Background: an optimization exercise with open tools, aiming at small area. Do not read the settings as production practice. At most, simulation tests tie the RTL to the original design; equivalence was not proved. Not every run is shown, and edits may drop behaviour that the tests do not exercise. Function not checked in runs 5 to 7: the RTL went through the layout flow alone.

<file path="constraint.sdc">
create_clock -name core_clock -period 10.0 [get_ports {s_axis_aclk}]
set_input_delay 2.0000 -clock core_clock [delete_from_list [all_inputs] [get_ports {s_axis_aclk}]]
set_output_delay 2.0000 -clock core_clock [all_outputs]
set_load 0.01 [all_outputs]
</file>
<file path="run.sh">
#!/bin/bash
# synth_recipe.tcl (not shown) runs the flow's synth.tcl, then flattens the netlist and writes it again
# the make line also repeats each setting of config.mk as NAME=value (left out here)
make -C /OpenROAD-flow-scripts/flow DESIGN_CONFIG=/design/flow/config.mk WORK_HOME=/design/flow/orfs CLKGATE_MAP_FILE= SYNTH_SCRIPT=/design/flow/synth_recipe.tcl finish
</file>
<file path="design.v">
`timescale 1ns / 1ps
module jtag_fifo # (
   parameter integer C_S_AXIS_DATA_WIDTH = 64
)
(
   input  wire           CLK        ,
   input  wire           ARESETN    ,
   output reg            RESET      ,
   output reg            ENABLE     ,
   input  wire           DONE       ,
   output wire [31 : 0 ] TMS_VECTOR ,
   output wire [31 : 0 ] TDI_VECTOR ,
   input  wire [31 : 0 ] TDO_VECTOR ,
   input  wire           S_AXIS_TVALID ,
   output reg            S_AXIS_TREADY ,
   input  wire [C_S_AXIS_DATA_WIDTH-1 : 0 ] S_AXIS_TDATA 
);
   localparam  IDLE = 2'b01 ,
               PULL = 2'b10 ;          
   reg [ 1:0]  state;
   reg [31:0]  tms_output;
   reg [31:0]  tdi_output;
   reg         first;
   always @(posedge CLK) begin 
      if (ARESETN == 1'b0) begin
         state         <= IDLE;
         first         <= 1'b1;
         RESET         <= 1'b1;
         ENABLE        <= 1'b0;
         S_AXIS_TREADY <= 1'b0;
      end else
      case (state)
         IDLE : begin
            if (DONE == 1'b1 || first == 1'b1) begin
               state      <= PULL;
               first      <= 1'b0;
               RESET      <= 1'b1;
               ENABLE     <= 1'b0;
               S_AXIS_TREADY <= 1'b0;
            end else begin
               S_AXIS_TREADY <= 1'b0;
            end
         end
         PULL : begin
            if (S_AXIS_TVALID == 1'b1) begin
               state <= IDLE;
               RESET      <= 1'b0;
               ENABLE     <= 1'b1;
               S_AXIS_TREADY <= 1'b1;
               tms_output    <= S_AXIS_TDATA[31:0];
	           tdi_output	 <= S_AXIS_TDATA[63:32];
            end else begin
               state <= PULL;
            end 
         end
         default : begin
            state <= IDLE;
         end
      endcase
   end
   assign TMS_VECTOR = tms_output;
   assign TDI_VECTOR = tdi_output;
endmodule
`timescale 1 ns / 1 ps
module jtag_fifo_proc # (
   parameter integer C_TCK_CLOCK_RATIO    = 4,
   parameter integer C_S_AXIS_DATA_LENGTH = 32
)
(
   input  wire           CLK        ,
   input  wire           RESET      ,
   input  wire           ENABLE     ,
   output reg            DONE       ,
   input  wire [31 : 0 ] TMS_VECTOR ,
   input  wire [31 : 0 ] TDI_VECTOR ,
   output wire [31 : 0 ] TDO_VECTOR ,
   output wire           TCK        ,
   output wire           TMS        ,
   output wire           TDI        ,
   input  wire           TDO       
);
   localparam  IDLE = 3'b001 ,
               TCKL = 3'b010 ,
               TCKH = 3'b100 ;           
   reg [ 2:0]   state, next_state;
   reg          enable_d;
   wire         enable_red;
   reg          tck_en;
   reg          tck_i;
   reg          done_i;
   reg [ 7:0]   tck_count;
   reg [31:0]   bit_count;
   reg [31:0]   tms_output;
   reg [31:0]   tdi_output;
   reg [31:0]   tdo_capture;
   reg [0:0]    tdo_buffer [31:0];
   reg [4:0]    index;
   wire         tck_pulse;
   wire [31:0]  tdo_capture2;
   always @(posedge CLK) begin
      if (RESET == 1'b1) begin
         state    <= IDLE;
         enable_d <= 1'b0;
      end else begin
         state    <= next_state;
         enable_d <= ENABLE;
      end
   end
   assign enable_red = ENABLE && !enable_d;
   always @(state or enable_red or bit_count or tck_pulse) begin 
      next_state = state;
      tck_en     = 1'b0;
      done_i     = 1'b0;
      case (state)
         IDLE : begin
            if (enable_red == 1'b1) begin
               next_state = TCKL;
               tck_en      = 1'b1;
            end
         end
         TCKL : begin
            tck_en     = 1'b1;
            if (tck_pulse == 1'b1) begin
               next_state = TCKH;
            end else begin
               next_state = TCKL;
            end 
         end
         TCKH : begin
            tck_en     = 1'b1;
            if (tck_pulse == 1'b1) begin
               if (bit_count == 0) begin
                  next_state = IDLE;
                  done_i     = 1'b1;
               end else begin
                  next_state = TCKL;
               end
            end else begin
               next_state = TCKH;
            end 
         end
         default : begin
            next_state = IDLE;
         end
      endcase
   end
   always @(posedge CLK) begin
      if (RESET == 1'b1) begin
         tck_count <= 0;
         bit_count <= 0;
         index     <= 0;
      end else begin
         if (enable_red == 1'b1) begin
            tck_count <= 0;
            bit_count <= C_S_AXIS_DATA_LENGTH-1;
            index     <= 0;
         end else if (tck_en == 1'b1) begin
            if (tck_count == (C_TCK_CLOCK_RATIO/2)-1) begin
               tck_count <= 0;
            end else begin
               tck_count <= tck_count + 1;
            end
            if (state == TCKH && tck_pulse) begin
               bit_count <= bit_count - 1;
               index     <= index + 1;
            end
         end
      end
   end
   assign tck_pulse = (tck_count == (C_TCK_CLOCK_RATIO/2)-1) ? 1'b1 : 1'b0;
   always @(posedge CLK) begin
      if (RESET == 1'b1) begin
         tck_i       <= 1'b0;
         tms_output  <= 0;
         tdi_output  <= 0;
         tdo_capture <= 0;
         DONE        <= 1'b0;
      end else begin
         DONE <= done_i;
         if (enable_red == 1'b1) begin
            tck_i       <= 1'b0;
            tms_output  <= TMS_VECTOR;
            tdi_output  <= TDI_VECTOR;
            tdo_capture <= 0;
         end else if (tck_en == 1'b1) begin
            if (tck_pulse == 1'b1) begin
               tck_i <= ~tck_i;
               if (state == TCKH) begin
                  tms_output  <= {1'b0, tms_output[31:1]};
                  tdi_output  <= {1'b0, tdi_output[31:1]};
                  tdo_capture <= {tdo_capture[30:0], TDO};
               end else begin
                  tdo_buffer[index] <= TDO;
               end
            end
         end else begin
            tms_output <= 0;
            tdi_output <= 0;
         end
      end
   end
genvar i;
generate 
    for (i=0; i < 32; i = i + 1) begin : array
        assign tdo_capture2[i] = tdo_buffer[i];
    end
endgenerate
assign TMS = tms_output[0];
assign TDI = tdi_output[0];
assign TCK = tck_i;
assign TDO_VECTOR = tdo_capture2;   
endmodule
`timescale 1 ns / 1 ps
   module axis_jtag_v1_0 #
   (
      parameter integer C_S_AXIS_DATA_WIDTH   = 64,
      parameter integer C_S_AXIS_DATA_LENGTH  = 32,
      parameter integer C_TCK_CLOCK_RATIO     = 4
   )
   (
      input  wire                                  channel,
      input  wire                                  s_axis_aclk,
      input  wire                                  s_axis_aresetn,
      input  wire [C_S_AXIS_DATA_WIDTH-1 : 0]      s_axis_tdata,
      input  wire                                  s_axis_tvalid,
      output wire                                  s_axis_tready,
      input  wire [7 : 0]                          s_axis_tkeep,
      input  wire                                  s_axis_tlast,
      (* X_INTERFACE_INFO = "xilinx.com:interface:jtag:2.0 jtag_0 TCK" *)
      output wire                                  TCK_0,
      (* X_INTERFACE_INFO = "xilinx.com:interface:jtag:2.0 jtag_0 TMS" *)
      output wire                                  TMS_0,
      (* X_INTERFACE_INFO = "xilinx.com:interface:jtag:2.0 jtag_0 TDI" *)
      output wire                                  TDI_0,
      (* X_INTERFACE_INFO = "xilinx.com:interface:jtag:2.0 jtag_0 TDO" *)
      input  wire                                  TDO_0,
      (* X_INTERFACE_INFO = "xilinx.com:interface:jtag:2.0 jtag_1 TCK" *)
      output wire                                  TCK_1,
      (* X_INTERFACE_INFO = "xilinx.com:interface:jtag:2.0 jtag_1 TMS" *)
      output wire                                  TMS_1,
      (* X_INTERFACE_INFO = "xilinx.com:interface:jtag:2.0 jtag_1 TDI" *)
      output wire                                  TDI_1,
      (* X_INTERFACE_INFO = "xilinx.com:interface:jtag:2.0 jtag_1 TDO" *)
      input  wire                                  TDO_1
   );
   wire [31:0] tdo_vector;
   wire [31:0] tdi_vector;
   wire [31:0] tms_vector;
   wire        enable;
   wire        reset;
   wire        done;
   wire        TCK;
   wire        TMS;
   wire        TDI;
   wire        TDO;
   reg         x1;
   reg         x2;
   reg         x3;
   reg         x4;
   reg         x5;
   reg         x6;
   wire        proc_reset;
   assign proc_reset = reset | ~s_axis_aresetn;
   always @(*) begin
      if (channel == 1'b0) begin
         x1 <= TCK;
         x2 <= TMS;
         x3 <= TDI;
         x4 <= 1'b0;
         x5 <= 1'b0;
         x6 <= 1'b0;
      end else begin
         x1 <= 1'b0;
         x2 <= 1'b0;
         x3 <= 1'b0;
         x4 <= TCK;
         x5 <= TMS;
         x6 <= TDI;
      end
   end
   assign TCK_0 = x1;
   assign TMS_0 = x2;
   assign TDI_0 = x3;
   assign TCK_1 = x4;
   assign TMS_1 = x5;
   assign TDI_1 = x6;
   jtag_fifo # (
      .C_S_AXIS_DATA_WIDTH (C_S_AXIS_DATA_WIDTH)
   ) u_jtag_fifo (
      .CLK        (s_axis_aclk),
      .ARESETN    (s_axis_aresetn),
      .RESET      (reset),
      .ENABLE     (enable),
      .DONE       (done),
      .TMS_VECTOR (tms_vector),
      .TDI_VECTOR (tdi_vector),
      .TDO_VECTOR (tdo_vector),
      .S_AXIS_TDATA (s_axis_tdata),
      .S_AXIS_TVALID (s_axis_tvalid),
      .S_AXIS_TREADY (s_axis_tready)
   );
   jtag_fifo_proc # (
      .C_TCK_CLOCK_RATIO (C_TCK_CLOCK_RATIO),
      .C_S_AXIS_DATA_LENGTH (C_S_AXIS_DATA_LENGTH)
   ) u_jtag_fifo_proc (
      .CLK        (s_axis_aclk),
      .RESET      (proc_reset),
      .ENABLE     (enable),
      .DONE       (done),
      .TMS_VECTOR (tms_vector),
      .TDI_VECTOR (tdi_vector),
      .TDO_VECTOR (tdo_vector),
      .TCK        (TCK),
      .TMS        (TMS),
      .TDI        (TDI),
      .TDO        (TDO)
   );
   endmodule
</file>
<file path="config.mk">
export PLATFORM = sky130hd
export DESIGN_NAME = axis_jtag_v1_0
export DESIGN_NICKNAME = axis_jtag_v1_0
export VERILOG_FILES = /design/flow/design.v
export SDC_FILE = /design/flow/constraint.sdc
export NUM_CORES = 4
export LEC_CHECK = 0
export CAP_MARGIN = 20
export CORE_MARGIN = 2
export CORE_UTILIZATION = 35
export SLEW_MARGIN = 20
</file>
run_1/m3.png
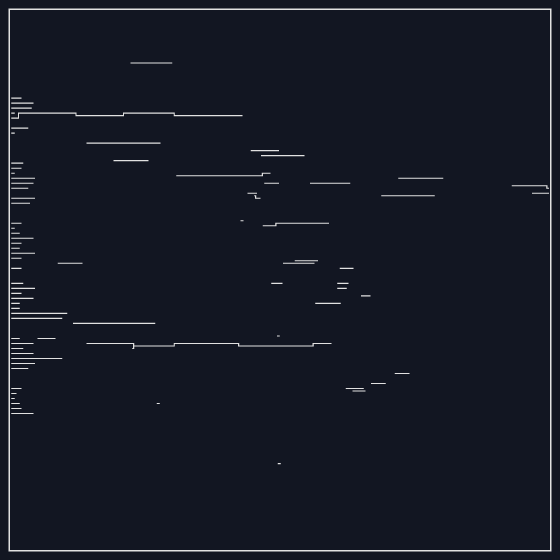
nets with wire on the layer = 68
longest straight run = 23.2 um
wire length on this layer = 568 um
main direction = horizontal

run_1/m1.png
Scale bar: 50 um.
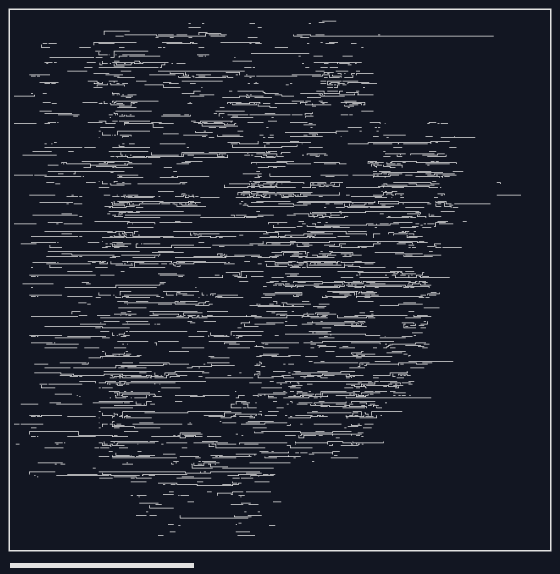
nets with wire on the layer = 698
wire length on this layer = 6990 um
share of all routed wire = 48%

run_1/util_map.png
15 x 15 tiles, from white (low) to dark blue (high), 0 to 100% covered.
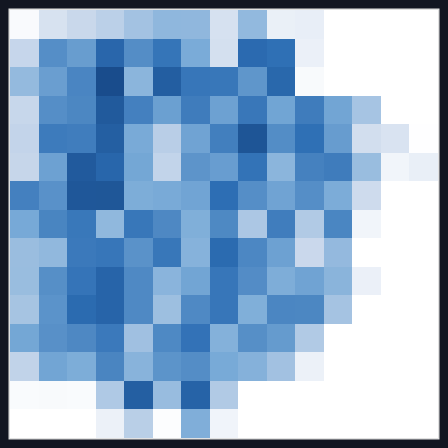
mean over tiles = 39%
nearly empty tiles = 24%
emptiest ninth of the die = south-east

==> results.json, run 1 <==
{
  "worstSetupPathType": "in -> out",
  "hold_path_depth": 2,
  "synthToLayoutAreaGrowth_pct": 22.6,
  "yosysWarnings": 3,
  "r2r_end": "u_jtag_fifo_proc.tms_output[13]$_SDFFE_PP0P_",
  "synthCells": 616,
  "critPathMaxStageDelay_ns": 0.60,
  "post-dp-hpwl_mm": 9.24,
  "ios": 86,
  "clk_latency_ns": 0.43,
  "setup_tns_ns": 0,
  "utilization_pct": 43.4,
  "synthXorXnorAreaFrac_pct": 0.615,
  "n_fill_cell": 1852,
  "finalSetupViolations": 0,
  "drt-vias-per-instance": 5.33,
  "wire_per_inst_um": 15.3,
  "rrSetupSlack_ns": 6.97,
  "crit_path_start": "channel",
  "layout-drive-gt1-share_pct": 7.55,
  "yosysSeqAreaShare_pct": 59.6,
  "period_share_pct": 53.0,
  "synth-simple-area-share_pct": 18.6,
  "synth_edf_count": 64,
  "synthesis.nets": 701,
  "hold_viol": 0,
  "first_global_vias": 4991,
  "final_common_cell": "dfxtp_1",
  "timing.rr.start": "u_jtag_fifo_proc.tck_count[0]$_SDFFE_PP0P_",
  "drv_slew": 0,
  "routabilityCongestion": 0.753,
  "fmax_ghz": 0.189,
  "cts.sinks": 180,
  "grt_overflow": 0,
  "grt_pass1_wl_mm": 24.7,
  "root_buffer": "clkbuf_16",
  "port_buffers": 74,
  "drc": 0,
  "drtIter0Drc": 362,
  "initial_core_util_pct": 35.4,
  "grt_max_degree": 81,
  "antenna_cells": 0,
  "crit_slowest_cell": "clkdlybuf4s50_1",
  "cts.htree.levels": 4,
  "layout.nets": 761,
  "worstSetupEndpointType": "primary output",
  "use_met1_pct": 18.5,
  "cp.depth": 3,
  "ys_ff_latch": 180,
  "antenna_found_initial": 0,
  "cts_setup_buffers": 0,
  "period_minus_slack_ns": 5.30,
  "synth_top_family_by_area": "simple AND/OR/NAND/NOR gates",
  "die_area_mm2": 0.0215,
  "max_slew_margin_pct": 30.5,
  "grt.busiest_layer": "met2",
  "cts_buffer_depth": 2,
  "syn_avg_cell_area_um2": 11.6,
  "critical_path_required_ns": 8.00,
  "crit_buf_inv": 2,
  "rows": 52,
  "yosys-mux-area-fraction_pct": 1.69,
  "cts_made_buffers": 17,
  "final_cell_mix": "dfxtp_1, clkdlybuf4s50_1, edfxtp_1",
  "first_pass_iters": 5,
  "synth-compound-area-share_pct": 15.6,
  "r2r_cells": 6,
  "core_area_mm2": 0.0201,
  "cts_hold_buf": 0,
  "yosysUniqueCellTypes": 49,
  "cp_common_cell": "clkdlybuf4s50_1",
  "hold_path_class": "reg -> reg",
  "post_cts_resize_count": 0,
  "worstMarginPinSlew_ns": 1.04,
  "gr-usage-met3_pct": 3.72,
  "path_cells": "clkdlybuf4s50_1, and2_1, clkdlybuf4s50_1",
  "grt_usage_pct": 14.0,
  "clock_skew_ns": 0.00832,
  "met2_usage_pct": 22.7,
  "drt_wl_total_mm": 14.7,
  "synth_flop_cell": "dfxtp_1",
  "die_h_um": 147,
  "synthAdderAreaFrac_pct": 1.05,
  "endpoint": "TMS_1",
  "path_clk_slew_ns": 0.07,
  "syn-cell-area_mm2": 0.00712,
  "status": "complete, no violations",
  "dieWidth_um": 147,
  "worstSetupStartpointType": "input port",
  "rsz0062_at_grt": "no",
  "cts_tree": "yes",
  "ant_nets": 0,
  "via_count": 5115,
  "cp_max_fo": 6,
  "async_reset_ff_share_pct": 0,
  "crit_family": "buffers and inverters",
  "arrival_ns": 3.30,
  "timing.max_cap.violations": 0
}
==> run 1: cell type report <==
class	instances	area (um2)	area share, %
clock buffers	21	504	5.77
clock inverters	11	110	1.26
inverters	11	41.3	0.473
multi-input cells	385	2700	30.9
flip-flops and latches	180	4240	48.6
well taps	270	338	3.87
repair buffers	81	793	9.08
==> run 1: state kept, by name, indices dropped and copies added, names as in the netlist <==
name	count
u_jtag_fifo.ENABLE	1
u_jtag_fifo.RESET	1
u_jtag_fifo.S_AXIS_TREADY	1
u_jtag_fifo.first	1
u_jtag_fifo.state	2
u_jtag_fifo.tdi_output	32
u_jtag_fifo.tms_output	32
u_jtag_fifo_proc.DONE	1
u_jtag_fifo_proc.bit_count	32
u_jtag_fifo_proc.enable_d	1
u_jtag_fifo_proc.state	3
u_jtag_fifo_proc.tck_count	8
u_jtag_fifo_proc.tck_i	1
u_jtag_fifo_proc.tdi_output	32
u_jtag_fifo_proc.tms_output	32
==> run 1: synth_stat cells, types with 12 or more instances <==
master	instances	area, um2
a21oi_1	30	150
nor4_1	18	113
edfxtp_1	64	1920
o31ai_1	14	105
nor2_1	13	48.8
or3_1	26	163
and3_1	61	382
mux2i_1	12	120
a221o_1	58	581
or4_1	13	97.6
nand2_1	27	101
clkbuf_1	35	131
dfxtp_1	116	2320
o21ai_0	16	80.1
==> run 1: worst min-delay path by stage <==
| stage | from | endpoint | slack, ns |
|---|---|---|---|
| 2_1_floorplan | u_jtag_fifo_proc.bit_count[31]$_SDFFE_PP0P_ | u_jtag_fifo_proc.bit_count[31]$_SDFFE_PP0P_ | 0.44 |
| 5_1_grt | u_jtag_fifo.first$_SDFFE_PN1P_ | u_jtag_fifo.first$_SDFFE_PN1P_ | 0.49 |
| 3_3_place_gp | u_jtag_fifo_proc.bit_count[31]$_SDFFE_PP0P_ | u_jtag_fifo_proc.bit_count[31]$_SDFFE_PP0P_ | 0.45 |
| 4_1_cts | u_jtag_fifo_proc.bit_count[29]$_SDFFE_PP0P_ | u_jtag_fifo_proc.bit_count[29]$_SDFFE_PP0P_ | 0.47 |
| 3_5_place_dp | u_jtag_fifo_proc.bit_count[31]$_SDFFE_PP0P_ | u_jtag_fifo_proc.bit_count[31]$_SDFFE_PP0P_ | 0.46 |
| 6_report | u_jtag_fifo_proc.bit_count[29]$_SDFFE_PP0P_ | u_jtag_fifo_proc.bit_count[29]$_SDFFE_PP0P_ | 0.47 |
==> run 1: metal layers <==
layer / vias to the layer above / part of all wire, %
met2: 116 / 48
met5: - / 0
met3: 12 / 3.9
li1: 2538 / -
met1: 2449 / 48
met4: 0 / 0.89
==> run 1: worst reg2reg max path, cell delays in order (launching register included) <==
cell and delay (ns):
dfxtp_1 0.40, ha_1 0.18, nor4b_4 0.46, nand3_1 0.86
nor2_4 0.28, buf_4 0.53, a221o_1 0.27
==> run 1: through the flow <==
stage / hold WS (ns) / instance area, um2 / cells / setup slack (ns)
detailed placement: 0.458 / 8120 / 927 / 4.63
floorplan: 0.439 / 7120 / 616 / 5.82
global placement: 0.454 / 8120 / 927 / 4.67
finish: 0.471 / 8730 / 959 / 4.70
global route: 0.486 / 8730 / 959 / 4.59
CTS: 0.474 / 8730 / 959 / 4.63
==> run 1: cell families (layout without fill, tap and decap cells) <==
kind of cell | Yosys count | count (layout)
adders and majority gates | 6 | 6
buffers and inverters | 51 | 124
AOI/OAI and AO/OA | 143 | 143
xor gates and xnor gates | 5 | 5
muxes | 12 | 12
DFF | 180 | 180
and+or+nand+nor | 219 | 219
run_1/placed.png
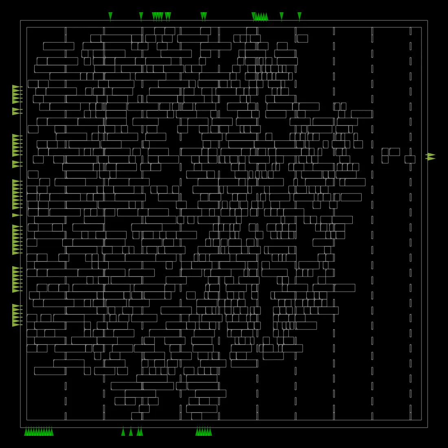

==> run 2: changes to the inputs <==
==> design.v (replaced) <==
`timescale 1 ns / 1 ps
module axis_jtag_v1_0 #
(
   parameter integer C_S_AXIS_DATA_WIDTH   = 64,
   parameter integer C_S_AXIS_DATA_LENGTH  = 32,
   parameter integer C_TCK_CLOCK_RATIO     = 4
)
(
   input  wire                                  channel,
   input  wire                                  s_axis_aclk,
   input  wire                                  s_axis_aresetn,
   input  wire [C_S_AXIS_DATA_WIDTH-1 : 0]      s_axis_tdata,
   input  wire                                  s_axis_tvalid,
   output wire                                  s_axis_tready,
   input  wire [7 : 0]                          s_axis_tkeep,
   input  wire                                  s_axis_tlast,
   output wire                                  TCK_0,
   output wire                                  TMS_0,
   output wire                                  TDI_0,
   input  wire                                  TDO_0,
   output wire                                  TCK_1,
   output wire                                  TMS_1,
   output wire                                  TDI_1,
   input  wire                                  TDO_1
);
   reg         pull;      
   reg         ready;     
   reg         active;    
   reg  [6:0]  k;         
   reg  [31:0] tms_q;
   reg  [31:0] tdi_q;
   wire        last = &k;
   always @(posedge s_axis_aclk) begin
      if (!s_axis_aresetn) begin
         pull   <= 1'b0;
         ready  <= 1'b0;
         active <= 1'b0;
         k      <= 7'd0;
      end else begin
         pull   <= (pull & ~s_axis_tvalid) | (~pull & ~ready & ~active);
         ready  <= pull & s_axis_tvalid;
         active <= ready | (active & ~last);
         k      <= active ? k + 7'd1 : 7'd0;
      end
   end
   always @(posedge s_axis_aclk) begin
      if (pull) begin
         tms_q <= s_axis_tdata[31:0];
         tdi_q <= s_axis_tdata[63:32];
      end
   end
   wire tck = k[1];
   wire tms = active & tms_q[k[6:2]];
   wire tdi = active & tdi_q[k[6:2]];
   assign s_axis_tready = ready;
   assign TCK_0 = ~channel & tck;
   assign TMS_0 = ~channel & tms;
   assign TDI_0 = ~channel & tdi;
   assign TCK_1 =  channel & tck;
   assign TMS_1 =  channel & tms;
   assign TDI_1 =  channel & tdi;
endmodule
==> flow/run.sh (new file) <==
#!/bin/bash
# Standard layout, with the smallest buffer on the ports and a lighter clock tree.
export BUFFER_PORTS_ARGS="-buffer_cell sky130_fd_sc_hd__buf_1"
export CTS_ARGS="-sink_clustering_enable -repair_clock_nets -dont_use_dummy_load -buf_list {sky130_fd_sc_hd__clkbuf_2 sky130_fd_sc_hd__clkbuf_4}"
bash standard.sh > standard.log 2>&1
==> standard.sh (new file) <==
#!/bin/bash
# synth_recipe.tcl (not shown) runs the flow's synth.tcl, then flattens the netlist and writes it again
# the make line also repeats each setting of config.mk as NAME=value (left out here)
make -C /OpenROAD-flow-scripts/flow DESIGN_CONFIG=/design/flow/config.mk WORK_HOME=/design/flow/orfs CLKGATE_MAP_FILE= SYNTH_SCRIPT=/design/flow/synth_recipe.tcl "${@:-finish}"
--- a/config.mk
+++ b/config.mk
@@ -7,2 +7,3 @@
 export LEC_CHECK = 0
+export ABC_AREA = 1
 export CAP_MARGIN = 20
removed: run.sh
run_2/placed.png
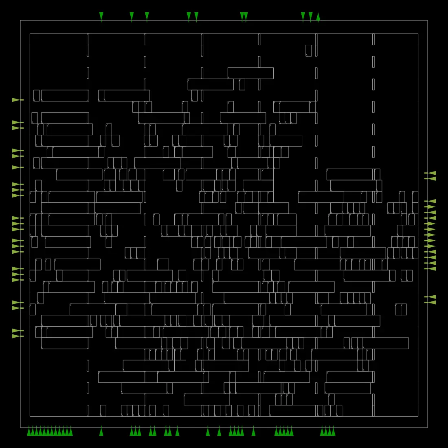
Layout Utilization: 40.5%
core area: 0.00868 mm2
Finished Layout Cells: 483
Site Rows: 34

run_2/util_map.png
10 x 10 tiles, from white (low) to dark blue (high), 0 to 100% covered.
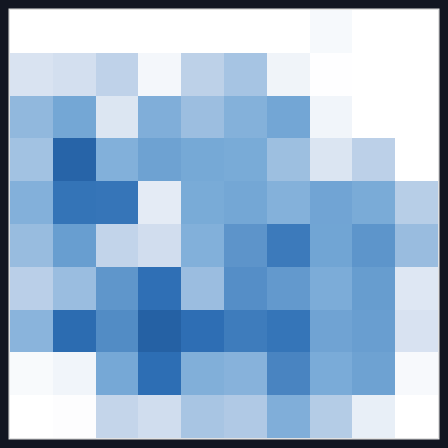
fullest tile = 80%
densest ninth of the die = south
emptiest ninth of the die = north-east

run_2/m1.png
Scale bar: 20 um.
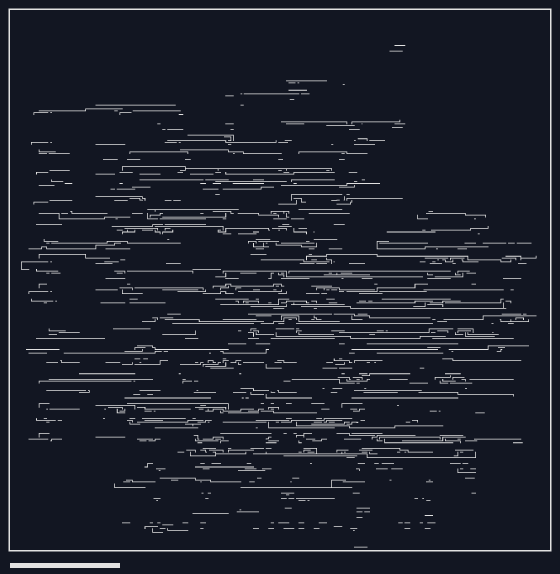
longest straight run = 29.4 um
share of all routed wire = 46%
nets with wire on the layer = 384

==> run 2 against run 1 <==
Net effect: critical path type unchanged; still clean; synthesized cell count decreased by 51%; via count decreased by 57%; register-to-register slack improved by 1.2 ns; global-route usage decreased by 0.64 points.
==> results.json, run 2 <==
{
  "dieWidth_um": 98.4,
  "cts_hold_buf": 0,
  "cts.sinks": 74,
  "worstMarginPinSlew_ns": 0.987,
  "root_buffer": "clkbuf_4",
  "grt_max_degree": 38,
  "post-dp-hpwl_mm": 4.37,
  "synth_area_leaders": "edfxtp_1, nand2_1, dfxtp_1",
  "period_share_pct": 45.0,
  "synth_edf_count": 64,
  "antenna_found_initial": 0,
  "antenna_cells": 0,
  "synthToLayoutAreaGrowth_pct": 12.5,
  "synthesis.nets": 382,
  "timing.max_cap.violations": 0,
  "grt_overflow": 0,
  "ys_ff_latch": 74,
  "n_fill_cell": 888,
  "arrival_ns": 2.50,
  "cts_tree": "yes",
  "period_minus_slack_ns": 4.50,
  "drv_slew": 0,
  "finalSetupViolations": 0,
  "drt-vias-per-instance": 4.55,
  "final_cell_area_mm2": 0.00351,
  "critPathMaxStageDelay_ns": 0.17,
  "hold_viol": 0,
  "ant_nets": 0,
  "drtIter0Drc": 146,
  "fin_ws_ns": 5.50,
  "wire_per_inst_um": 12.9,
  "max_slew_margin_pct": 34.2,
  "cp_common_cell": "buf_1",
  "setup_tns_ns": 0,
  "critical_path_required_ns": 8.00,
  "port_buffers": 74,
  "cts.htree.levels": 3,
  "final_common_cell": "nand2_1",
  "syn_avg_cell_area_um2": 10.3,
  "worstSetupStartpointType": "input port",
  "layout.nets": 457,
  "final_cell_mix": "nand2_1, buf_1, edfxtp_1",
  "post_cts_resize_count": 0,
  "cp_max_fo": 5,
  "synth.most_common_cell": "nand2_1",
  "cts_buffer_depth": 2,
  "synth_top_cell_by_area": "edfxtp_1",
  "whs_ns": 0.470,
  "worstSetupEndpointType": "primary output",
  "routabilityCongestion": 0.749,
  "initial_core_util_pct": 36.0,
  "yosysSeqAreaShare_pct": 68.0,
  "synthCells": 302,
  "fmax_ghz": 0.222,
  "worstSetupPathType": "in -> out",
  "first_pass_iters": 4,
  "synth_flop_cell": "edfxtp_1",
  "grt_pass1_wl_mm": 9.92,
  "status": "complete, no violations",
  "clock_skew_ns": 0.0240,
  "grt_usage_pct": 13.4,
  "yosysWarnings": 1,
  "ios": 86,
  "dp_slack_ns": 5.50,
  "clk_latency_ns": 0.41,
  "drt_wl_total_mm": 6.25,
  "via_count": 2198,
  "layout-drive-gt1-share_pct": 3.73,
  "post_dp_cell_area_mm2": 0.00345,
  "first_global_vias": 2026,
  "path_clk_slew_ns": 0.09,
  "netlist_top_cells_count": "nand2_1, edfxtp_1, inv_1, nand3_1, nor2_1",
  "top_regs": "tdi_q (32), tms_q (32), k (7)",
  "crit_slowest_cell": "buf_1",
  "path_cells": "buf_1, inv_1, nor2_1, buf_1",
  "hold_path_class": "reg -> reg",
  "syn-cell-area_mm2": 0.00312,
  "yosysUniqueCellTypes": 17,
  "die_h_um": 98.4,
  "rsz0062_at_grt": "no",
  "drc": 0,
  "die_area_mm2": 0.00969,
  "cts_made_buffers": 9,
  "yosysTopAreaCellShare_pct": 61.6,
  "cts_setup_buffers": 0,
  "async_reset_ff_share_pct": 0
}
run 2: cell families (layout without fill, tap and decap cells):
family	after synthesis	in the layout	share of synthesized area, %
compound gates	15	15	2.48
buf+inv	51	124	8.06
flops	74	74	68.0
simple gates	161	161	21.1
fa+ha+maj	1	1	0.401
run 2: path summary, 6_finish.rpt:
check,slack (ns),end,cells after the start,startpoint
setup / recovery,5.50,TDI_1,4,channel
hold / removal,0.47,k[0]$_SDFF_PN0_,1,k[0]$_SDFF_PN0_
setup reg to reg,8.15,active$_SDFF_PN0_,7,k[3]$_SDFF_PN0_
hold reg to reg,0.47,k[0]$_SDFF_PN0_,1,k[0]$_SDFF_PN0_
run 2: layout make-up:
cell class | instances | area [um2] | share of cell area [%]
clock buffers | 9 | 67.6 | 1.92
well taps | 108 | 135 | 3.85
multi-input cells | 177 | 748 | 21.3
inverters | 39 | 146 | 4.17
flip-flops and latches | 74 | 2120 | 60.4
repair buffers | 76 | 293 | 8.33
run 2: metal layers:
metal / track usage [%] / share of wire (%) / vias up
li1: - / - / 1127
met1: 18.2 / 46 / 992
met2: 20.4 / 46 / 74
met3: 4.82 / 6.4 / 5
met4: 3.90 / 0.98 / 0
met5: 0 / 0 / -
run 2: metrics by stage:
step	cells
3_3_place_gp	474
5_1_grt	483
2_1_floorplan	302
3_5_place_dp	474
6_report	483
4_1_cts	483
run 2: critical path, delay by kind of cell:
| kind | cells | cell delay (ns) |
|---|---|---|
| buf+inv | 3 | 0.41 |
| simple gates | 1 | 0.10 |
run_2/m3.png
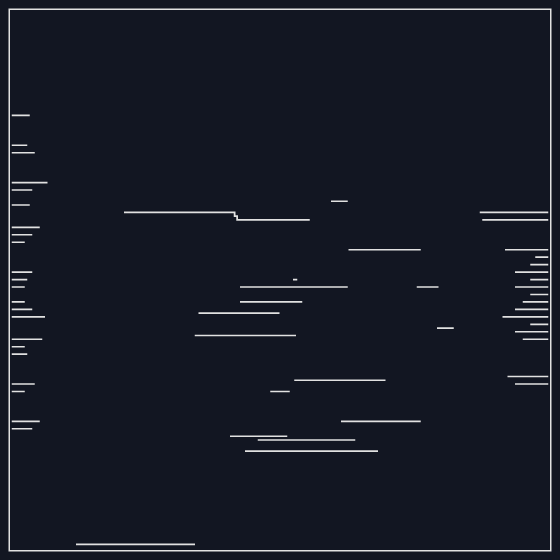

==> run 3: changes to the inputs <==
==> flow/run.sh (replaced) <==
#!/bin/bash
# Standard layout, with the smallest buffer on the ports and a lighter clock tree.
export BUFFER_PORTS_ARGS="-buffer_cell sky130_fd_sc_hd__buf_1"
export CTS_ARGS="-sink_clustering_enable -repair_clock_nets -dont_use_dummy_load"
bash standard.sh > standard.log 2>&1
--- a/config.mk
+++ b/config.mk
@@ -7,3 +7,2 @@
 export LEC_CHECK = 0
-export ABC_AREA = 1
 export CAP_MARGIN = 20
run_3/m3.png
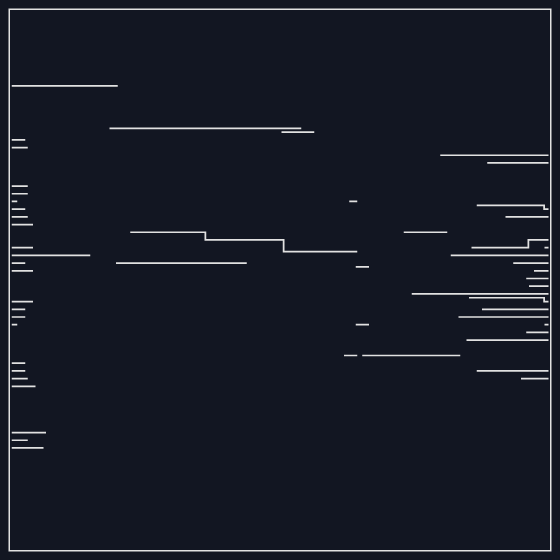
main direction = horizontal
share of all routed wire = 8.0%

run_3/util_map.png
10 x 10 tiles, from white (low) to dark blue (high), 0 to 100% covered.
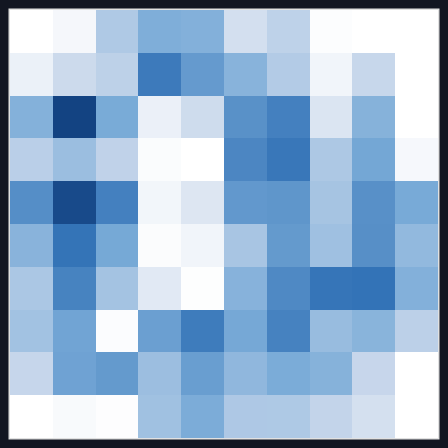
fullest tile = 92%
nearly empty tiles = 13%
emptiest ninth of the die = north-east

==> run 3 against run 2 <==
Net effect: sequential share of layout area grew 1.8 points; clock skew is 0.015 ns lower; fmax fell by 4.6%; first-iteration DRC count fell by 53%; critical path depth stayed put; sequential cell count stayed put; count of clock-buffer cells in the layout is the same; routed wire length down 15%; synthesized cell count fell by 45%; critical endpoint is now TDI_0; largest cell class unchanged.
==> results.json, run 3 <==
{
  "rsz0062_at_grt": "no",
  "die_h_um": 95.3,
  "clock_skew_ns": 0.00917,
  "ios": 86,
  "worstMarginPinSlew_ns": 0.908,
  "status": "complete, no violations",
  "yosysWarnings": 1,
  "grt_overflow": 0,
  "cts.htree.levels": 3,
  "timing.max_cap.violations": 0,
  "ant_nets": 0,
  "ys_ff_latch": 74,
  "post_cts_resize_count": 0,
  "hold_viol": 0,
  "rows": 33,
  "port_buffers": 74,
  "die_area_mm2": 0.00909,
  "antenna_cells": 0,
  "routabilityCongestion": 0.730,
  "period_share_pct": 47.2,
  "fmax_ghz": 0.212,
  "layout-drive-gt1-share_pct": 8.61,
  "drtIter0Drc": 69,
  "synth.most_common_cell": "edfxtp_1",
  "hold_path_class": "reg -> reg",
  "grt_max_degree": 36,
  "yosysSeqAreaShare_pct": 72.7,
  "antenna_found_initial": 0,
  "cp_max_fo": 4,
  "cts_hold_buf": 0,
  "synth_flop_cell": "edfxtp_1",
  "finalSetupViolations": 0,
  "cts_tree": "yes",
  "cts_made_buffers": 9,
  "yosysUniqueCellTypes": 29,
  "wire_per_inst_um": 15.2,
  "top_regs": "tdi_q (32), tms_q (32), k (7)",
  "arrival_ns": 2.72,
  "timing.rr.start": "pull$_SDFF_PN0_",
  "yosysTopAreaCellShare_pct": 65.8,
  "hold_path_startpoint": "k[0]$_SDFF_PN0_",
  "async_reset_ff_share_pct": 0,
  "via_count": 1648,
  "post-dp-hpwl_mm": 3.79,
  "max_slew_margin_pct": 39.5,
  "grt_usage_pct": 12.5,
  "drt_wl_total_mm": 5.32,
  "first_pass_iters": 4,
  "cts.sinks": 74,
  "cts_setup_buffers": 0,
  "worstSetupPathType": "in -> out",
  "final_common_cell": "buf_1",
  "clk_latency_ns": 0.33,
  "setup_tns_ns": 0,
  "final_cell_mix": "buf_1, edfxtp_1, mux2i_1",
  "crit_path_start": "channel",
  "n_fill_cell": 769,
  "first_global_vias": 1646,
  "period_minus_slack_ns": 4.72,
  "synth_edf_count": 64,
  "synthToLayoutAreaGrowth_pct": 16.9,
  "synthCells": 167,
  "core_area_mm2": 0.00813,
  "netlist_top_cells_count": "edfxtp_1, mux2i_1, dfxtp_1",
  "layout.nets": 326,
  "worstSetupEndpointType": "primary output",
  "critical_path_required_ns": 8.00,
  "synthesis.nets": 247,
  "drt-vias-per-instance": 4.72,
  "syn_avg_cell_area_um2": 17.5,
  "grt_pass1_wl_mm": 8.15,
  "root_buffer": "clkbuf_8",
  "drc": 0,
  "dieWidth_um": 95.3,
  "synth_top_cell_by_area": "edfxtp_1",
  "synth_area_leaders": "edfxtp_1, dfxtp_1, mux2i_1",
  "cts_buffer_depth": 2,
  "path_clk_slew_ns": 0.07,
  "initial_core_util_pct": 35.9,
  "syn-cell-area_mm2": 0.00292,
  "drv_slew": 0,
  "worstSetupStartpointType": "input port"
}
run_3/m1.png
Scale bar: 20 um.
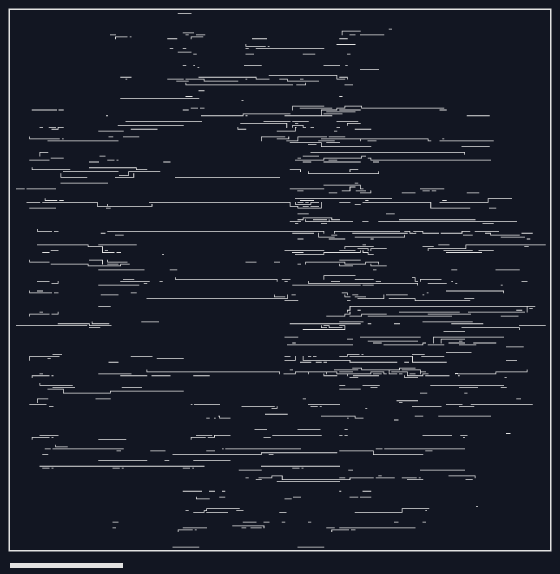
share of all routed wire = 43%
wire length on this layer = 2280 um
main direction = horizontal
nets with wire on the layer = 269

-- run 3: cell types whose count changed after synthesis, sizes merged, moves of 6 or more --
cell   change
nor2      -18
mux4       +8
nand3     -36
nand2     -91
buf        -7
mux2i     +16
inv       -38
o21ai      -6
a21oi      -8
-- run 3: path summary, 6_finish.rpt --
check,depth (start not counted),to,slack [ns]
min,1,k[0]$_SDFF_PN0_,0.46
max reg2reg,3,pull$_SDFF_PN0_,8.27
max,4,TDI_0,5.28
min reg2reg,1,k[0]$_SDFF_PN0_,0.46
-- run 3: worst max-delay path, cell delays in order --
cell and delay [ns]:
buf_1 0.13, nand2b_1 0.18, nor3_1 0.20, buf_1 0.22
-- run 3: through the flow --
| step | utilization [%] | std cells | instance area [um2] | hold slack, ns | worst slack, ns |
|---|---|---|---|---|---|
| after floorplan | - | 167 | 2920 | 0.418 | 5.55 |
| after global placement | 40.5 | 340 | 3290 | 0.430 | 5.32 |
| after detailed placement | 40.5 | 340 | 3290 | 0.455 | 5.29 |
| after CTS | 42.0 | 349 | 3410 | 0.466 | 5.29 |
| after global routing | 42.0 | 349 | 3410 | 0.476 | 5.18 |
| final | 42.0 | 349 | 3410 | 0.460 | 5.28 |
-- run 3: cell families after synthesis --
| kind of cell | Yosys count | synth area share (%) |
|---|---|---|
| adders and majority gates | 1 | 0.428 |
| xor gates and xnor gates | 5 | 1.50 |
| AOI/OAI and AO/OA | 15 | 4.54 |
| and+or+nand+nor | 40 | 7.28 |
| buffers and inverters | 8 | 1.80 |
| DFF | 74 | 72.7 |
| muxes | 24 | 11.8 |
-- run 3: final cells by class --
cell class | instances | area [um2] | area share, %
well taps | 105 | 131 | 3.85
inverters | 1 | 3.75 | 0.110
clock buffers | 9 | 124 | 3.63
multi-input cells | 85 | 746 | 21.8
flip-flops and latches | 74 | 2120 | 62.2
repair buffers | 75 | 285 | 8.35
-- run 3: per-layer routing --
| metal | global-route usage (%) | wire, um | share of wire (%) | vias to the layer above |
|---|---|---|---|---|
| li1 | - | - | - | 805 |
| met1 | 15.7 | 2280 | 43 | 777 |
| met2 | 19.7 | 2560 | 48 | 59 |
| met3 | 3.87 | 425 | 8.0 | 7 |
| met4 | 5.80 | 48 | 0.90 | 0 |
| met5 | 0 | 0 | 0 | - |
run_3/placed.png
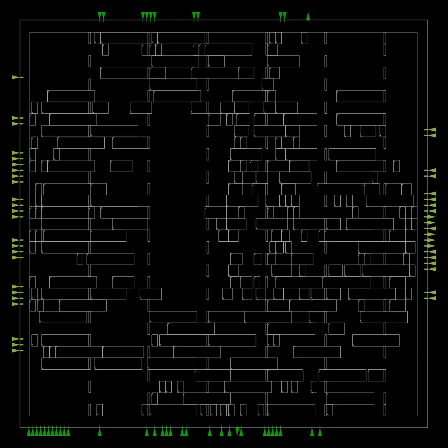

==> run 4: changes to the inputs <==
==> run.sh (new file) <==
#!/bin/bash
# synth_recipe.tcl (not shown) runs the flow's synth.tcl, then flattens the netlist and writes it again
# the make line also repeats each setting of config.mk as NAME=value (left out here)
make -C /OpenROAD-flow-scripts/flow DESIGN_CONFIG=/design/flow/config.mk WORK_HOME=/design/flow/orfs CLKGATE_MAP_FILE= SYNTH_SCRIPT=/design/flow/synth_recipe.tcl finish
removed: flow/run.sh
removed: standard.sh
run_4/placed.png
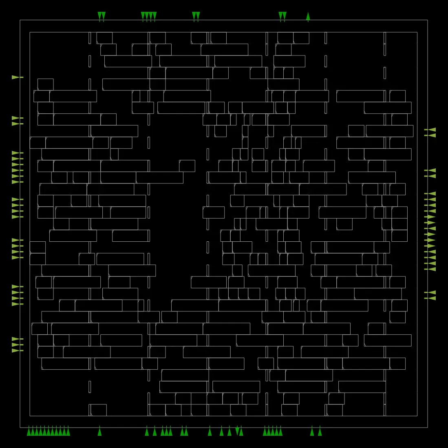
Seq/total area: 54.0%
flip-flop and latch count: 74

run_4/util_map.png
10 x 10 tiles, from white (low) to dark blue (high), 0 to 100% covered.
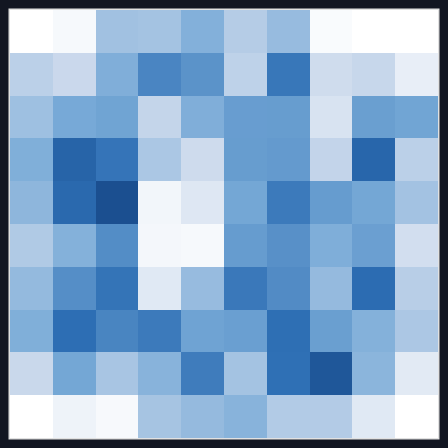
fullest tile = 87%
nearly empty tiles = 5.0%
tiles over 75% full = 6.0%

run_4/m2.png
Scale bar: 20 um.
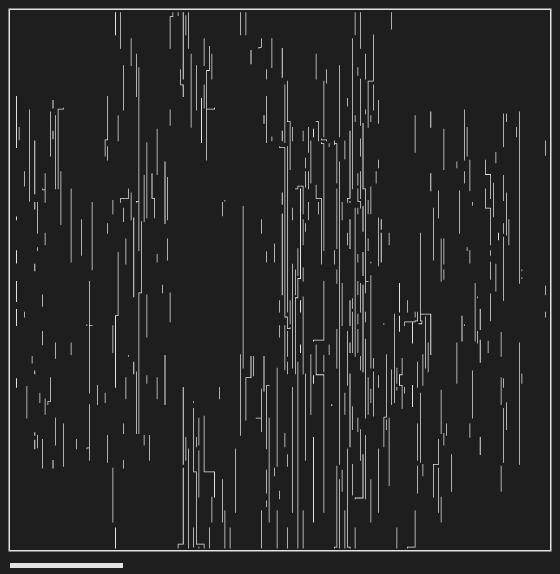
longest straight run = 53.4 um
share of all routed wire = 46%
nets with wire on the layer = 271

==> run 4 against run 3 <==
Net effect: highest routed layer unchanged; final cell count is 2.0% higher; count of clock-buffer cells in the layout stayed put; critical path depth stayed put; register-to-register slack hardly changed; core utilization is 6.4 points higher; first-iteration DRC count is 4.3% higher; die area stayed put; sequential share of layout area is 8.3 points lower; clock skew is 0.0037 ns lower; final area is 15% higher.
==> results.json, run 4 <==
{
  "final_common_cell": "clkdlybuf4s50_1",
  "grt_usage_pct": 13.0,
  "grt_max_degree": 36,
  "ys_ff_latch": 74,
  "utilization_pct": 48.4,
  "cts_buffer_depth": 2,
  "rows": 33,
  "post-dp-hpwl_mm": 3.85,
  "layout.nets": 326,
  "antenna_found_initial": 0,
  "core_area_mm2": 0.00813,
  "crit_path_start": "channel",
  "hold_path_depth": 1,
  "ant_nets": 0,
  "initial_core_util_pct": 35.9,
  "dp_slack_ns": 4.54,
  "worstSetupEndpointType": "primary output",
  "path_clk_slew_ns": 0.07,
  "finalSetupViolations": 0,
  "cts_hold_buf": 0,
  "rsz0062_at_grt": "no",
  "clock_skew_ns": 0.00546,
  "status": "complete, no violations",
  "whs_ns": 0.452,
  "crit_slowest_cell": "clkdlybuf4s50_1",
  "final_cell_mix": "clkdlybuf4s50_1, edfxtp_1, mux2i_1",
  "die_h_um": 95.3,
  "die_area_mm2": 0.00909,
  "yosysTopAreaCellShare_pct": 65.8,
  "synth_area_leaders": "edfxtp_1, dfxtp_1, mux2i_1",
  "drc": 0,
  "cts.sinks": 74,
  "synth_top_cell_by_area": "edfxtp_1",
  "synthesis.nets": 247,
  "synthCells": 167,
  "cp.depth": 4,
  "layout-drive-gt1-share_pct": 10.4,
  "antenna_cells": 0,
  "post_cts_resize_count": 0,
  "hold_path_class": "reg -> reg",
  "drtIter0Drc": 72,
  "drt_wl_total_mm": 5.51,
  "root_buffer": "clkbuf_8",
  "wire_per_inst_um": 15.5,
  "first_pass_iters": 4,
  "timing.rr.start": "pull$_SDFF_PN0_",
  "cts_made_buffers": 9,
  "period_share_pct": 54.9,
  "crit_family": "buffers and inverters",
  "syn-cell-area_mm2": 0.00292,
  "rrSetupSlack_ns": 8.26,
  "setup_tns_ns": 0,
  "drt-vias-per-instance": 4.79,
  "synth_flop_cell": "edfxtp_1",
  "grt_pass1_wl_mm": 8.53,
  "cts_setup_buffers": 0
}
-- run 4: changes by cell type in the layout (fill, tap and decap cells not counted), sizes merged --
cell / delta
buf: -74
bufinv: +1
clkdlybuf4s50: +74
clkinv: +5
clkinvlp: +1
-- run 4: kinds of logic (layout without fill, tap and decap cells) --
logic type / Yosys count / count (layout) / share of synthesized area (%)
mux: 24 / 24 / 11.8
fa+ha+maj: 1 / 1 / 0.428
buf+inv: 8 / 92 / 1.80
compound gates: 15 / 15 / 4.54
simple gates: 40 / 40 / 7.28
flops: 74 / 74 / 72.7
xor+xnor: 5 / 5 / 1.50
-- run 4: through the flow --
step / instance area (um2) / cells
2_1_floorplan: 2920 / 167
3_3_place_gp: 3750 / 340
3_5_place_dp: 3750 / 340
4_1_cts: 3940 / 356
5_1_grt: 3940 / 356
6_report: 3940 / 356
-- run 4: path summary, 6_finish.rpt --
path                      to
max reg2reg  pull$_SDFF_PN0_
min reg2reg  k[0]$_SDFF_PN0_
min          k[0]$_SDFF_PN0_
max                    TDI_0
-- run 4: metal layers --
layer  routed length, um  part of all wire (%)  track usage, %
met1                2420                    44            17.0
met2                2530                    46            19.5
met3                 451                   8.2            4.82
met4                 115                   2.1            5.80
met5                   0                     0               0
-- run 4: area by class of cell --
type	instances	area [um2]	share of cell area, %
flip-flops and latches	74	2120	54.0
clock inverters	7	60.1	1.53
repair buffers	75	748	19.0
multi-input cells	85	746	18.9
clock buffers	9	124	3.15
well taps	105	131	3.34
inverters	1	3.75	0.0953
-- run 4: worst reg2reg max path: stages (launching register included) --
cell and delay (ns):
dfxtp_2 0.83, buf_4 0.51, nor3_1 0.12, o21a_1 0.18
run_4/m3.png
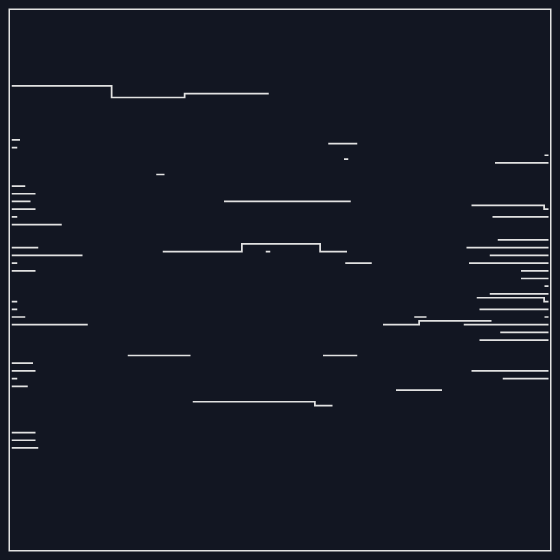

==> run 5: changes to the inputs <==
--- a/design.v
+++ b/design.v
@@ -51,5 +51,15 @@
    end
+   wire [3:0]  s1n = ~(4'b0001 << k[3:2]);
+   wire [7:0]  s2n = ~(8'b00000001 << k[6:4]);
+   wire [7:0]  gms, gdi;
+   genvar g, j;
+   generate
+      for (g = 0; g < 8; g = g + 1) begin : grp
+         assign gms[g] = &(tms_q[4*g+3:4*g] | s1n);
+         assign gdi[g] = &(tdi_q[4*g+3:4*g] | s1n);
+      end
+   endgenerate
    wire tck = k[1];
-   wire tms = active & tms_q[k[6:2]];
-   wire tdi = active & tdi_q[k[6:2]];
+   wire tms = active & (&(gms | s2n));
+   wire tdi = active & (&(gdi | s2n));
    assign s_axis_tready = ready;
==> flow/run.sh (new file) <==
#!/bin/bash
# Layout flow: the standard ORFS flow (standard.sh) with three changes:
#  - synthesis maps the logic with an area-oriented ABC script (abc.script);
#    the registers are the standard synthesis's (ABC does not touch them);
#  - port buffers are the smallest buffer, sky130_fd_sc_hd__buf_1;
#  - clock tree synthesis without dummy loads.
# Each tool's output goes to the ORFS logs; make's output to standard.log.
set -euo pipefail
here=$(pwd)
cp flow/abc.script "$here/abc_area_opt.script"
cat > "$here/synth_opt.tcl" <<TCL
proc abc {args} {
  set i [lsearch -exact \$args -script]
  if { \$i >= 0 } { lset args [expr { \$i + 1 }] $here/abc_area_opt.script }
  yosys abc {*}\$args
}
source $here/synth_recipe.tcl
TCL
sed "s#SYNTH_SCRIPT=[^ ]*#SYNTH_SCRIPT=$here/synth_opt.tcl#" standard.sh > standard_opt.sh
export BUFFER_PORTS_ARGS="-buffer_cell sky130_fd_sc_hd__buf_1"
export CTS_ARGS="${CTS_ARGS_OPT:--sink_clustering_enable -repair_clock_nets -dont_use_dummy_load}"
bash standard_opt.sh > standard.log 2>&1
==> flow/abc.script (new file) <==
&get -n
&st
&dch
&nf -R 1000 -p -F 8 -A 8 -a
&put
==> standard.sh (new file) <==
#!/bin/bash
# synth_recipe.tcl (not shown) runs the flow's synth.tcl, then flattens the netlist and writes it again
# the make line also repeats each setting of config.mk as NAME=value (left out here)
make -C /OpenROAD-flow-scripts/flow DESIGN_CONFIG=/design/flow/config.mk WORK_HOME=/design/flow/orfs CLKGATE_MAP_FILE= SYNTH_SCRIPT=/design/flow/synth_recipe.tcl "${@:-finish}"
removed: run.sh
run_5/m3.png
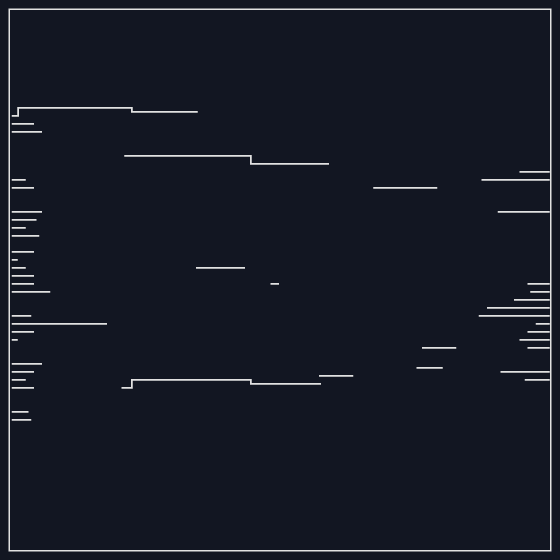
share of all routed wire = 5.6%
longest straight run = 21.4 um
wire length on this layer = 315 um

run_5/m1.png
Scale bar: 20 um.
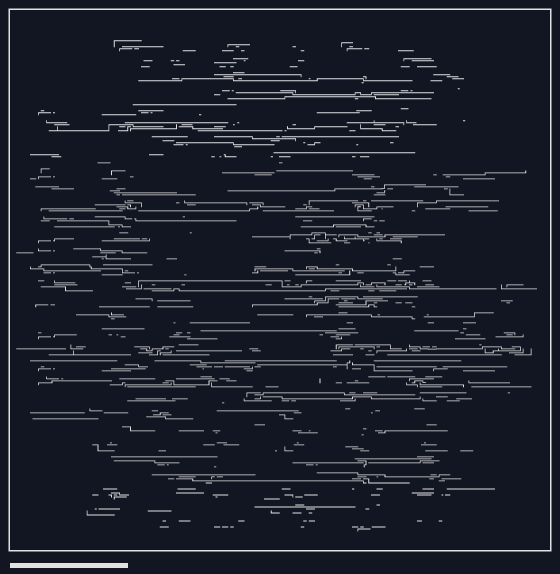
longest straight run = 29.0 um
nets with wire on the layer = 283
wire length on this layer = 2520 um
share of all routed wire = 45%

==> run 5 against run 4 <==
Net effect: still clean on timing, DRC and antenna; setup slack better by 0.83 ns; hold slack improved by 0.0066 ns; sequential cell count did not move; core utilization down 4.5 points; sequential share of layout area rose by 12 points; global-route usage is 0.74 points higher; final area is 18% lower; fmax rose by 18%; non-clock buffer count is 1 higher; final cell count grew 1.1%; count of clock-buffer cells in the layout is the same; largest cell class unchanged.
==> results.json, run 5 <==
{
  "status": "complete, no violations",
  "cts_made_buffers": 9,
  "cts.sinks": 74,
  "hold_path_class": "reg -> reg",
  "synth_flop_cell": "edfxtp_1",
  "finalSetupViolations": 0,
  "async_reset_ff_share_pct": 0,
  "post-dp-hpwl_mm": 3.80,
  "dieWidth_um": 91.8,
  "fmax_ghz": 0.215,
  "synthesis.nets": 256,
  "path_cells": "or2_0, buf_4, o22ai_1, o21ai_0, nand3_1, nor3_1, nand3_1, nor2b_1, buf_1",
  "final_common_cell": "buf_1",
  "first_pass_iters": 4,
  "grt_max_degree": 35,
  "cts_hold_buf": 0,
  "yosysUniqueCellTypes": 23,
  "core_area_mm2": 0.00737,
  "drt_wl_total_mm": 5.59,
  "ys_ff_latch": 74,
  "routabilityCongestion": 0.737,
  "setup_tns_ns": 0,
  "synth_top_cell_by_area": "edfxtp_1",
  "first_global_vias": 1742,
  "grt.busiest_layer": "met2",
  "gr-usage-met3_pct": 4.35,
  "antenna_cells": 0,
  "worstSetupEndpointType": "primary output",
  "yosysWarnings": 1,
  "drc": 0,
  "cts_tree": "yes",
  "hold_viol": 0,
  "synthCells": 176,
  "path_clk_slew_ns": 0.07,
  "synth_area_leaders": "edfxtp_1, dfxtp_1, o22ai_1",
  "yosysTopAreaCellShare_pct": 71.3,
  "cts_buffer_depth": 2,
  "drv_slew": 0,
  "cts.htree.levels": 3,
  "grt_pass1_wl_mm": 8.65,
  "rsz0062_at_grt": "no",
  "period_share_pct": 46.6,
  "critical_path_required_ns": 8.00,
  "ios": 86,
  "layout.nets": 343,
  "syn-cell-area_mm2": 0.00270,
  "met2_usage_pct": 22.5,
  "critPathMaxStageDelay_ns": 0.48,
  "via_count": 1763,
  "worstSetupStartpointType": "register",
  "utilization_pct": 43.9,
  "antenna_found_initial": 0,
  "die_area_mm2": 0.00842,
  "cp_common_cell": "nand3_1",
  "worstSetupPathType": "reg -> out",
  "initial_core_util_pct": 36.6,
  "whs_ns": 0.459,
  "period_minus_slack_ns": 4.66,
  "ant_nets": 0,
  "worstMarginPinSlew_ns": 0.778,
  "use_met1_pct": 17.5,
  "grt_usage_pct": 13.8,
  "grt_overflow": 0,
  "post_cts_resize_count": 0,
  "crit_slowest_cell": "or2_0",
  "yosysSeqAreaShare_pct": 78.7,
  "clk_latency_ns": 0.33,
  "drt-vias-per-instance": 4.90,
  "crit_buf_inv": 2,
  "timing.max_cap.violations": 0,
  "top_regs": "tdi_q (32), tms_q (32), k (7)",
  "final_cell_mix": "buf_1, edfxtp_1, o22ai_1",
  "netlist_top_cells_count": "edfxtp_1, o22ai_1, nor2_1, o21ai_0, dfxtp_1",
  "root_buffer": "clkbuf_8",
  "port_buffers": 74,
  "die_h_um": 91.8,
  "crit_family": "simple AND/OR/NAND/NOR gates",
  "max_slew_margin_pct": 48.1,
  "drtIter0Drc": 72,
  "cts_setup_buffers": 0,
  "arrival_ns": 2.66,
  "synth_edf_count": 64,
  "wire_per_inst_um": 15.5,
  "cp_max_fo": 10,
  "layout-drive-gt1-share_pct": 4.60,
  "rows": 31,
  "clock_skew_ns": 0.00915,
  "syn_avg_cell_area_um2": 15.3,
  "synthToLayoutAreaGrowth_pct": 20.1,
  "synth.most_common_cell": "edfxtp_1"
}
run_5/m2.png
Scale bar: 20 um.
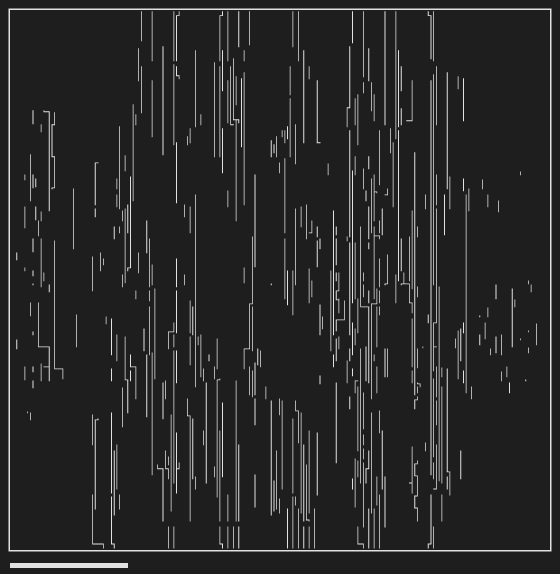
longest straight run = 67.0 um
share of all routed wire = 48%
main direction = vertical
nets with wire on the layer = 273
wire length on this layer = 2690 um

==> run 5: cells by family (layout without fill, tap and decap cells) <==
| kind of cell | after synthesis | after routing | share of synthesized area [%] |
|---|---|---|---|
| mux | 1 | 1 | 0.371 |
| simple gates | 46 | 46 | 8.40 |
| xor+xnor | 2 | 2 | 0.650 |
| flops | 74 | 74 | 78.7 |
| fa+ha+maj | 1 | 1 | 0.464 |
| compound gates | 52 | 52 | 11.4 |
| buf+inv | 0 | 85 | 0 |
==> run 5: final cells by class <==
type | count | area [um2]
fill | 707 | 4130
sequential | 74 | 2120
multi-input combinational | 102 | 573
timing repair buffer | 76 | 293
clock buffer | 9 | 124
tap | 99 | 124
==> run 5: final timing paths <==
path	depth (start not counted)	start	end	slack [ns]
worst max register to register	1	pull$_SDFF_PN0_	tms_q[0]$_DFFE_PP_	8.31
worst min-delay path	1	k[0]$_SDFF_PN0_	k[0]$_SDFF_PN0_	0.46
worst min register to register	1	k[0]$_SDFF_PN0_	k[0]$_SDFF_PN0_	0.46
worst max-delay path	9	k[2]$_SDFF_PN0_	TDI_1	5.34
==> run 5: per-stage QoR <==
stage               std cells  instance area [um2]  worst slack, ns
global placement          351                 3110             5.53
floorplan                 176                 2700             5.80
finish                    360                 3240             5.34
global route              360                 3240             5.04
detailed placement        351                 3110             5.51
CTS                       360                 3240             5.31
==> run 5: layer usage <==
layer,share of wire (%),vias up
met3,5.6,5
met5,0,-
li1,-,875
met4,1.1,0
met1,45,830
met2,48,53
run_5/placed.png
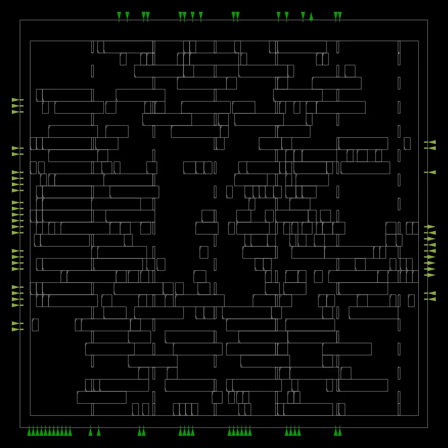

==> run 6: changes to the inputs <==
--- a/design.v
+++ b/design.v
@@ -25,21 +25,17 @@
 );
-   reg         pull;      
-   reg         ready;     
-   reg         active;    
-   reg  [6:0]  k;         
+   reg  [7:0]  c;
    reg  [31:0] tms_q;
    reg  [31:0] tdi_q;
-   wire        last = &k;
+   wire [6:0]  k      = c[6:0];
+   wire        active = ~c[7];
+   wire        pull   = c[7] & c[0];
+   wire        ready  = c[7] & c[1];
+   wire        inc    = ~(pull & ~s_axis_tvalid);
    always @(posedge s_axis_aclk) begin
-      if (!s_axis_aresetn) begin
-         pull   <= 1'b0;
-         ready  <= 1'b0;
-         active <= 1'b0;
-         k      <= 7'd0;
-      end else begin
-         pull   <= (pull & ~s_axis_tvalid) | (~pull & ~ready & ~active);
-         ready  <= pull & s_axis_tvalid;
-         active <= ready | (active & ~last);
-         k      <= active ? k + 7'd1 : 7'd0;
-      end
+      if (!s_axis_aresetn)
+         c <= 8'd128;
+      else if (ready)
+         c <= 8'd0;
+      else
+         c <= c + {7'd0, inc};
    end
@@ -51,15 +47,15 @@
    end
-   wire [3:0]  s1n = ~(4'b0001 << k[3:2]);
-   wire [7:0]  s2n = ~(8'b00000001 << k[6:4]);
-   wire [7:0]  gms, gdi;
-   genvar g, j;
+   wire [7:0]  s1n = ~(8'b00000001 << k[4:2]);
+   wire [3:0]  s2  = {4{active}} & (4'b0001 << k[6:5]);
+   wire [3:0]  gms, gdi;
+   genvar g;
    generate
-      for (g = 0; g < 8; g = g + 1) begin : grp
-         assign gms[g] = &(tms_q[4*g+3:4*g] | s1n);
-         assign gdi[g] = &(tdi_q[4*g+3:4*g] | s1n);
+      for (g = 0; g < 4; g = g + 1) begin : grp
+         assign gms[g] = &(tms_q[8*g+7:8*g] | s1n);
+         assign gdi[g] = &(tdi_q[8*g+7:8*g] | s1n);
       end
    endgenerate
-   wire tck = k[1];
-   wire tms = active & (&(gms | s2n));
-   wire tdi = active & (&(gdi | s2n));
+   wire tck = active & k[1];
+   wire tms = |(gms & s2);
+   wire tdi = |(gdi & s2);
    assign s_axis_tready = ready;
--- a/flow/run.sh
+++ b/flow/run.sh
@@ -20,3 +20,3 @@
 export BUFFER_PORTS_ARGS="-buffer_cell sky130_fd_sc_hd__buf_1"
-export CTS_ARGS="${CTS_ARGS_OPT:--sink_clustering_enable -repair_clock_nets -dont_use_dummy_load}"
+export CTS_ARGS="-sink_clustering_enable -repair_clock_nets -dont_use_dummy_load -buf_list sky130_fd_sc_hd__clkbuf_4"
 bash standard_opt.sh > standard.log 2>&1
run_6/placed.png
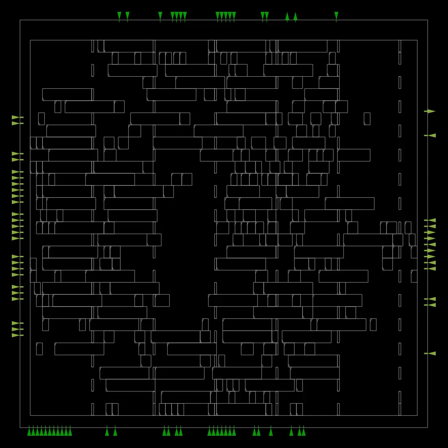
Finished Layout Cells: 355
fill count: 698
Seq/total area: 65.8%

run_6/m2.png
Scale bar: 20 um.
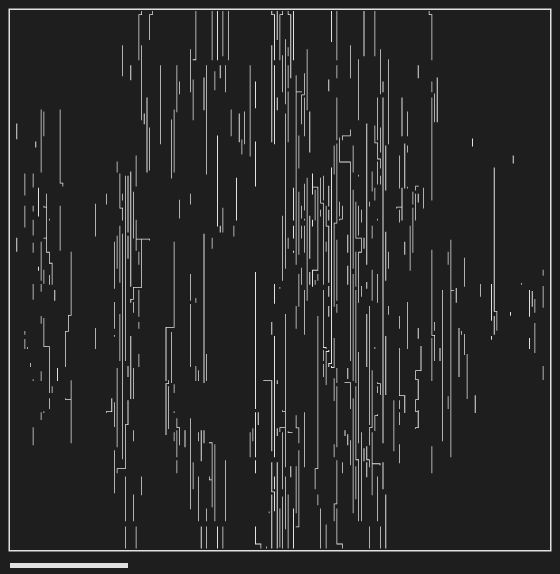
nets with wire on the layer = 270
wire length on this layer = 2620 um

run_6/m1.png
Scale bar: 20 um.
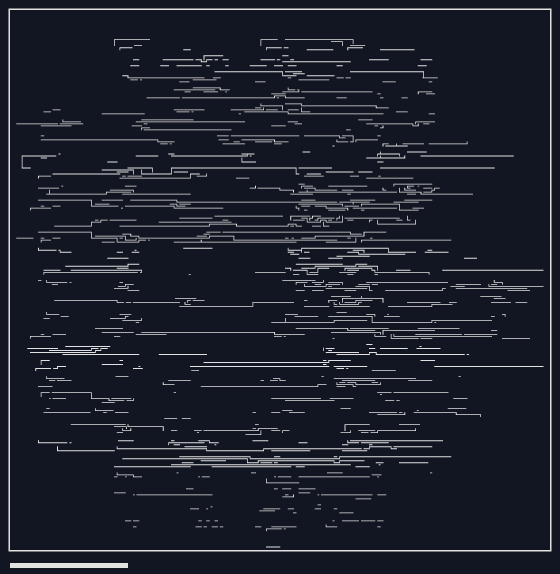
main direction = horizontal
nets with wire on the layer = 290

==> run 6 against run 5 <==
Net effect: global-route usage up 1.2 points; clock skew up 0.0097 ns; area after synthesis fell by 0.42%; setup slack better by 0.016 ns; register-to-register slack got worse by 0.63 ns; via count grew 0.74%; fmax is 0.35% higher; final area down 2.3%; count of clock-buffer cells in the layout unchanged; core utilization decreased by 0.79 points; highest routed layer unchanged.
==> results.json, run 6 <==
{
  "yosysUniqueCellTypes": 30,
  "synthToLayoutAreaGrowth_pct": 17.8,
  "drv_slew": 0,
  "max_slew_margin_pct": 44.9,
  "worstSetupEndpointType": "primary output",
  "syn_avg_cell_area_um2": 15.6,
  "yosysWarnings": 1,
  "yosysSeqAreaShare_pct": 77.6,
  "via_count": 1776,
  "seq_area_mm2": 0.00208,
  "netlist_top_cells_count": "edfxtp_1, o22ai_1, nor2_1",
  "crit_path_start": "c[2]$_SDFF_PP0_",
  "clk_latency_ns": 0.41,
  "drt_wl_total_mm": 5.82,
  "first_global_vias": 1737,
  "async_reset_ff_share_pct": 0,
  "synthesis.nets": 253,
  "antenna_cells": 0,
  "root_buffer": "clkbuf_4",
  "final_cell_mix": "buf_1, edfxtp_1, o22ai_1",
  "layout-drive-gt1-share_pct": 4.30,
  "synth_area_leaders": "edfxtp_1, dfxtp_1, o22ai_1",
  "initial_core_util_pct": 36.6,
  "cts_hold_buf": 0,
  "worstSetupStartpointType": "register",
  "port_buffers": 74,
  "synth_edf_count": 64,
  "r2r_end": "c[4]$_SDFF_PP0_",
  "core_area_mm2": 0.00733,
  "synth_top_cell_by_area": "edfxtp_1",
  "die_area_mm2": 0.00838,
  "finalSetupViolations": 0,
  "cts.sinks": 72,
  "synth.most_common_cell": "edfxtp_1",
  "first_pass_iters": 4,
  "rsz0062_at_grt": "no",
  "worstSetupPathType": "reg -> out",
  "dp_slack_ns": 5.41,
  "drtIter0Drc": 196,
  "grt_usage_pct": 15.0,
  "ant_nets": 0,
  "drc": 0,
  "timing.max_cap.violations": 0,
  "cts.htree.levels": 3,
  "post-dp-hpwl_mm": 3.94,
  "rrSetupSlack_ns": 7.68,
  "status": "complete, no violations",
  "syn-cell-area_mm2": 0.00268,
  "period_share_pct": 46.4,
  "cts_setup_buffers": 0,
  "period_minus_slack_ns": 4.64,
  "worstMarginPinSlew_ns": 0.826,
  "post_cts_resize_count": 0,
  "grt_max_degree": 66,
  "critical_path_required_ns": 8.00,
  "fin_ws_ns": 5.36,
  "clock_skew_ns": 0.0188,
  "drt-vias-per-instance": 5.00,
  "top_regs": "tdi_q (32), tms_q (32), c (8)",
  "rows": 31,
  "die_h_um": 91.6,
  "endpoint": "TDI_1",
  "yosysTopAreaCellShare_pct": 71.6,
  "multi_input_area_um2": 599,
  "synth_flop_cell": "edfxtp_1",
  "cp_max_fo": 12,
  "ys_ff_latch": 72,
  "fmax_ghz": 0.216,
  "path_clk_slew_ns": 0.08,
  "cts_tree": "yes",
  "dp.cells": 346,
  "hold_path_class": "reg -> reg",
  "timing.rr.start": "c[7]$_SDFF_PN1_",
  "r2r_cells": 8,
  "grt_pass1_wl_mm": 9.10,
  "arrival_ns": 2.64,
  "cts_buffer_depth": 2,
  "grt_overflow": 0,
  "wire_per_inst_um": 16.4,
  "dieWidth_um": 91.6,
  "cts_made_buffers": 9,
  "synthCells": 172,
  "ios": 86,
  "final_common_cell": "buf_1",
  "routabilityCongestion": 0.753,
  "setup_tns_ns": 0,
  "layout.nets": 339
}
run 6: cell count changes in the layout (fill, tap and decap cells not counted), moves of 2 or more:
cell	change
o21ai_0	-10
clkbuf_4	+9
clkbuf_8	-9
o22ai_1	-8
nor4_1	+5
nor3_1	-4
o221ai_1	+3
or3_1	+3
a21oi_1	+2
nand4_1	+2
nor2_1	-2
or3b_1	+2
run 6: per-layer routing:
| metal | GRT usage (%) | share of wire [%] | up-vias |
|---|---|---|---|
| met5 | 0 | 0 | - |
| met4 | 8.21 | 2.2 | 0 |
| met3 | 4.56 | 5.9 | 12 |
| met2 | 21.6 | 45 | 63 |
| met1 | 20.1 | 47 | 834 |
| li1 | - | - | 867 |
run 6: logic make-up (layout without fill, tap and decap cells):
group,after synthesis,after routing,share of synthesized area [%]
AND/OR/NAND/NOR,55,55,11.2
buffers and inverters,1,85,0.140
adder cells (fa/ha/maj),2,2,0.932
flip-flops,72,72,77.6
AO/OA/AOI/OAI,39,39,9.18
XOR/XNOR,3,3,0.979
run 6: stage by stage:
step	area [um2]	utilization (%)	hold slack, ns
floorplan	2680	-	0.509
global placement	3090	42.2	0.550
detailed placement	3090	42.2	0.548
CTS	3160	43.1	0.561
global route	3160	43.1	0.611
finish	3160	43.1	0.567
run 6: how the worst min path moves through the flow:
| stage | from | endpoint | slack (ns) | depth (start not counted) |
|---|---|---|---|---|
| floorplan | c[6]$_SDFF_PP0_ | c[6]$_SDFF_PP0_ | 0.51 | 2 |
| global placement | c[6]$_SDFF_PP0_ | c[6]$_SDFF_PP0_ | 0.55 | 2 |
| detailed placement | c[6]$_SDFF_PP0_ | c[6]$_SDFF_PP0_ | 0.55 | 2 |
| CTS | c[6]$_SDFF_PP0_ | c[6]$_SDFF_PP0_ | 0.56 | 2 |
| global route | c[6]$_SDFF_PP0_ | c[6]$_SDFF_PP0_ | 0.61 | 2 |
| finish | c[6]$_SDFF_PP0_ | c[6]$_SDFF_PP0_ | 0.57 | 2 |
run 6: final cells by class:
type,instances,share of cell area (%)
Sequential cell,72,65.8
Multi-Input combinational cell,99,19.0
Timing Repair Buffer,75,9.02
Tap cell,99,3.92
Clock buffer,9,2.14
Inverter,1,0.119
run 6: worst max-delay path: stages (launching register included):
cell	delay, ns
dfxtp_1	0.54
or2_0	0.55
o22ai_1	0.15
nor4_1	0.40
a21oi_1	0.13
o211ai_1	0.15
and2_0	0.17
buf_1	0.15
run_6/m3.png
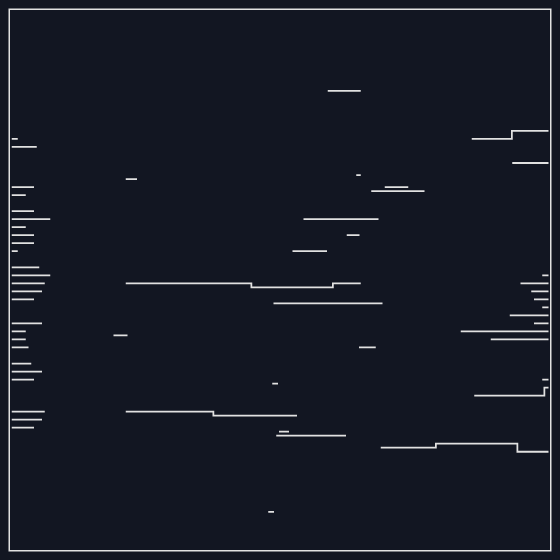

==> run 7: changes to the inputs <==
--- a/flow/run.sh
+++ b/flow/run.sh
@@ -20,3 +20,3 @@
 export BUFFER_PORTS_ARGS="-buffer_cell sky130_fd_sc_hd__buf_1"
-export CTS_ARGS="-sink_clustering_enable -repair_clock_nets -dont_use_dummy_load -buf_list sky130_fd_sc_hd__clkbuf_4"
+export CTS_ARGS="-sink_clustering_enable -repair_clock_nets -dont_use_dummy_load -buf_list sky130_fd_sc_hd__clkbuf_16 -sink_clustering_size 80 -sink_clustering_max_diameter 500"
 bash standard_opt.sh > standard.log 2>&1
run_7/m3.png
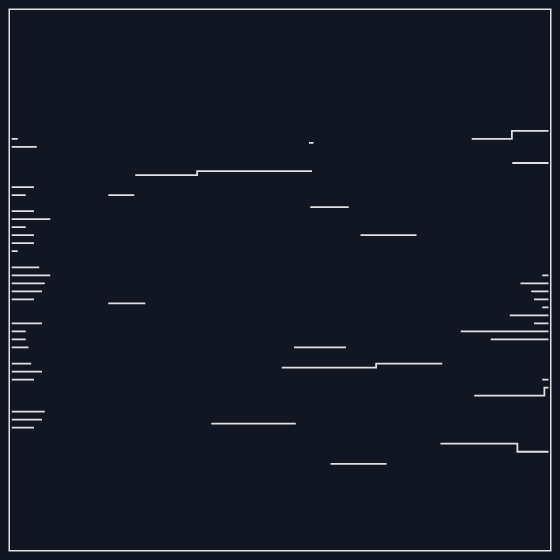
share of all routed wire = 5.2%
nets with wire on the layer = 44

run_7/m2.png
Scale bar: 20 um.
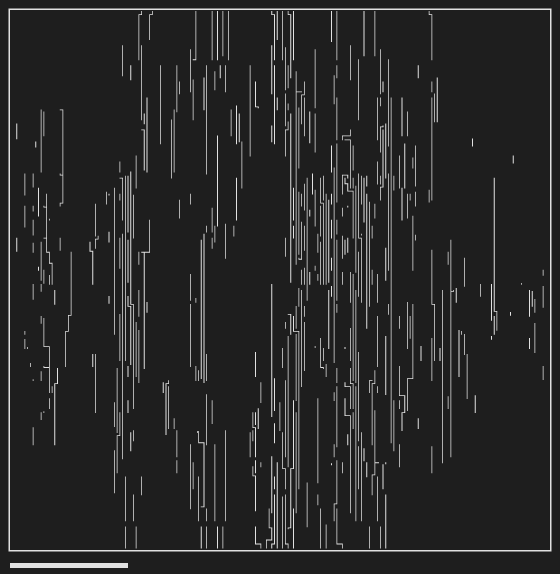
main direction = vertical
share of all routed wire = 47%

==> run 7 against run 6 <==
Net effect: register-to-register slack about the same; critical path depth unchanged; routed wire length up 0.17%; largest cell class unchanged; non-clock buffer count unchanged; hold slack better by 0.0018 ns; fmax up 1.1%; die area unchanged; synthesized cell count unchanged; global-route usage down 0.14 points.
==> results.json, run 7 <==
{
  "worstSetupPathType": "reg -> out",
  "crit_path_start": "c[2]$_SDFF_PP0_",
  "rsz0062_at_grt": "no",
  "layout.nets": 339,
  "critical_path_required_ns": 8.00,
  "path_cells": "or2_0, o22ai_1, nor4_1, a21oi_1, o211ai_1, and2_0, buf_1",
  "final_common_cell": "buf_1",
  "grt_overflow": 0,
  "worstMarginPinSlew_ns": 0.823,
  "die_area_mm2": 0.00838,
  "period_share_pct": 45.9,
  "endpoint": "TDI_1",
  "cp_max_fo": 12,
  "yosysTopAreaCellShare_pct": 71.6,
  "post_dp_cell_area_mm2": 0.00309,
  "top_regs": "tdi_q (32), tms_q (32), c (8)",
  "crit_slowest_cell": "or2_0",
  "synth.most_common_cell": "edfxtp_1",
  "arrival_ns": 2.59,
  "synth_edf_count": 64,
  "initial_core_util_pct": 36.6,
  "timing.max_cap.violations": 0,
  "synth_area_leaders": "edfxtp_1, dfxtp_1, o22ai_1",
  "yosysWarnings": 1,
  "via_count": 1767,
  "max_slew_margin_pct": 45.2,
  "grt_pass1_wl_mm": 9.22,
  "rrSetupSlack_ns": 7.67,
  "post_cts_resize_count": 0,
  "post-dp-hpwl_mm": 3.94,
  "hold_path_class": "reg -> reg",
  "final_cell_mix": "buf_1, edfxtp_1, o22ai_1",
  "crit_family": "simple AND/OR/NAND/NOR gates",
  "netlist_top_cells_count": "edfxtp_1, o22ai_1, nor2_1",
  "drt-vias-per-instance": 4.98,
  "yosysUniqueCellTypes": 30,
  "synthToLayoutAreaGrowth_pct": 23.7,
  "ys_ff_latch": 72,
  "grt_usage_pct": 14.8,
  "antenna_cells": 0,
  "drtIter0Drc": 200,
  "fmax_ghz": 0.218,
  "wire_per_inst_um": 16.4,
  "cts.sinks": 72,
  "routabilityCongestion": 0.753,
  "period_minus_slack_ns": 4.59,
  "worstSetupEndpointType": "primary output",
  "r2r_cells": 8,
  "synthesis.nets": 253,
  "clk_latency_ns": 0.32,
  "worstSetupStartpointType": "register",
  "synth_flop_cell": "edfxtp_1",
  "root_buffer": "clkbuf_16",
  "cts_setup_buffers": 0,
  "synthCells": 172,
  "setup_tns_ns": 0,
  "ios": 86,
  "status": "complete, no violations",
  "dieWidth_um": 91.6,
  "clock_skew_ns": 0.00788,
  "critPathMaxStageDelay_ns": 0.56,
  "die_h_um": 91.6,
  "drt_wl_total_mm": 5.83,
  "syn_avg_cell_area_um2": 15.6,
  "core_area_mm2": 0.00733,
  "cts_buffer_depth": 2,
  "r2r_end": "c[4]$_SDFF_PP0_",
  "syn-cell-area_mm2": 0.00268,
  "cts.htree.levels": 3,
  "first_pass_iters": 4,
  "port_buffers": 74,
  "ant_nets": 0,
  "final_cell_area_mm2": 0.00332,
  "first_global_vias": 1776,
  "path_clk_slew_ns": 0.04,
  "rows": 31,
  "cts_tree": "yes",
  "grt_max_degree": 66,
  "cp.depth": 7,
  "synth_top_cell_by_area": "edfxtp_1",
  "finalSetupViolations": 0,
  "timing.rr.start": "c[7]$_SDFF_PN1_",
  "hold_viol": 0,
  "antenna_found_initial": 0,
  "cts_made_buffers": 9,
  "drv_slew": 0,
  "layout-drive-gt1-share_pct": 4.30,
  "async_reset_ff_share_pct": 0,
  "cts_hold_buf": 0,
  "crit_buf_inv": 1,
  "fin_ws_ns": 5.41,
  "yosysSeqAreaShare_pct": 77.6,
  "dp_slack_ns": 5.41,
  "drc": 0
}
run_7/util_map.png
9 x 9 tiles, from white (low) to dark blue (high), 0 to 100% covered.
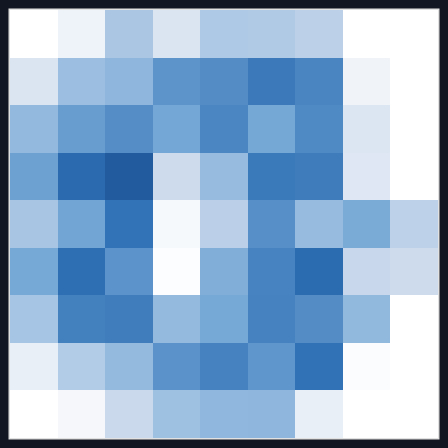
mean over tiles = 38%
fullest tile = 83%
densest ninth of the die = west

==> run 7: cell counts after synthesis <==
No cell type changed its count.
==> run 7: cells by family (layout without fill, tap and decap cells) <==
group	Yosys count	in the layout	synth area share, %
AO/OA/AOI/OAI	39	39	9.18
XOR/XNOR	3	3	0.979
adder cells (fa/ha/maj)	2	2	0.932
buffers and inverters	1	85	0.140
flip-flops	72	72	77.6
AND/OR/NAND/NOR	55	55	11.2
==> run 7: routing by layer <==
layer,GRT usage (%),share of wire (%),up-vias
met3,4.32,5.2,9
li1,-,-,866
met5,0,0,-
met1,20.1,47,838
met2,22.2,47,54
met4,6.19,1.0,0
==> run 7: worst min path at each step <==
stage / cells after the start / startpoint / slack [ns] / endpoint
after floorplan: 2 / c[6]$_SDFF_PP0_ / 0.51 / c[6]$_SDFF_PP0_
after global placement: 2 / c[6]$_SDFF_PP0_ / 0.55 / c[6]$_SDFF_PP0_
after detailed placement: 2 / c[6]$_SDFF_PP0_ / 0.55 / c[6]$_SDFF_PP0_
after CTS: 2 / c[6]$_SDFF_PP0_ / 0.56 / c[6]$_SDFF_PP0_
after global routing: 2 / c[6]$_SDFF_PP0_ / 0.61 / c[6]$_SDFF_PP0_
final: 2 / c[6]$_SDFF_PP0_ / 0.57 / c[6]$_SDFF_PP0_
==> run 7: stage by stage <==
step | cells | utilization (%) | hold slack, ns
6_report | 355 | 45.3 | 0.569
5_1_grt | 355 | 45.3 | 0.611
4_1_cts | 355 | 45.3 | 0.561
3_5_place_dp | 346 | 42.2 | 0.548
3_3_place_gp | 346 | 42.2 | 0.550
2_1_floorplan | 172 | - | 0.509
==> run 7: final cells by class <==
cell class              instances  area [um2]
flip-flops and latches         72        2080
inverters                       1        3.75
repair buffers                 75         285
multi-input cells              99         599
fillers                       679        4010
clock buffers                   9         225
well taps                      99         124
==> run 7: tightest hold or removal path, delay by kind of cell (launching register included) <==
kind	cells	cell delay, ns
flip-flops	1	0.36
AO/OA/AOI/OAI	2	0.16
run_7/m1.png
Scale bar: 20 um.
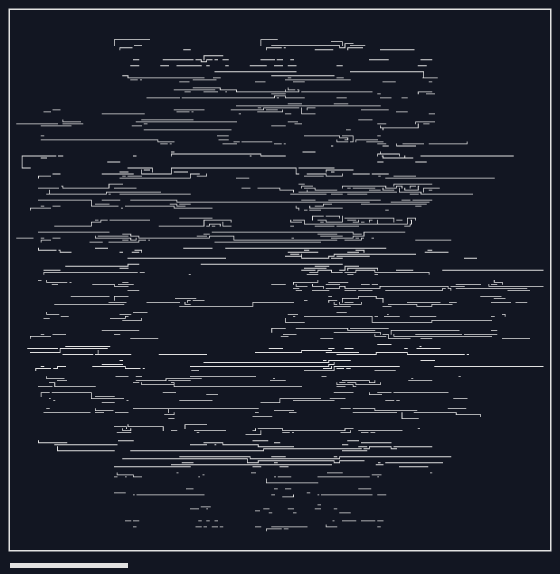

==> run 8: changes to the inputs <==
--- a/design.v
+++ b/design.v
@@ -42,6 +42,4 @@
    always @(posedge s_axis_aclk) begin
-      if (pull) begin
-         tms_q <= s_axis_tdata[31:0];
-         tdi_q <= s_axis_tdata[63:32];
-      end
+      tms_q <= ~((s_axis_tdata[31:0]  | {32{~pull}}) & (tms_q | {32{pull}}));
+      tdi_q <= ~((s_axis_tdata[63:32] | {32{~pull}}) & (tdi_q | {32{pull}}));
    end
@@ -58,4 +56,4 @@
    wire tck = active & k[1];
-   wire tms = |(gms & s2);
-   wire tdi = |(gdi & s2);
+   wire tms = |(gms & s2) ^ (active & c[0]);
+   wire tdi = |(gdi & s2) ^ (active & c[0]);
    assign s_axis_tready = ready;
--- a/flow/run.sh
+++ b/flow/run.sh
@@ -20,3 +20,3 @@
 export BUFFER_PORTS_ARGS="-buffer_cell sky130_fd_sc_hd__buf_1"
-export CTS_ARGS="-sink_clustering_enable -repair_clock_nets -dont_use_dummy_load -buf_list sky130_fd_sc_hd__clkbuf_16 -sink_clustering_size 80 -sink_clustering_max_diameter 500"
+export CTS_ARGS="-sink_clustering_enable -repair_clock_nets -dont_use_dummy_load -buf_list sky130_fd_sc_hd__clkbuf_4"
 bash standard_opt.sh > standard.log 2>&1
==> flow/abc.script (replaced) <==
strash
dch
amap
topo
--- a/config.mk
+++ b/config.mk
@@ -9,3 +9,3 @@
 export CORE_MARGIN = 2
-export CORE_UTILIZATION = 35
+export CORE_UTILIZATION = 60
 export SLEW_MARGIN = 20
run_8/m1.png
Scale bar: 20 um.
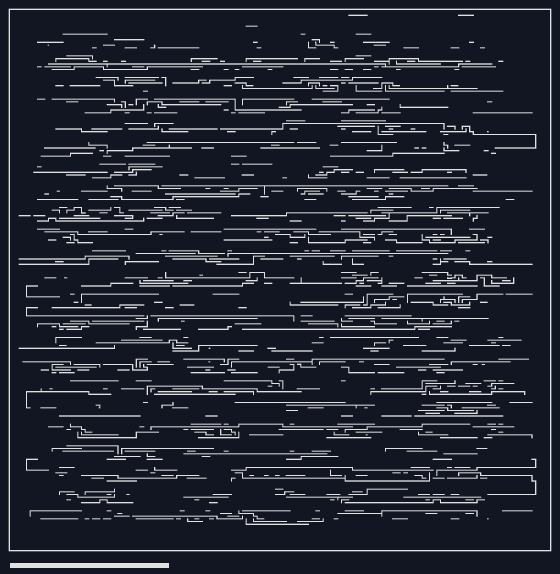
nets with wire on the layer = 361
longest straight run = 42.3 um
main direction = horizontal
wire length on this layer = 2750 um

run_8/placed.png
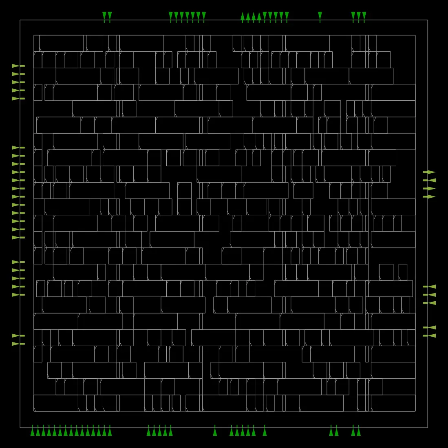
Seq/total area: 50.2%
Layout Utilization: 72.4%
# Taps: 50
core area: 0.00397 mm2

run_8/util_map.png
7 x 7 tiles, from white (low) to dark blue (high), 0 to 100% covered.
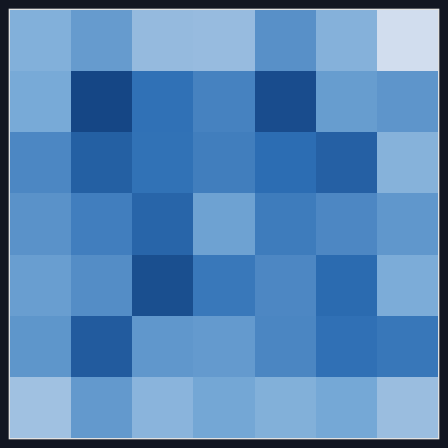
tiles over 75% full = 18%
mean over tiles = 61%
fullest tile = 91%

==> run 8 against run 7 <==
Net effect: still clean on timing, DRC and antenna; count of clock-buffer cells in the layout did not move; setup slack got worse by 0.071 ns; sequential cell count did not move.
==> results.json, run 8 <==
{
  "status": "complete, no violations",
  "syn_avg_cell_area_um2": 9.89,
  "cp_max_fo": 4,
  "final_common_cell": "o22ai_1",
  "yosysUniqueCellTypes": 20,
  "rows": 23,
  "drtIter0Drc": 141,
  "antenna_found_initial": 0,
  "root_buffer": "clkbuf_4",
  "rsz0062_at_grt": "no",
  "synthXorXnorAreaFrac_pct": 0,
  "synth.most_common_cell": "o22ai_1",
  "drt_wl_total_mm": 5.94,
  "synth_flop_cell": "dfxtp_1",
  "grt_overflow": 0,
  "grt_max_degree": 65,
  "crit_path_start": "channel",
  "dieWidth_um": 67.8,
  "timing.max_cap.violations": 0,
  "drv_slew": 0,
  "period_share_pct": 46.6,
  "drt-vias-per-instance": 5.99,
  "post-dp-hpwl_mm": 4.11,
  "antenna_cells": 0,
  "yosysTopAreaCellShare_pct": 59.0,
  "initial_core_util_pct": 61.5,
  "multi_input_area_um2": 965,
  "arrival_ns": 2.66,
  "port_buffers": 74,
  "cts_buffer_depth": 2,
  "synthToLayoutAreaGrowth_pct": 17.6,
  "hold_path_class": "reg -> reg",
  "drc": 0,
  "endpoint": "TCK_1",
  "synth-simple-area-share_pct": 10.4,
  "grt_usage_pct": 26.8,
  "worstSetupPathType": "in -> out",
  "top_regs": "tdi_q (32), tms_q (32), c (8)",
  "layout.nets": 415,
  "cts_made_buffers": 9,
  "die_area_mm2": 0.00460,
  "worstMarginPinSlew_ns": 0.730,
  "synth_edf_count": 0,
  "max_slew_margin_pct": 50.8,
  "final_cell_mix": "o22ai_1, buf_1, dfxtp_1",
  "cts.htree.levels": 3,
  "finalSetupViolations": 0,
  "yosysWarnings": 1,
  "cts_tree": "yes",
  "first_pass_iters": 4,
  "async_reset_ff_share_pct": 0,
  "clock_skew_ns": 0.0273,
  "clk_latency_ns": 0.40,
  "yosysSeqAreaShare_pct": 59.0,
  "fmax_ghz": 0.215,
  "cts_hold_buf": 0,
  "layout-drive-gt1-share_pct": 3.61,
  "routabilityCongestion": 0.836,
  "setup_tns_ns": 0,
  "rrSetupSlack_ns": 8.03,
  "die_h_um": 67.8,
  "via_count": 2287,
  "cts.sinks": 72,
  "synthesis.nets": 328,
  "synthCells": 247,
  "grt_pass1_wl_mm": 8.85,
  "netlist_top_cells_count": "o22ai_1, dfxtp_1, nor2_1",
  "wire_per_inst_um": 15.5,
  "seq_area_mm2": 0.00144,
  "ys_ff_latch": 72,
  "synth-compound-area-share_pct": 27.8,
  "post_cts_resize_count": 0,
  "worstSetupStartpointType": "input port",
  "ant_nets": 0,
  "path_clk_slew_ns": 0.08,
  "first_global_vias": 1904,
  "r2r_end": "c[6]$_SDFF_PP0_",
  "n_fill_cell": 325,
  "synth_area_leaders": "dfxtp_1, o22ai_1, nor2_1",
  "worstSetupEndpointType": "primary output",
  "timing.rr.start": "c[7]$_SDFF_PN1_",
  "r2r_cells": 11,
  "critical_path_required_ns": 8.00,
  "synth_top_cell_by_area": "dfxtp_1",
  "period_minus_slack_ns": 4.66,
  "syn-cell-area_mm2": 0.00244,
  "hold_viol": 0,
  "synth_top_family_by_area": "compound AO/OA/AOI/OAI gates",
  "yosys-mux-area-fraction_pct": 0,
  "cts_setup_buffers": 0,
  "synthAdderAreaFrac_pct": 1.02,
  "ios": 86
}
==> run 8: cell families (layout without fill, tap and decap cells) <==
logic type,count (synthesis),in the layout
AO/OA/AOI/OAI,106,106
flip-flops,72,72
AND/OR/NAND/NOR,55,55
buffers and inverters,12,97
adder cells (fa/ha/maj),2,2
==> run 8: cell type report <==
type / count / share of cell area (%)
clock buffer: 9 / 2.35
multi-input combinational: 163 / 33.6
timing repair buffer: 76 / 10.2
sequential: 72 / 50.2
inverter: 12 / 1.57
tap: 50 / 2.18
==> run 8: routing by layer <==
| layer | global-route usage (%) | share of wire [%] | up-vias |
|---|---|---|---|
| met5 | 0 | 0 | - |
| met4 | 13.3 | 1.6 | 0 |
| met3 | 5.26 | 4.7 | 9 |
| met2 | 40.4 | 47 | 64 |
| met1 | 36.8 | 46 | 1047 |
| li1 | - | - | 1167 |
==> run 8: worst max-delay path, cell delays in order <==
cell      delay, ns
buf_1          0.16
clkinv_1       0.14
nor3_1         0.17
buf_1          0.19
==> run 8: through the flow <==
stage	worst slack, ns	cells	hold slack [ns]	area (um2)	util (%)
floorplan	4.12	247	0.434	2440	-
finish	5.34	382	0.461	2870	72.4
detailed placement	5.33	373	0.449	2810	70.7
CTS	5.33	382	0.461	2870	72.4
global route	5.07	382	0.476	2870	72.4
global placement	5.31	373	0.442	2810	70.7
==> run 8: worst min-delay path by stage <==
stage | start | end | slack [ns] | cells past startpoint
6_report | tdi_q[21]$_DFF_P_ | tdi_q[21]$_DFF_P_ | 0.46 | 1
5_1_grt | tdi_q[20]$_DFF_P_ | tdi_q[20]$_DFF_P_ | 0.48 | 1
4_1_cts | tdi_q[29]$_DFF_P_ | tdi_q[29]$_DFF_P_ | 0.46 | 1
3_5_place_dp | tms_q[11]$_DFF_P_ | tms_q[11]$_DFF_P_ | 0.45 | 1
3_3_place_gp | tdi_q[7]$_DFF_P_ | tdi_q[7]$_DFF_P_ | 0.44 | 1
2_1_floorplan | tms_q[24]$_DFF_P_ | tms_q[24]$_DFF_P_ | 0.43 | 1
run_8/m2.png
Scale bar: 20 um.
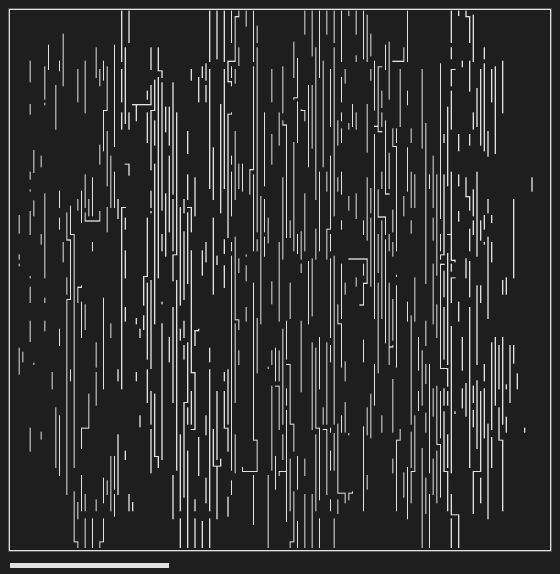

==> run 9: changes to the inputs <==
--- a/config.mk
+++ b/config.mk
@@ -9,3 +9,3 @@
 export CORE_MARGIN = 2
-export CORE_UTILIZATION = 60
+export CORE_UTILIZATION = 35
 export SLEW_MARGIN = 20
run_9/m2.png
Scale bar: 20 um.
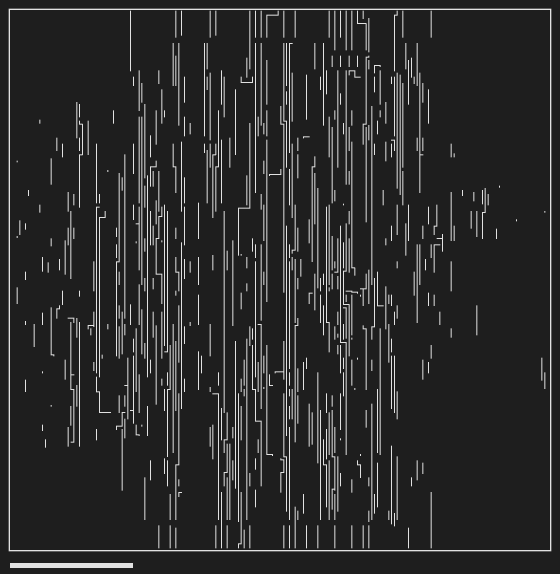
longest straight run = 34.0 um
share of all routed wire = 46%
main direction = vertical

run_9/util_map.png
9 x 9 tiles, from white (low) to dark blue (high), 0 to 100% covered.
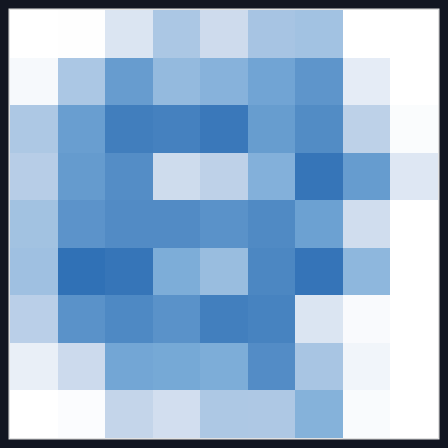
emptiest ninth of the die = south-east
nearly empty tiles = 15%
mean over tiles = 37%
fullest tile = 74%
densest ninth of the die = west

==> run 9 against run 8 <==
Net effect: still clean; clock skew down 0.00089 ns; first-iteration DRC count fell by 26%; sequential share of layout area shrank 0.65 points; fmax is 2.3% lower; highest routed layer unchanged; critical path depth grew 6; count of clock-buffer cells in the layout unchanged; critical endpoint is now TDI_1.
==> results.json, run 9 <==
{
  "drt_wl_total_mm": 6.58,
  "grt_max_degree": 65,
  "max_slew_margin_pct": 50.5,
  "finalSetupViolations": 0,
  "ys_ff_latch": 72,
  "synth.most_common_cell": "o22ai_1",
  "status": "complete, no violations",
  "yosysSeqAreaShare_pct": 59.0,
  "worstSetupEndpointType": "primary output",
  "crit_path_start": "c[2]$_SDFF_PP0_",
  "rsz0062_at_grt": "no",
  "yosysTopAreaCellShare_pct": 59.0,
  "cts_setup_buffers": 0,
  "cts.htree.levels": 3,
  "fmax_ghz": 0.210,
  "timing.max_cap.violations": 0,
  "hold_path_startpoint": "tdi_q[30]$_DFF_P_",
  "clock_skew_ns": 0.0264,
  "cts_hold_buf": 0,
  "clk_latency_ns": 0.41,
  "hold_path_depth": 1,
  "post_cts_resize_count": 0,
  "r2r_end": "c[6]$_SDFF_PP0_",
  "post_dp_cell_area_mm2": 0.00284,
  "worstSetupPathType": "reg -> out",
  "synthesis.nets": 328,
  "initial_core_util_pct": 36.2,
  "whs_endpoint": "tdi_q[30]$_DFF_P_",
  "grt_overflow": 0,
  "async_reset_ff_share_pct": 0,
  "syn_avg_cell_area_um2": 9.89,
  "cts_buffer_depth": 2,
  "path_clk_slew_ns": 0.10,
  "first_pass_iters": 4,
  "period_share_pct": 47.7,
  "layout-drive-gt1-share_pct": 3.61,
  "routabilityCongestion": 0.753,
  "hold_viol": 0,
  "worstMarginPinSlew_ns": 0.735,
  "cp_common_cell": "nor2_1",
  "netlist_top_cells_count": "o22ai_1, dfxtp_1, nor2_1",
  "ant_nets": 0,
  "cts_tree": "yes",
  "grt_usage_pct": 17.8,
  "synthCells": 247,
  "arrival_ns": 2.77,
  "drc": 0,
  "dp.cells": 403,
  "core_area_mm2": 0.00676,
  "wire_per_inst_um": 16.0,
  "stdcell_count": 412,
  "n_fill_cell": 711,
  "via_count": 2291,
  "drt-vias-per-instance": 5.56,
  "ios": 86,
  "r2r_cells": 11,
  "cp_max_fo": 8,
  "die_h_um": 87.6,
  "final_common_cell": "o22ai_1",
  "synth_top_cell_by_area": "dfxtp_1",
  "cts.sinks": 72,
  "period_minus_slack_ns": 4.77,
  "rows": 30,
  "rrSetupSlack_ns": 7.94,
  "drtIter0Drc": 104,
  "syn-cell-area_mm2": 0.00244,
  "grt_pass1_wl_mm": 10.3,
  "root_buffer": "clkbuf_4",
  "antenna_cells": 0,
  "synth_flop_cell": "dfxtp_1",
  "first_global_vias": 2138,
  "port_buffers": 74,
  "yosysWarnings": 1,
  "drv_slew": 0,
  "critical_path_required_ns": 8.00,
  "synthToLayoutAreaGrowth_pct": 19.1,
  "path_cells": "clkinv_1, nand3_1, o22ai_1, nor4_1, a22o_1, a221oi_1, nor2_1, a21oi_1, nor2_1, buf_1",
  "setup_tns_ns": 0,
  "hold_path_class": "reg -> reg",
  "critPathMaxStageDelay_ns": 0.47,
  "post-dp-hpwl_mm": 4.47,
  "crit_slowest_cell": "nor4_1",
  "final_cell_mix": "o22ai_1, buf_1, dfxtp_1",
  "dieWidth_um": 87.6,
  "layout.nets": 415,
  "antenna_found_initial": 0,
  "yosysUniqueCellTypes": 20,
  "final_cell_area_mm2": 0.00291,
  "top_regs": "tdi_q (32), tms_q (32), c (8)",
  "synth_area_leaders": "dfxtp_1, o22ai_1, nor2_1",
  "worstSetupStartpointType": "register",
  "timing.rr.start": "c[7]$_SDFF_PN1_",
  "die_area_mm2": 0.00767,
  "cts_made_buffers": 9,
  "synth_edf_count": 0
}
run_9/m3.png
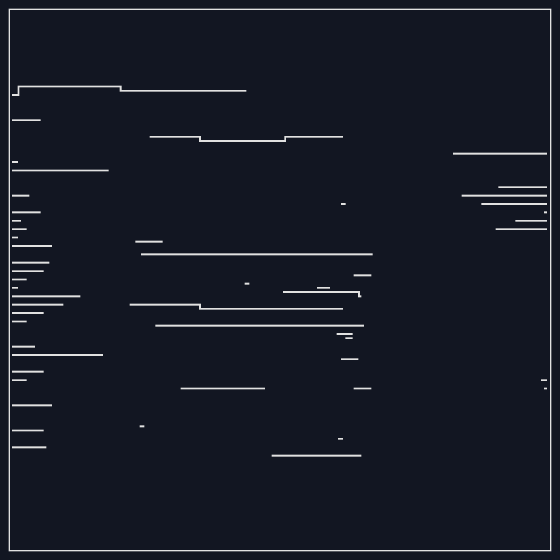
share of all routed wire = 6.3%
wire length on this layer = 415 um
nets with wire on the layer = 44

[run 9: cell counts in the layout (fill, tap and decap cells not counted)]
No cell type changed its count.
[run 9: routing by layer]
layer  up-vias  wire (um)  global-route usage [%]
li1       1161          -                       -
met1      1054       3030                    24.5
met2        65       3020                    26.6
met3        11        414                    5.47
met4         0        118                    6.43
met5         -          0                       0
[run 9: kinds of logic after synthesis]
group | after synthesis | share of synthesized area (%)
simple gates | 55 | 10.4
compound gates | 106 | 27.8
fa+ha+maj | 2 | 1.02
buf+inv | 12 | 1.84
flops | 72 | 59.0
[run 9: layout make-up]
cell class                 count  area, um2  share of cell area, %
clock buffer                   9       67.6                   2.32
inverter                      12       45.0                   1.55
multi-input combinational    163        965                   33.1
sequential                    72       1440                   49.5
tap                           80        100                   3.44
timing repair buffer          76        293                   10.1
[run 9: worst max-delay path, delay by kind of cell (launching register included)]
kind,cells,cell delay [ns]
AO/OA/AOI/OAI,4,0.54
buffers and inverters,2,0.34
flip-flops,1,0.46
AND/OR/NAND/NOR,4,1.05
[run 9: worst max path at each step]
stage	to	slack (ns)	depth (start not counted)
2_1_floorplan	c[6]$_SDFF_PP0_	4.12	11
3_3_place_gp	TCK_1	5.29	4
3_5_place_dp	TCK_1	5.30	4
4_1_cts	TDI_0	5.25	9
5_1_grt	TDI_0	4.92	9
6_report	TDI_1	5.23	10
[run 9: stage by stage]
stage / setup WS, ns / hold WS (ns) / util, %
after floorplan: 4.12 / 0.434 / -
after global placement: 5.29 / 0.442 / 42.1
after detailed placement: 5.30 / 0.449 / 42.1
after CTS: 5.25 / 0.463 / 43.1
after global routing: 4.92 / 0.477 / 43.1
final: 5.23 / 0.461 / 43.1
==> run 10: changes to the inputs <==
--- a/flow/run.sh
+++ b/flow/run.sh
@@ -20,3 +20,3 @@
 export BUFFER_PORTS_ARGS="-buffer_cell sky130_fd_sc_hd__buf_1"
-export CTS_ARGS="-sink_clustering_enable -repair_clock_nets -dont_use_dummy_load -buf_list sky130_fd_sc_hd__clkbuf_4"
+export CTS_ARGS="-sink_clustering_enable -repair_clock_nets -dont_use_dummy_load -buf_list {sky130_fd_sc_hd__clkbuf_2 sky130_fd_sc_hd__clkbuf_4}"
 bash standard_opt.sh > standard.log 2>&1
--- a/config.mk
+++ b/config.mk
@@ -9,3 +9,3 @@
 export CORE_MARGIN = 2
-export CORE_UTILIZATION = 35
+export CORE_UTILIZATION = 60
 export SLEW_MARGIN = 20
run_10/m3.png
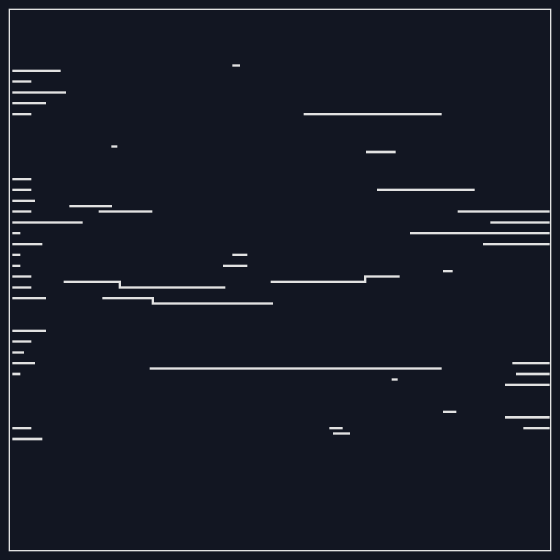
nets with wire on the layer = 44
longest straight run = 36.3 um
share of all routed wire = 4.8%

==> run 10 against run 9 <==
Net effect: still clean; fmax is 2.4% higher; sequential share of layout area is 0.65 points higher; routed wire length down 9.7%; die area shrank 40%; synthesized cell count is the same; core utilization increased by 29 points; area after synthesis stayed put; setup slack improved by 0.11 ns; largest cell class unchanged.
==> results.json, run 10 <==
{
  "grt_max_degree": 65,
  "dieWidth_um": 67.8,
  "cts_hold_buf": 0,
  "grt_usage_pct": 26.8,
  "synth_area_leaders": "dfxtp_1, o22ai_1, nor2_1",
  "yosysTopAreaCellShare_pct": 59.0,
  "critical_path_required_ns": 8.00,
  "period_share_pct": 46.6,
  "drc": 0,
  "first_global_vias": 1904,
  "hold_viol": 0,
  "root_buffer": "clkbuf_4",
  "worstMarginPinSlew_ns": 0.730,
  "syn-cell-area_mm2": 0.00244,
  "clk_latency_ns": 0.40,
  "top_regs": "tdi_q (32), tms_q (32), c (8)",
  "yosysSeqAreaShare_pct": 59.0,
  "final_cell_mix": "o22ai_1, buf_1, dfxtp_1",
  "syn_avg_cell_area_um2": 9.89,
  "synthCells": 247,
  "clock_skew_ns": 0.0273,
  "arrival_ns": 2.66,
  "die_area_mm2": 0.00460,
  "cp_common_cell": "buf_1",
  "post-dp-hpwl_mm": 4.11,
  "netlist_top_cells_count": "o22ai_1, dfxtp_1, nor2_1",
  "final_common_cell": "o22ai_1",
  "path_cells": "buf_1, clkinv_1, nor3_1, buf_1",
  "worstSetupPathType": "in -> out",
  "post_cts_resize_count": 0,
  "grt_overflow": 0,
  "multi_input_area_um2": 965,
  "path_clk_slew_ns": 0.08,
  "synth.most_common_cell": "o22ai_1",
  "core_area_mm2": 0.00397,
  "port_buffers": 74,
  "rsz0062_at_grt": "no",
  "timing.max_cap.violations": 0,
  "dp_slack_ns": 5.33,
  "drt_wl_total_mm": 5.94,
  "fmax_ghz": 0.215,
  "cts_buffer_depth": 2,
  "cts_tree": "yes",
  "fin_ws_ns": 5.34,
  "worstSetupStartpointType": "input port",
  "yosysUniqueCellTypes": 20,
  "ys_ff_latch": 72,
  "first_pass_iters": 4,
  "crit_slowest_cell": "buf_1",
  "die_h_um": 67.8,
  "synthToLayoutAreaGrowth_pct": 17.6,
  "critPathMaxStageDelay_ns": 0.19,
  "period_minus_slack_ns": 4.66,
  "yosysWarnings": 1,
  "cts.htree.levels": 3,
  "finalSetupViolations": 0,
  "ant_nets": 0,
  "ios": 86,
  "synth_top_cell_by_area": "dfxtp_1",
  "antenna_cells": 0,
  "n_fill_cell": 325,
  "synthesis.nets": 328,
  "layout-drive-gt1-share_pct": 3.61,
  "grt_pass1_wl_mm": 8.85,
  "antenna_found_initial": 0,
  "setup_tns_ns": 0,
  "async_reset_ff_share_pct": 0,
  "seq_area_mm2": 0.00144,
  "cts_made_buffers": 9,
  "synth_edf_count": 0,
  "cts.sinks": 72,
  "drt-vias-per-instance": 5.99,
  "routabilityCongestion": 0.836,
  "drv_slew": 0,
  "drtIter0Drc": 141,
  "via_count": 2287,
  "worstSetupEndpointType": "primary output",
  "rows": 23,
  "synth_flop_cell": "dfxtp_1",
  "cts_setup_buffers": 0,
  "status": "complete, no violations",
  "max_slew_margin_pct": 50.8,
  "layout.nets": 415,
  "cp_max_fo": 4,
  "wire_per_inst_um": 15.5,
  "initial_core_util_pct": 61.5,
  "hold_path_class": "reg -> reg"
}
[run 10: cell counts after synthesis]
No cell type changed its count.
[run 10: layer usage]
metal / vias to the layer above / track usage, % / part of all wire, %
met5: - / 0 / 0
met1: 1047 / 36.8 / 46
li1: 1167 / - / -
met3: 9 / 5.26 / 4.7
met4: 0 / 13.3 / 1.6
met2: 64 / 40.4 / 47
[run 10: layout make-up]
| cell class | count | share of cell area, % |
|---|---|---|
| multi-input combinational | 163 | 33.6 |
| inverter | 12 | 1.57 |
| sequential | 72 | 50.2 |
| clock buffer | 9 | 2.35 |
| timing repair buffer | 76 | 10.2 |
| tap | 50 | 2.18 |
[run 10: kinds of logic (layout without fill, tap and decap cells)]
kind of cell / Yosys count / in the layout / synth area share [%]
compound gates: 106 / 106 / 27.8
flops: 72 / 72 / 59.0
simple gates: 55 / 55 / 10.4
buf+inv: 12 / 97 / 1.84
fa+ha+maj: 2 / 2 / 1.02
[run 10: path summary, 6_finish.rpt]
kind / start / to / slack (ns) / depth (start not counted)
max: channel / TCK_1 / 5.34 / 4
min: tdi_q[21]$_DFF_P_ / tdi_q[21]$_DFF_P_ / 0.46 / 1
max reg2reg: c[7]$_SDFF_PN1_ / c[6]$_SDFF_PP0_ / 8.03 / 11
min reg2reg: tdi_q[21]$_DFF_P_ / tdi_q[21]$_DFF_P_ / 0.46 / 1
[run 10: worst max-delay path, delay by kind of cell]
family                 cells  cell delay [ns]
buffers and inverters      3             0.49
AND/OR/NAND/NOR            1             0.17
[run 10: metrics by stage]
stage	std cells	cell area [um2]	util [%]	hold WS, ns
global placement	373	2810	70.7	0.442
floorplan	247	2440	-	0.434
global route	382	2870	72.4	0.476
detailed placement	373	2810	70.7	0.449
finish	382	2870	72.4	0.461
CTS	382	2870	72.4	0.461
==> run 11: changes to the inputs <==
--- a/design.v
+++ b/design.v
@@ -26,4 +26,4 @@
    reg  [7:0]  c;
-   reg  [31:0] tms_q;
-   reg  [31:0] tdi_q;
+   reg  [31:0] a;
+   reg  [31:0] b;
    wire [6:0]  k      = c[6:0];
@@ -32,2 +32,3 @@
    wire        ready  = c[7] & c[1];
+   wire        turn   = ~(pull | ready);
    wire        inc    = ~(pull & ~s_axis_tvalid);
@@ -42,8 +43,10 @@
    always @(posedge s_axis_aclk) begin
-      tms_q <= ~((s_axis_tdata[31:0]  | {32{~pull}}) & (tms_q | {32{pull}}));
-      tdi_q <= ~((s_axis_tdata[63:32] | {32{~pull}}) & (tdi_q | {32{pull}}));
+      a <= ~((s_axis_tdata[31:0]  & {32{pull}})  |
+             (s_axis_tdata[63:32] & {32{ready}}) |
+             (b                   & {32{turn}}));
+      b <= a;
    end
    wire [7:0]  s1n = ~(8'b00000001 << k[4:2]);
-   wire [3:0]  s2  = {4{active}} & (4'b0001 << k[6:5]);
-   wire [3:0]  gms, gdi;
+   wire [3:0]  s2  = 4'b0001 << k[6:5];
+   wire [3:0]  ga, gb;
    genvar g;
@@ -51,9 +54,11 @@
       for (g = 0; g < 4; g = g + 1) begin : grp
-         assign gms[g] = &(tms_q[8*g+7:8*g] | s1n);
-         assign gdi[g] = &(tdi_q[8*g+7:8*g] | s1n);
+         assign ga[g] = &(a[8*g+7:8*g] | s1n);
+         assign gb[g] = &(b[8*g+7:8*g] | s1n);
       end
    endgenerate
+   wire ma = |(ga & s2);
+   wire mb = |(gb & s2);
    wire tck = active & k[1];
-   wire tms = |(gms & s2) ^ (active & c[0]);
-   wire tdi = |(gdi & s2) ^ (active & c[0]);
+   wire tms = active & ((k[0] ? ma : mb) ^ ~(k[0] ^ k[1]));
+   wire tdi = active & ((k[0] ? mb : ma) ^ ~k[1]);
    assign s_axis_tready = ready;
--- a/flow/run.sh
+++ b/flow/run.sh
@@ -20,3 +20,3 @@
 export BUFFER_PORTS_ARGS="-buffer_cell sky130_fd_sc_hd__buf_1"
-export CTS_ARGS="-sink_clustering_enable -repair_clock_nets -dont_use_dummy_load -buf_list {sky130_fd_sc_hd__clkbuf_2 sky130_fd_sc_hd__clkbuf_4}"
+export CTS_ARGS="-sink_clustering_enable -repair_clock_nets -dont_use_dummy_load -buf_list sky130_fd_sc_hd__clkbuf_4"
 bash standard_opt.sh > standard.log 2>&1
==> flow/abc.script (replaced) <==
strash
dch
amap -F 20 -A 40 -C 5000 -E 0.5
topo
--- a/config.mk
+++ b/config.mk
@@ -7,5 +7,5 @@
 export LEC_CHECK = 0
-export CAP_MARGIN = 20
+export CAP_MARGIN = 0
 export CORE_MARGIN = 2
-export CORE_UTILIZATION = 60
-export SLEW_MARGIN = 20
+export CORE_UTILIZATION = 35
+export SLEW_MARGIN = 0
run_11/placed.png
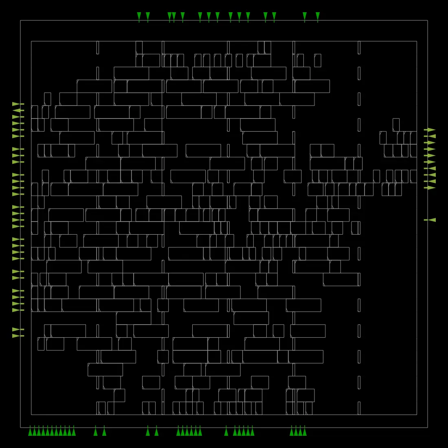
fill count: 636
# Taps: 77

run_11/m2.png
Scale bar: 20 um.
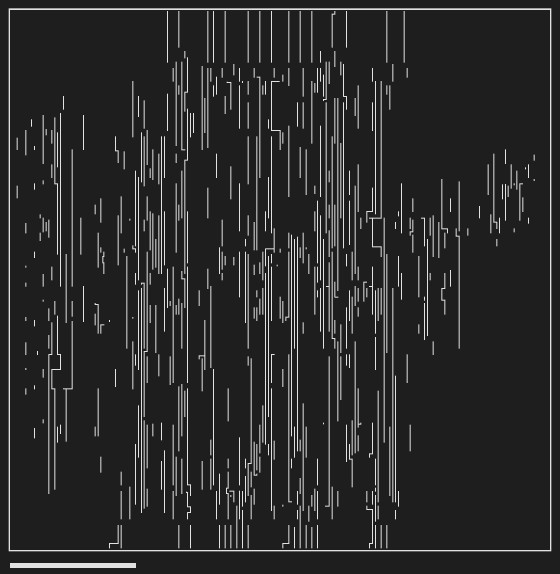
main direction = vertical
wire length on this layer = 2770 um
nets with wire on the layer = 315
share of all routed wire = 47%

==> run 11 against run 10 <==
Net effect: still clean; core utilization shrank 28 points; synthesized cell count shrank 16%; global-route usage shrank 10 points; fmax shrank 8.4%; count of clock-buffer cells in the layout is the same; area after synthesis shrank 3.7%; critical path type is now reg -> out.
==> results.json, run 11 <==
{
  "ant_nets": 0,
  "yosysSeqAreaShare_pct": 61.2,
  "routabilityCongestion": 0.855,
  "cts_setup_buffers": 0,
  "cts_made_buffers": 9,
  "clk_latency_ns": 0.40,
  "first_pass_iters": 7,
  "drv_slew": 0,
  "port_buffers": 74,
  "critPathMaxStageDelay_ns": 0.55,
  "via_count": 2109,
  "netlist_top_cells_count": "dfxtp_1, o22ai_1, a222oi_1",
  "worstSetupPathType": "reg -> out",
  "final_common_cell": "buf_1",
  "seq_area_mm2": 0.00144,
  "hold_path_class": "reg -> reg",
  "synth-simple-area-share_pct": 8.45,
  "die_area_mm2": 0.00740,
  "synth-compound-area-share_pct": 27.5,
  "synthesis.nets": 288,
  "rows": 29,
  "grt_usage_pct": 16.5,
  "synthXorXnorAreaFrac_pct": 0,
  "crit_slowest_cell": "or4_1",
  "cts_hold_buf": 0,
  "cts.sinks": 72,
  "top_regs": "a (32), b (32), c (8)",
  "post_dp_cell_area_mm2": 0.00276,
  "first_global_vias": 2012,
  "synth_top_family_by_area": "compound AO/OA/AOI/OAI gates",
  "antenna_found_initial": 0,
  "ios": 86,
  "worstSetupStartpointType": "register",
  "syn_avg_cell_area_um2": 11.4,
  "drt_wl_total_mm": 5.87,
  "worstSetupEndpointType": "primary output",
  "synth_edf_count": 0,
  "grt_overflow": 0,
  "path_clk_slew_ns": 0.10,
  "post-dp-hpwl_mm": 4.36,
  "layout.nets": 376,
  "cp_common_cell": "o22ai_1",
  "crit_family": "simple AND/OR/NAND/NOR gates",
  "ys_ff_latch": 72,
  "grt.busiest_layer": "met2",
  "syn-cell-area_mm2": 0.00235,
  "worstMarginPinSlew_ns": 0.799,
  "use_met1_pct": 21.0,
  "drtIter0Drc": 193,
  "cp_max_fo": 8,
  "synth_top_cell_by_area": "dfxtp_1",
  "grt_max_degree": 36,
  "status": "complete, no violations",
  "synthAdderAreaFrac_pct": 1.06,
  "period_share_pct": 50.9,
  "fmax_ghz": 0.197,
  "period_minus_slack_ns": 5.09,
  "crit_buf_inv": 2,
  "drt-vias-per-instance": 5.70,
  "multi_input_area_um2": 878,
  "post_cts_resize_count": 0,
  "initial_core_util_pct": 36.6,
  "yosysUniqueCellTypes": 19,
  "die_h_um": 86,
  "drc": 0,
  "dieWidth_um": 86,
  "gr-usage-met3_pct": 4.23,
  "synthCells": 207,
  "setup_tns_ns": 0,
  "final_cell_mix": "buf_1, dfxtp_1, o22ai_1",
  "path_cells": "clkinv_1, nand3_1, o22ai_1, or4_1, o22ai_1, a221o_1, o22ai_1, a21oi_1, o21ai_0, nor2_1, buf_1",
  "finalSetupViolations": 0,
  "met2_usage_pct": 27.1,
  "layout-drive-gt1-share_pct": 5.12,
  "cts_buffer_depth": 2,
  "yosysWarnings": 1,
  "hold_viol": 0,
  "grt_pass1_wl_mm": 9.37,
  "timing.max_cap.violations": 0,
  "async_reset_ff_share_pct": 0,
  "cts.htree.levels": 3,
  "synthToLayoutAreaGrowth_pct": 20.0,
  "synth_area_leaders": "dfxtp_1, a222oi_1, o22ai_1",
  "synth_flop_cell": "dfxtp_1",
  "final_cell_area_mm2": 0.00283,
  "root_buffer": "clkbuf_4",
  "wire_per_inst_um": 15.9,
  "yosysTopAreaCellShare_pct": 61.2,
  "critical_path_required_ns": 8.00,
  "max_slew_margin_pct": 46.2,
  "rsz0062_at_grt": "no",
  "cts_tree": "yes",
  "arrival_ns": 3.09,
  "antenna_cells": 0,
  "synth.most_common_cell": "dfxtp_1",
  "yosys-mux-area-fraction_pct": 0,
  "clock_skew_ns": 0.0243,
  "core_area_mm2": 0.00642
}
run_11/m1.png
Scale bar: 20 um.
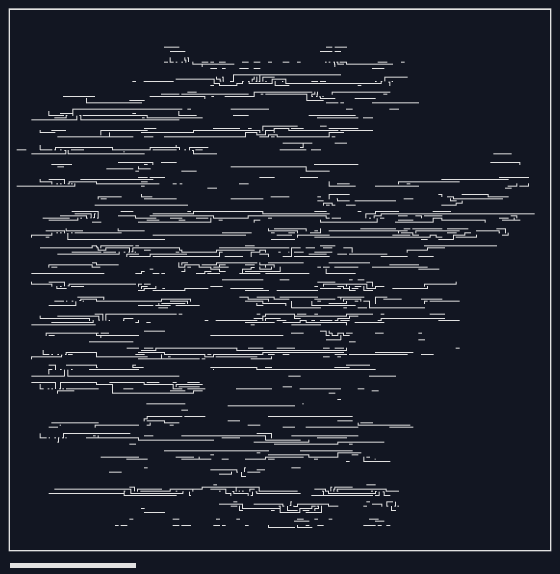
longest straight run = 24.4 um
nets with wire on the layer = 312
wire length on this layer = 2620 um
main direction = horizontal

run 11: cell count changes in the layout (fill, tap and decap cells not counted), moves of 2 or more:
cell	delta
o221ai_1	-3
o22a_1	-2
nor3_1	-3
o22ai_1	-52
nor2_2	+3
a2bb2oi_1	+2
a222oi_1	+32
a221o_1	+2
nor4_1	-3
nor2_1	-14
nand3_1	-2
or4_1	+4
run 11: worst paths after layout:
kind | slack, ns | depth (start not counted) | from | end
max | 4.91 | 11 | c[2]$_SDFF_PP0_ | TDI_1
min | 0.35 | 0 | a[22]$_DFF_P_ | b[22]$_DFF_P_
max reg2reg | 7.34 | 12 | c[7]$_SDFF_PN1_ | c[7]$_SDFF_PN1_
min reg2reg | 0.35 | 0 | a[22]$_DFF_P_ | b[22]$_DFF_P_
run 11: cell type report:
class / count / share of cell area [%]
clock buffer: 9 / 2.39
sequential: 72 / 51.0
timing repair buffer: 77 / 10.6
tap: 77 / 3.41
inverter: 11 / 1.46
multi-input combinational: 124 / 31.1
run 11: cell families after synthesis:
| logic type | after synthesis |
|---|---|
| buf+inv | 11 |
| fa+ha+maj | 2 |
| simple gates | 40 |
| compound gates | 82 |
| flops | 72 |
run 11: per-stage QoR:
stage / instances / worst slack, ns / util (%) / hold slack, ns
final: 370 / 4.91 / 44.0 / 0.351
after CTS: 370 / 4.89 / 44.0 / 0.341
after global placement: 361 / 5.43 / 42.9 / 0.335
after floorplan: 207 / 5.67 / - / 0.331
after detailed placement: 361 / 5.38 / 42.9 / 0.337
after global routing: 370 / 4.60 / 44.0 / 0.348
run 11: per-layer routing:
metal / share of wire (%) / vias to the layer above
met5: 0 / -
met4: 1.3 / 0
met3: 6.9 / 10
met2: 47 / 79
met1: 45 / 964
li1: - / 1056
==> run 12: changes to the inputs <==
--- a/config.mk
+++ b/config.mk
@@ -7,5 +7,5 @@
 export LEC_CHECK = 0
-export CAP_MARGIN = 0
+export CAP_MARGIN = 20
 export CORE_MARGIN = 2
 export CORE_UTILIZATION = 35
-export SLEW_MARGIN = 0
+export SLEW_MARGIN = 20
run_12/m3.png
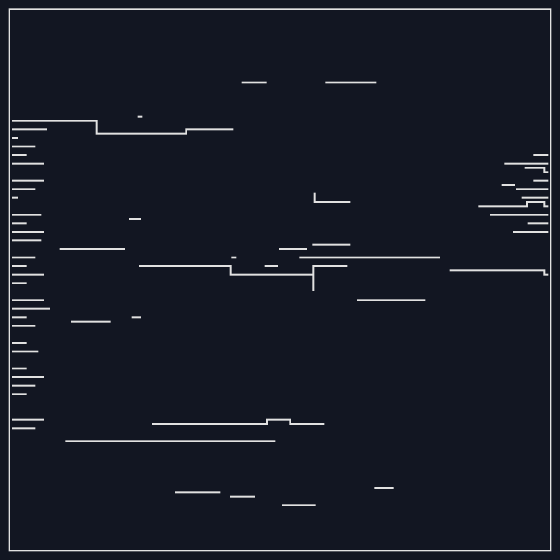
main direction = horizontal
longest straight run = 33.1 um
share of all routed wire = 6.9%
nets with wire on the layer = 50

==> run 12 against run 11 <==
Net effect: still clean; synthesized cell count is the same; sequential cell count is the same; register-to-register slack is essentially flat; die area is the same; hold slack is the same; fmax is the same; critical path depth is the same; core utilization is the same; final area is the same; setup slack is the same; final cell count is the same; critical path type unchanged; largest cell class unchanged.
==> results.json, run 12 <==
{
  "finalSetupViolations": 0,
  "cp_common_cell": "o22ai_1",
  "core_area_mm2": 0.00642,
  "synth_flop_cell": "dfxtp_1",
  "synth_edf_count": 0,
  "layout.nets": 376,
  "crit_slowest_cell": "or4_1",
  "post_cts_resize_count": 0,
  "synth_top_cell_by_area": "dfxtp_1",
  "yosysWarnings": 1,
  "ios": 86,
  "synthCells": 207,
  "antenna_found_initial": 0,
  "layout-drive-gt1-share_pct": 5.12,
  "cts_made_buffers": 9,
  "n_fill_cell": 636,
  "synthAdderAreaFrac_pct": 1.06,
  "synthesis.nets": 288,
  "worstSetupPathType": "reg -> out",
  "drt_wl_total_mm": 5.87,
  "critical_path_required_ns": 8.00,
  "final_cell_mix": "buf_1, dfxtp_1, o22ai_1",
  "critPathMaxStageDelay_ns": 0.55,
  "async_reset_ff_share_pct": 0,
  "drtIter0Drc": 193,
  "rows": 29,
  "yosys-mux-area-fraction_pct": 0,
  "worstSetupEndpointType": "primary output",
  "final_common_cell": "buf_1",
  "cts.htree.levels": 3,
  "yosysSeqAreaShare_pct": 61.2,
  "synth_top_family_by_area": "compound AO/OA/AOI/OAI gates",
  "path_cells": "clkinv_1, nand3_1, o22ai_1, or4_1, o22ai_1, a221o_1, o22ai_1, a21oi_1, o21ai_0, nor2_1, buf_1",
  "worstMarginPinSlew_ns": 0.799,
  "setup_tns_ns": 0,
  "initial_core_util_pct": 36.6,
  "grt_overflow": 0,
  "ant_nets": 0,
  "clk_latency_ns": 0.40,
  "first_global_vias": 2012,
  "hold_path_class": "reg -> reg",
  "port_buffers": 74,
  "post-dp-hpwl_mm": 4.36,
  "first_pass_iters": 7,
  "wire_per_inst_um": 15.9,
  "ys_ff_latch": 72,
  "netlist_top_cells_count": "dfxtp_1, o22ai_1, a222oi_1",
  "dieWidth_um": 86,
  "cts.sinks": 72,
  "wl_met3_um": 405,
  "r2r_cells": 12,
  "drt-vias-per-instance": 5.70,
  "status": "complete, no violations",
  "worstSetupStartpointType": "register",
  "yosysUniqueCellTypes": 19,
  "timing.max_cap.violations": 0,
  "synth_area_leaders": "dfxtp_1, a222oi_1, o22ai_1",
  "routabilityCongestion": 0.855,
  "die_h_um": 86,
  "synth.most_common_cell": "dfxtp_1",
  "root_buffer": "clkbuf_4",
  "max_slew_margin_pct": 46.2,
  "drc": 0,
  "rrSetupSlack_ns": 7.34,
  "drv_slew": 0,
  "yosysTopAreaCellShare_pct": 61.2,
  "cts_buffer_depth": 2,
  "period_share_pct": 50.9,
  "cp_max_fo": 8,
  "routed.top_layer": "met4",
  "clock_skew_ns": 0.0243,
  "cts_tree": "yes",
  "grt_usage_pct": 16.5,
  "hold_path_depth": 0,
  "via_count": 2109,
  "synthToLayoutAreaGrowth_pct": 20.0,
  "stdcell_count": 370,
  "syn_avg_cell_area_um2": 11.4,
  "path_clk_slew_ns": 0.10,
  "die_area_mm2": 0.00740,
  "cts_hold_buf": 0,
  "drt-met1-wl_mm": 2.62,
  "fmax_ghz": 0.197,
  "grt_pass1_wl_mm": 9.37,
  "syn-cell-area_mm2": 0.00235,
  "cts_setup_buffers": 0,
  "synth-simple-area-share_pct": 8.45,
  "synth-compound-area-share_pct": 27.5,
  "antenna_cells": 0,
  "grt_max_degree": 36,
  "period_minus_slack_ns": 5.09,
  "top_regs": "a (32), b (32), c (8)",
  "synthXorXnorAreaFrac_pct": 0,
  "arrival_ns": 3.09,
  "hold_viol": 0,
  "routed-wl-met2_mm": 2.77,
  "dp.cells": 361,
  "rsz0062_at_grt": "no"
}
run_12/util_map.png
9 x 9 tiles, from white (low) to dark blue (high), 0 to 100% covered.
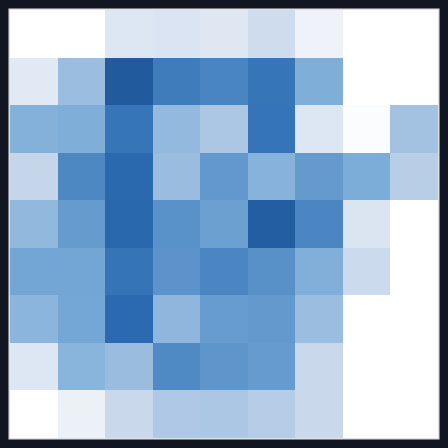
tiles over 75% full = 6.2%
nearly empty tiles = 20%
emptiest ninth of the die = south-east

-- run 12: cell families after synthesis --
kind of cell,Yosys count
buffers and inverters,11
flip-flops,72
adder cells (fa/ha/maj),2
AND/OR/NAND/NOR,40
AO/OA/AOI/OAI,82
-- run 12: final timing paths --
kind                     endpoint       startpoint
setup / recovery            TDI_1  c[2]$_SDFF_PP0_
hold / removal      b[22]$_DFF_P_    a[22]$_DFF_P_
setup reg to reg  c[7]$_SDFF_PN1_  c[7]$_SDFF_PN1_
hold reg to reg     b[22]$_DFF_P_    a[22]$_DFF_P_
-- run 12: layer usage --
layer | up-vias | global-route usage (%)
met2 | 79 | 27.1
met3 | 10 | 4.23
met1 | 964 | 21.0
met4 | 0 | 6.06
met5 | - | 0
li1 | 1056 | -
-- run 12: final cells by class --
class,count,area (um2),share of cell area (%)
Clock buffer,9,67.6,2.39
Inverter,11,41.3,1.46
Multi-Input combinational cell,124,878,31.1
Sequential cell,72,1440,51.0
Tap cell,77,96.3,3.41
Timing Repair Buffer,77,300,10.6
-- run 12: per-stage QoR --
| step | instance area [um2] | setup WS, ns | util (%) | hold WS [ns] |
|---|---|---|---|---|
| 6_report | 2830 | 4.91 | 44.0 | 0.351 |
| 5_1_grt | 2830 | 4.60 | 44.0 | 0.348 |
| 4_1_cts | 2830 | 4.89 | 44.0 | 0.341 |
| 3_5_place_dp | 2760 | 5.38 | 42.9 | 0.337 |
| 3_3_place_gp | 2760 | 5.43 | 42.9 | 0.335 |
| 2_1_floorplan | 2350 | 5.67 | - | 0.331 |
-- run 12: worst max-delay path, delay by kind of cell (launching register included) --
family,cells,cell delay [ns]
flops,1,0.47
buf+inv,2,0.37
compound gates,6,0.86
simple gates,3,1.00

port drivers added, routing unchanged:
How much do the figures lean on ideal ports? The routed layouts below were timed once more, with nothing changed but the port constraints.
Step 1 sets driving cells, clkbuf_16 on the clock port and buf_2 on the other inputs (assumed; they add their load-dependent delay and slew).
Step 2 adds t to the input delays and takes it off the output delays; t is the mean of the earliest and latest rising clock arrival at the registers after step 1. Input paths then give back, and output paths get back, about the clock's delay inside the block.
a / b / c = ideal ports / drivers / drivers and shift; a / b = the first two.
run | t, ns | slack for setup (ns) | hold WS [ns]
run 1 | 0.461 | 4.696 / 4.672 / 4.672 | 0.471 / 0.471 / 0.471
run 2 | 0.417 | 5.496 / 5.474 / 5.474 | 0.470 / 0.470 / 0.470
run 3 | 0.352 | 5.277 / 5.256 / 5.256 | 0.460 / 0.460 / 0.460
run 4 | 0.364 | 4.511 / 4.488 / 4.488 | 0.452 / 0.452 / 0.452
run 5 | 0.351 | 5.345 / 5.317 / 5.489 | 0.459 / 0.459 / 0.459
run 6 | 0.431 | 5.361 / 5.333 / 5.405 | 0.567 / 0.567 / 0.567
run 7 | 0.348 | 5.411 / 5.379 / 5.393 | 0.569 / 0.569 / 0.569
run 8 | 0.408 | 5.340 / 5.318 / 5.318 | 0.461 / 0.461 / 0.461
run 9 | 0.420 | 5.230 / 5.204 / 5.243 | 0.461 / 0.461 / 0.461
run 10 | 0.408 | 5.340 / 5.318 / 5.318 | 0.461 / 0.461 / 0.461
run 11 | 0.417 | 4.915 / 4.889 / 5.306 | 0.351 / 0.351 / 0.351
run 12 | 0.417 | 4.915 / 4.889 / 5.306 | 0.351 / 0.351 / 0.351
After both steps every run listed still meets setup and hold. The setup slack of run 1, which loses most, moves by -0.024 ns with the drivers and by -0.024 ns with both steps.
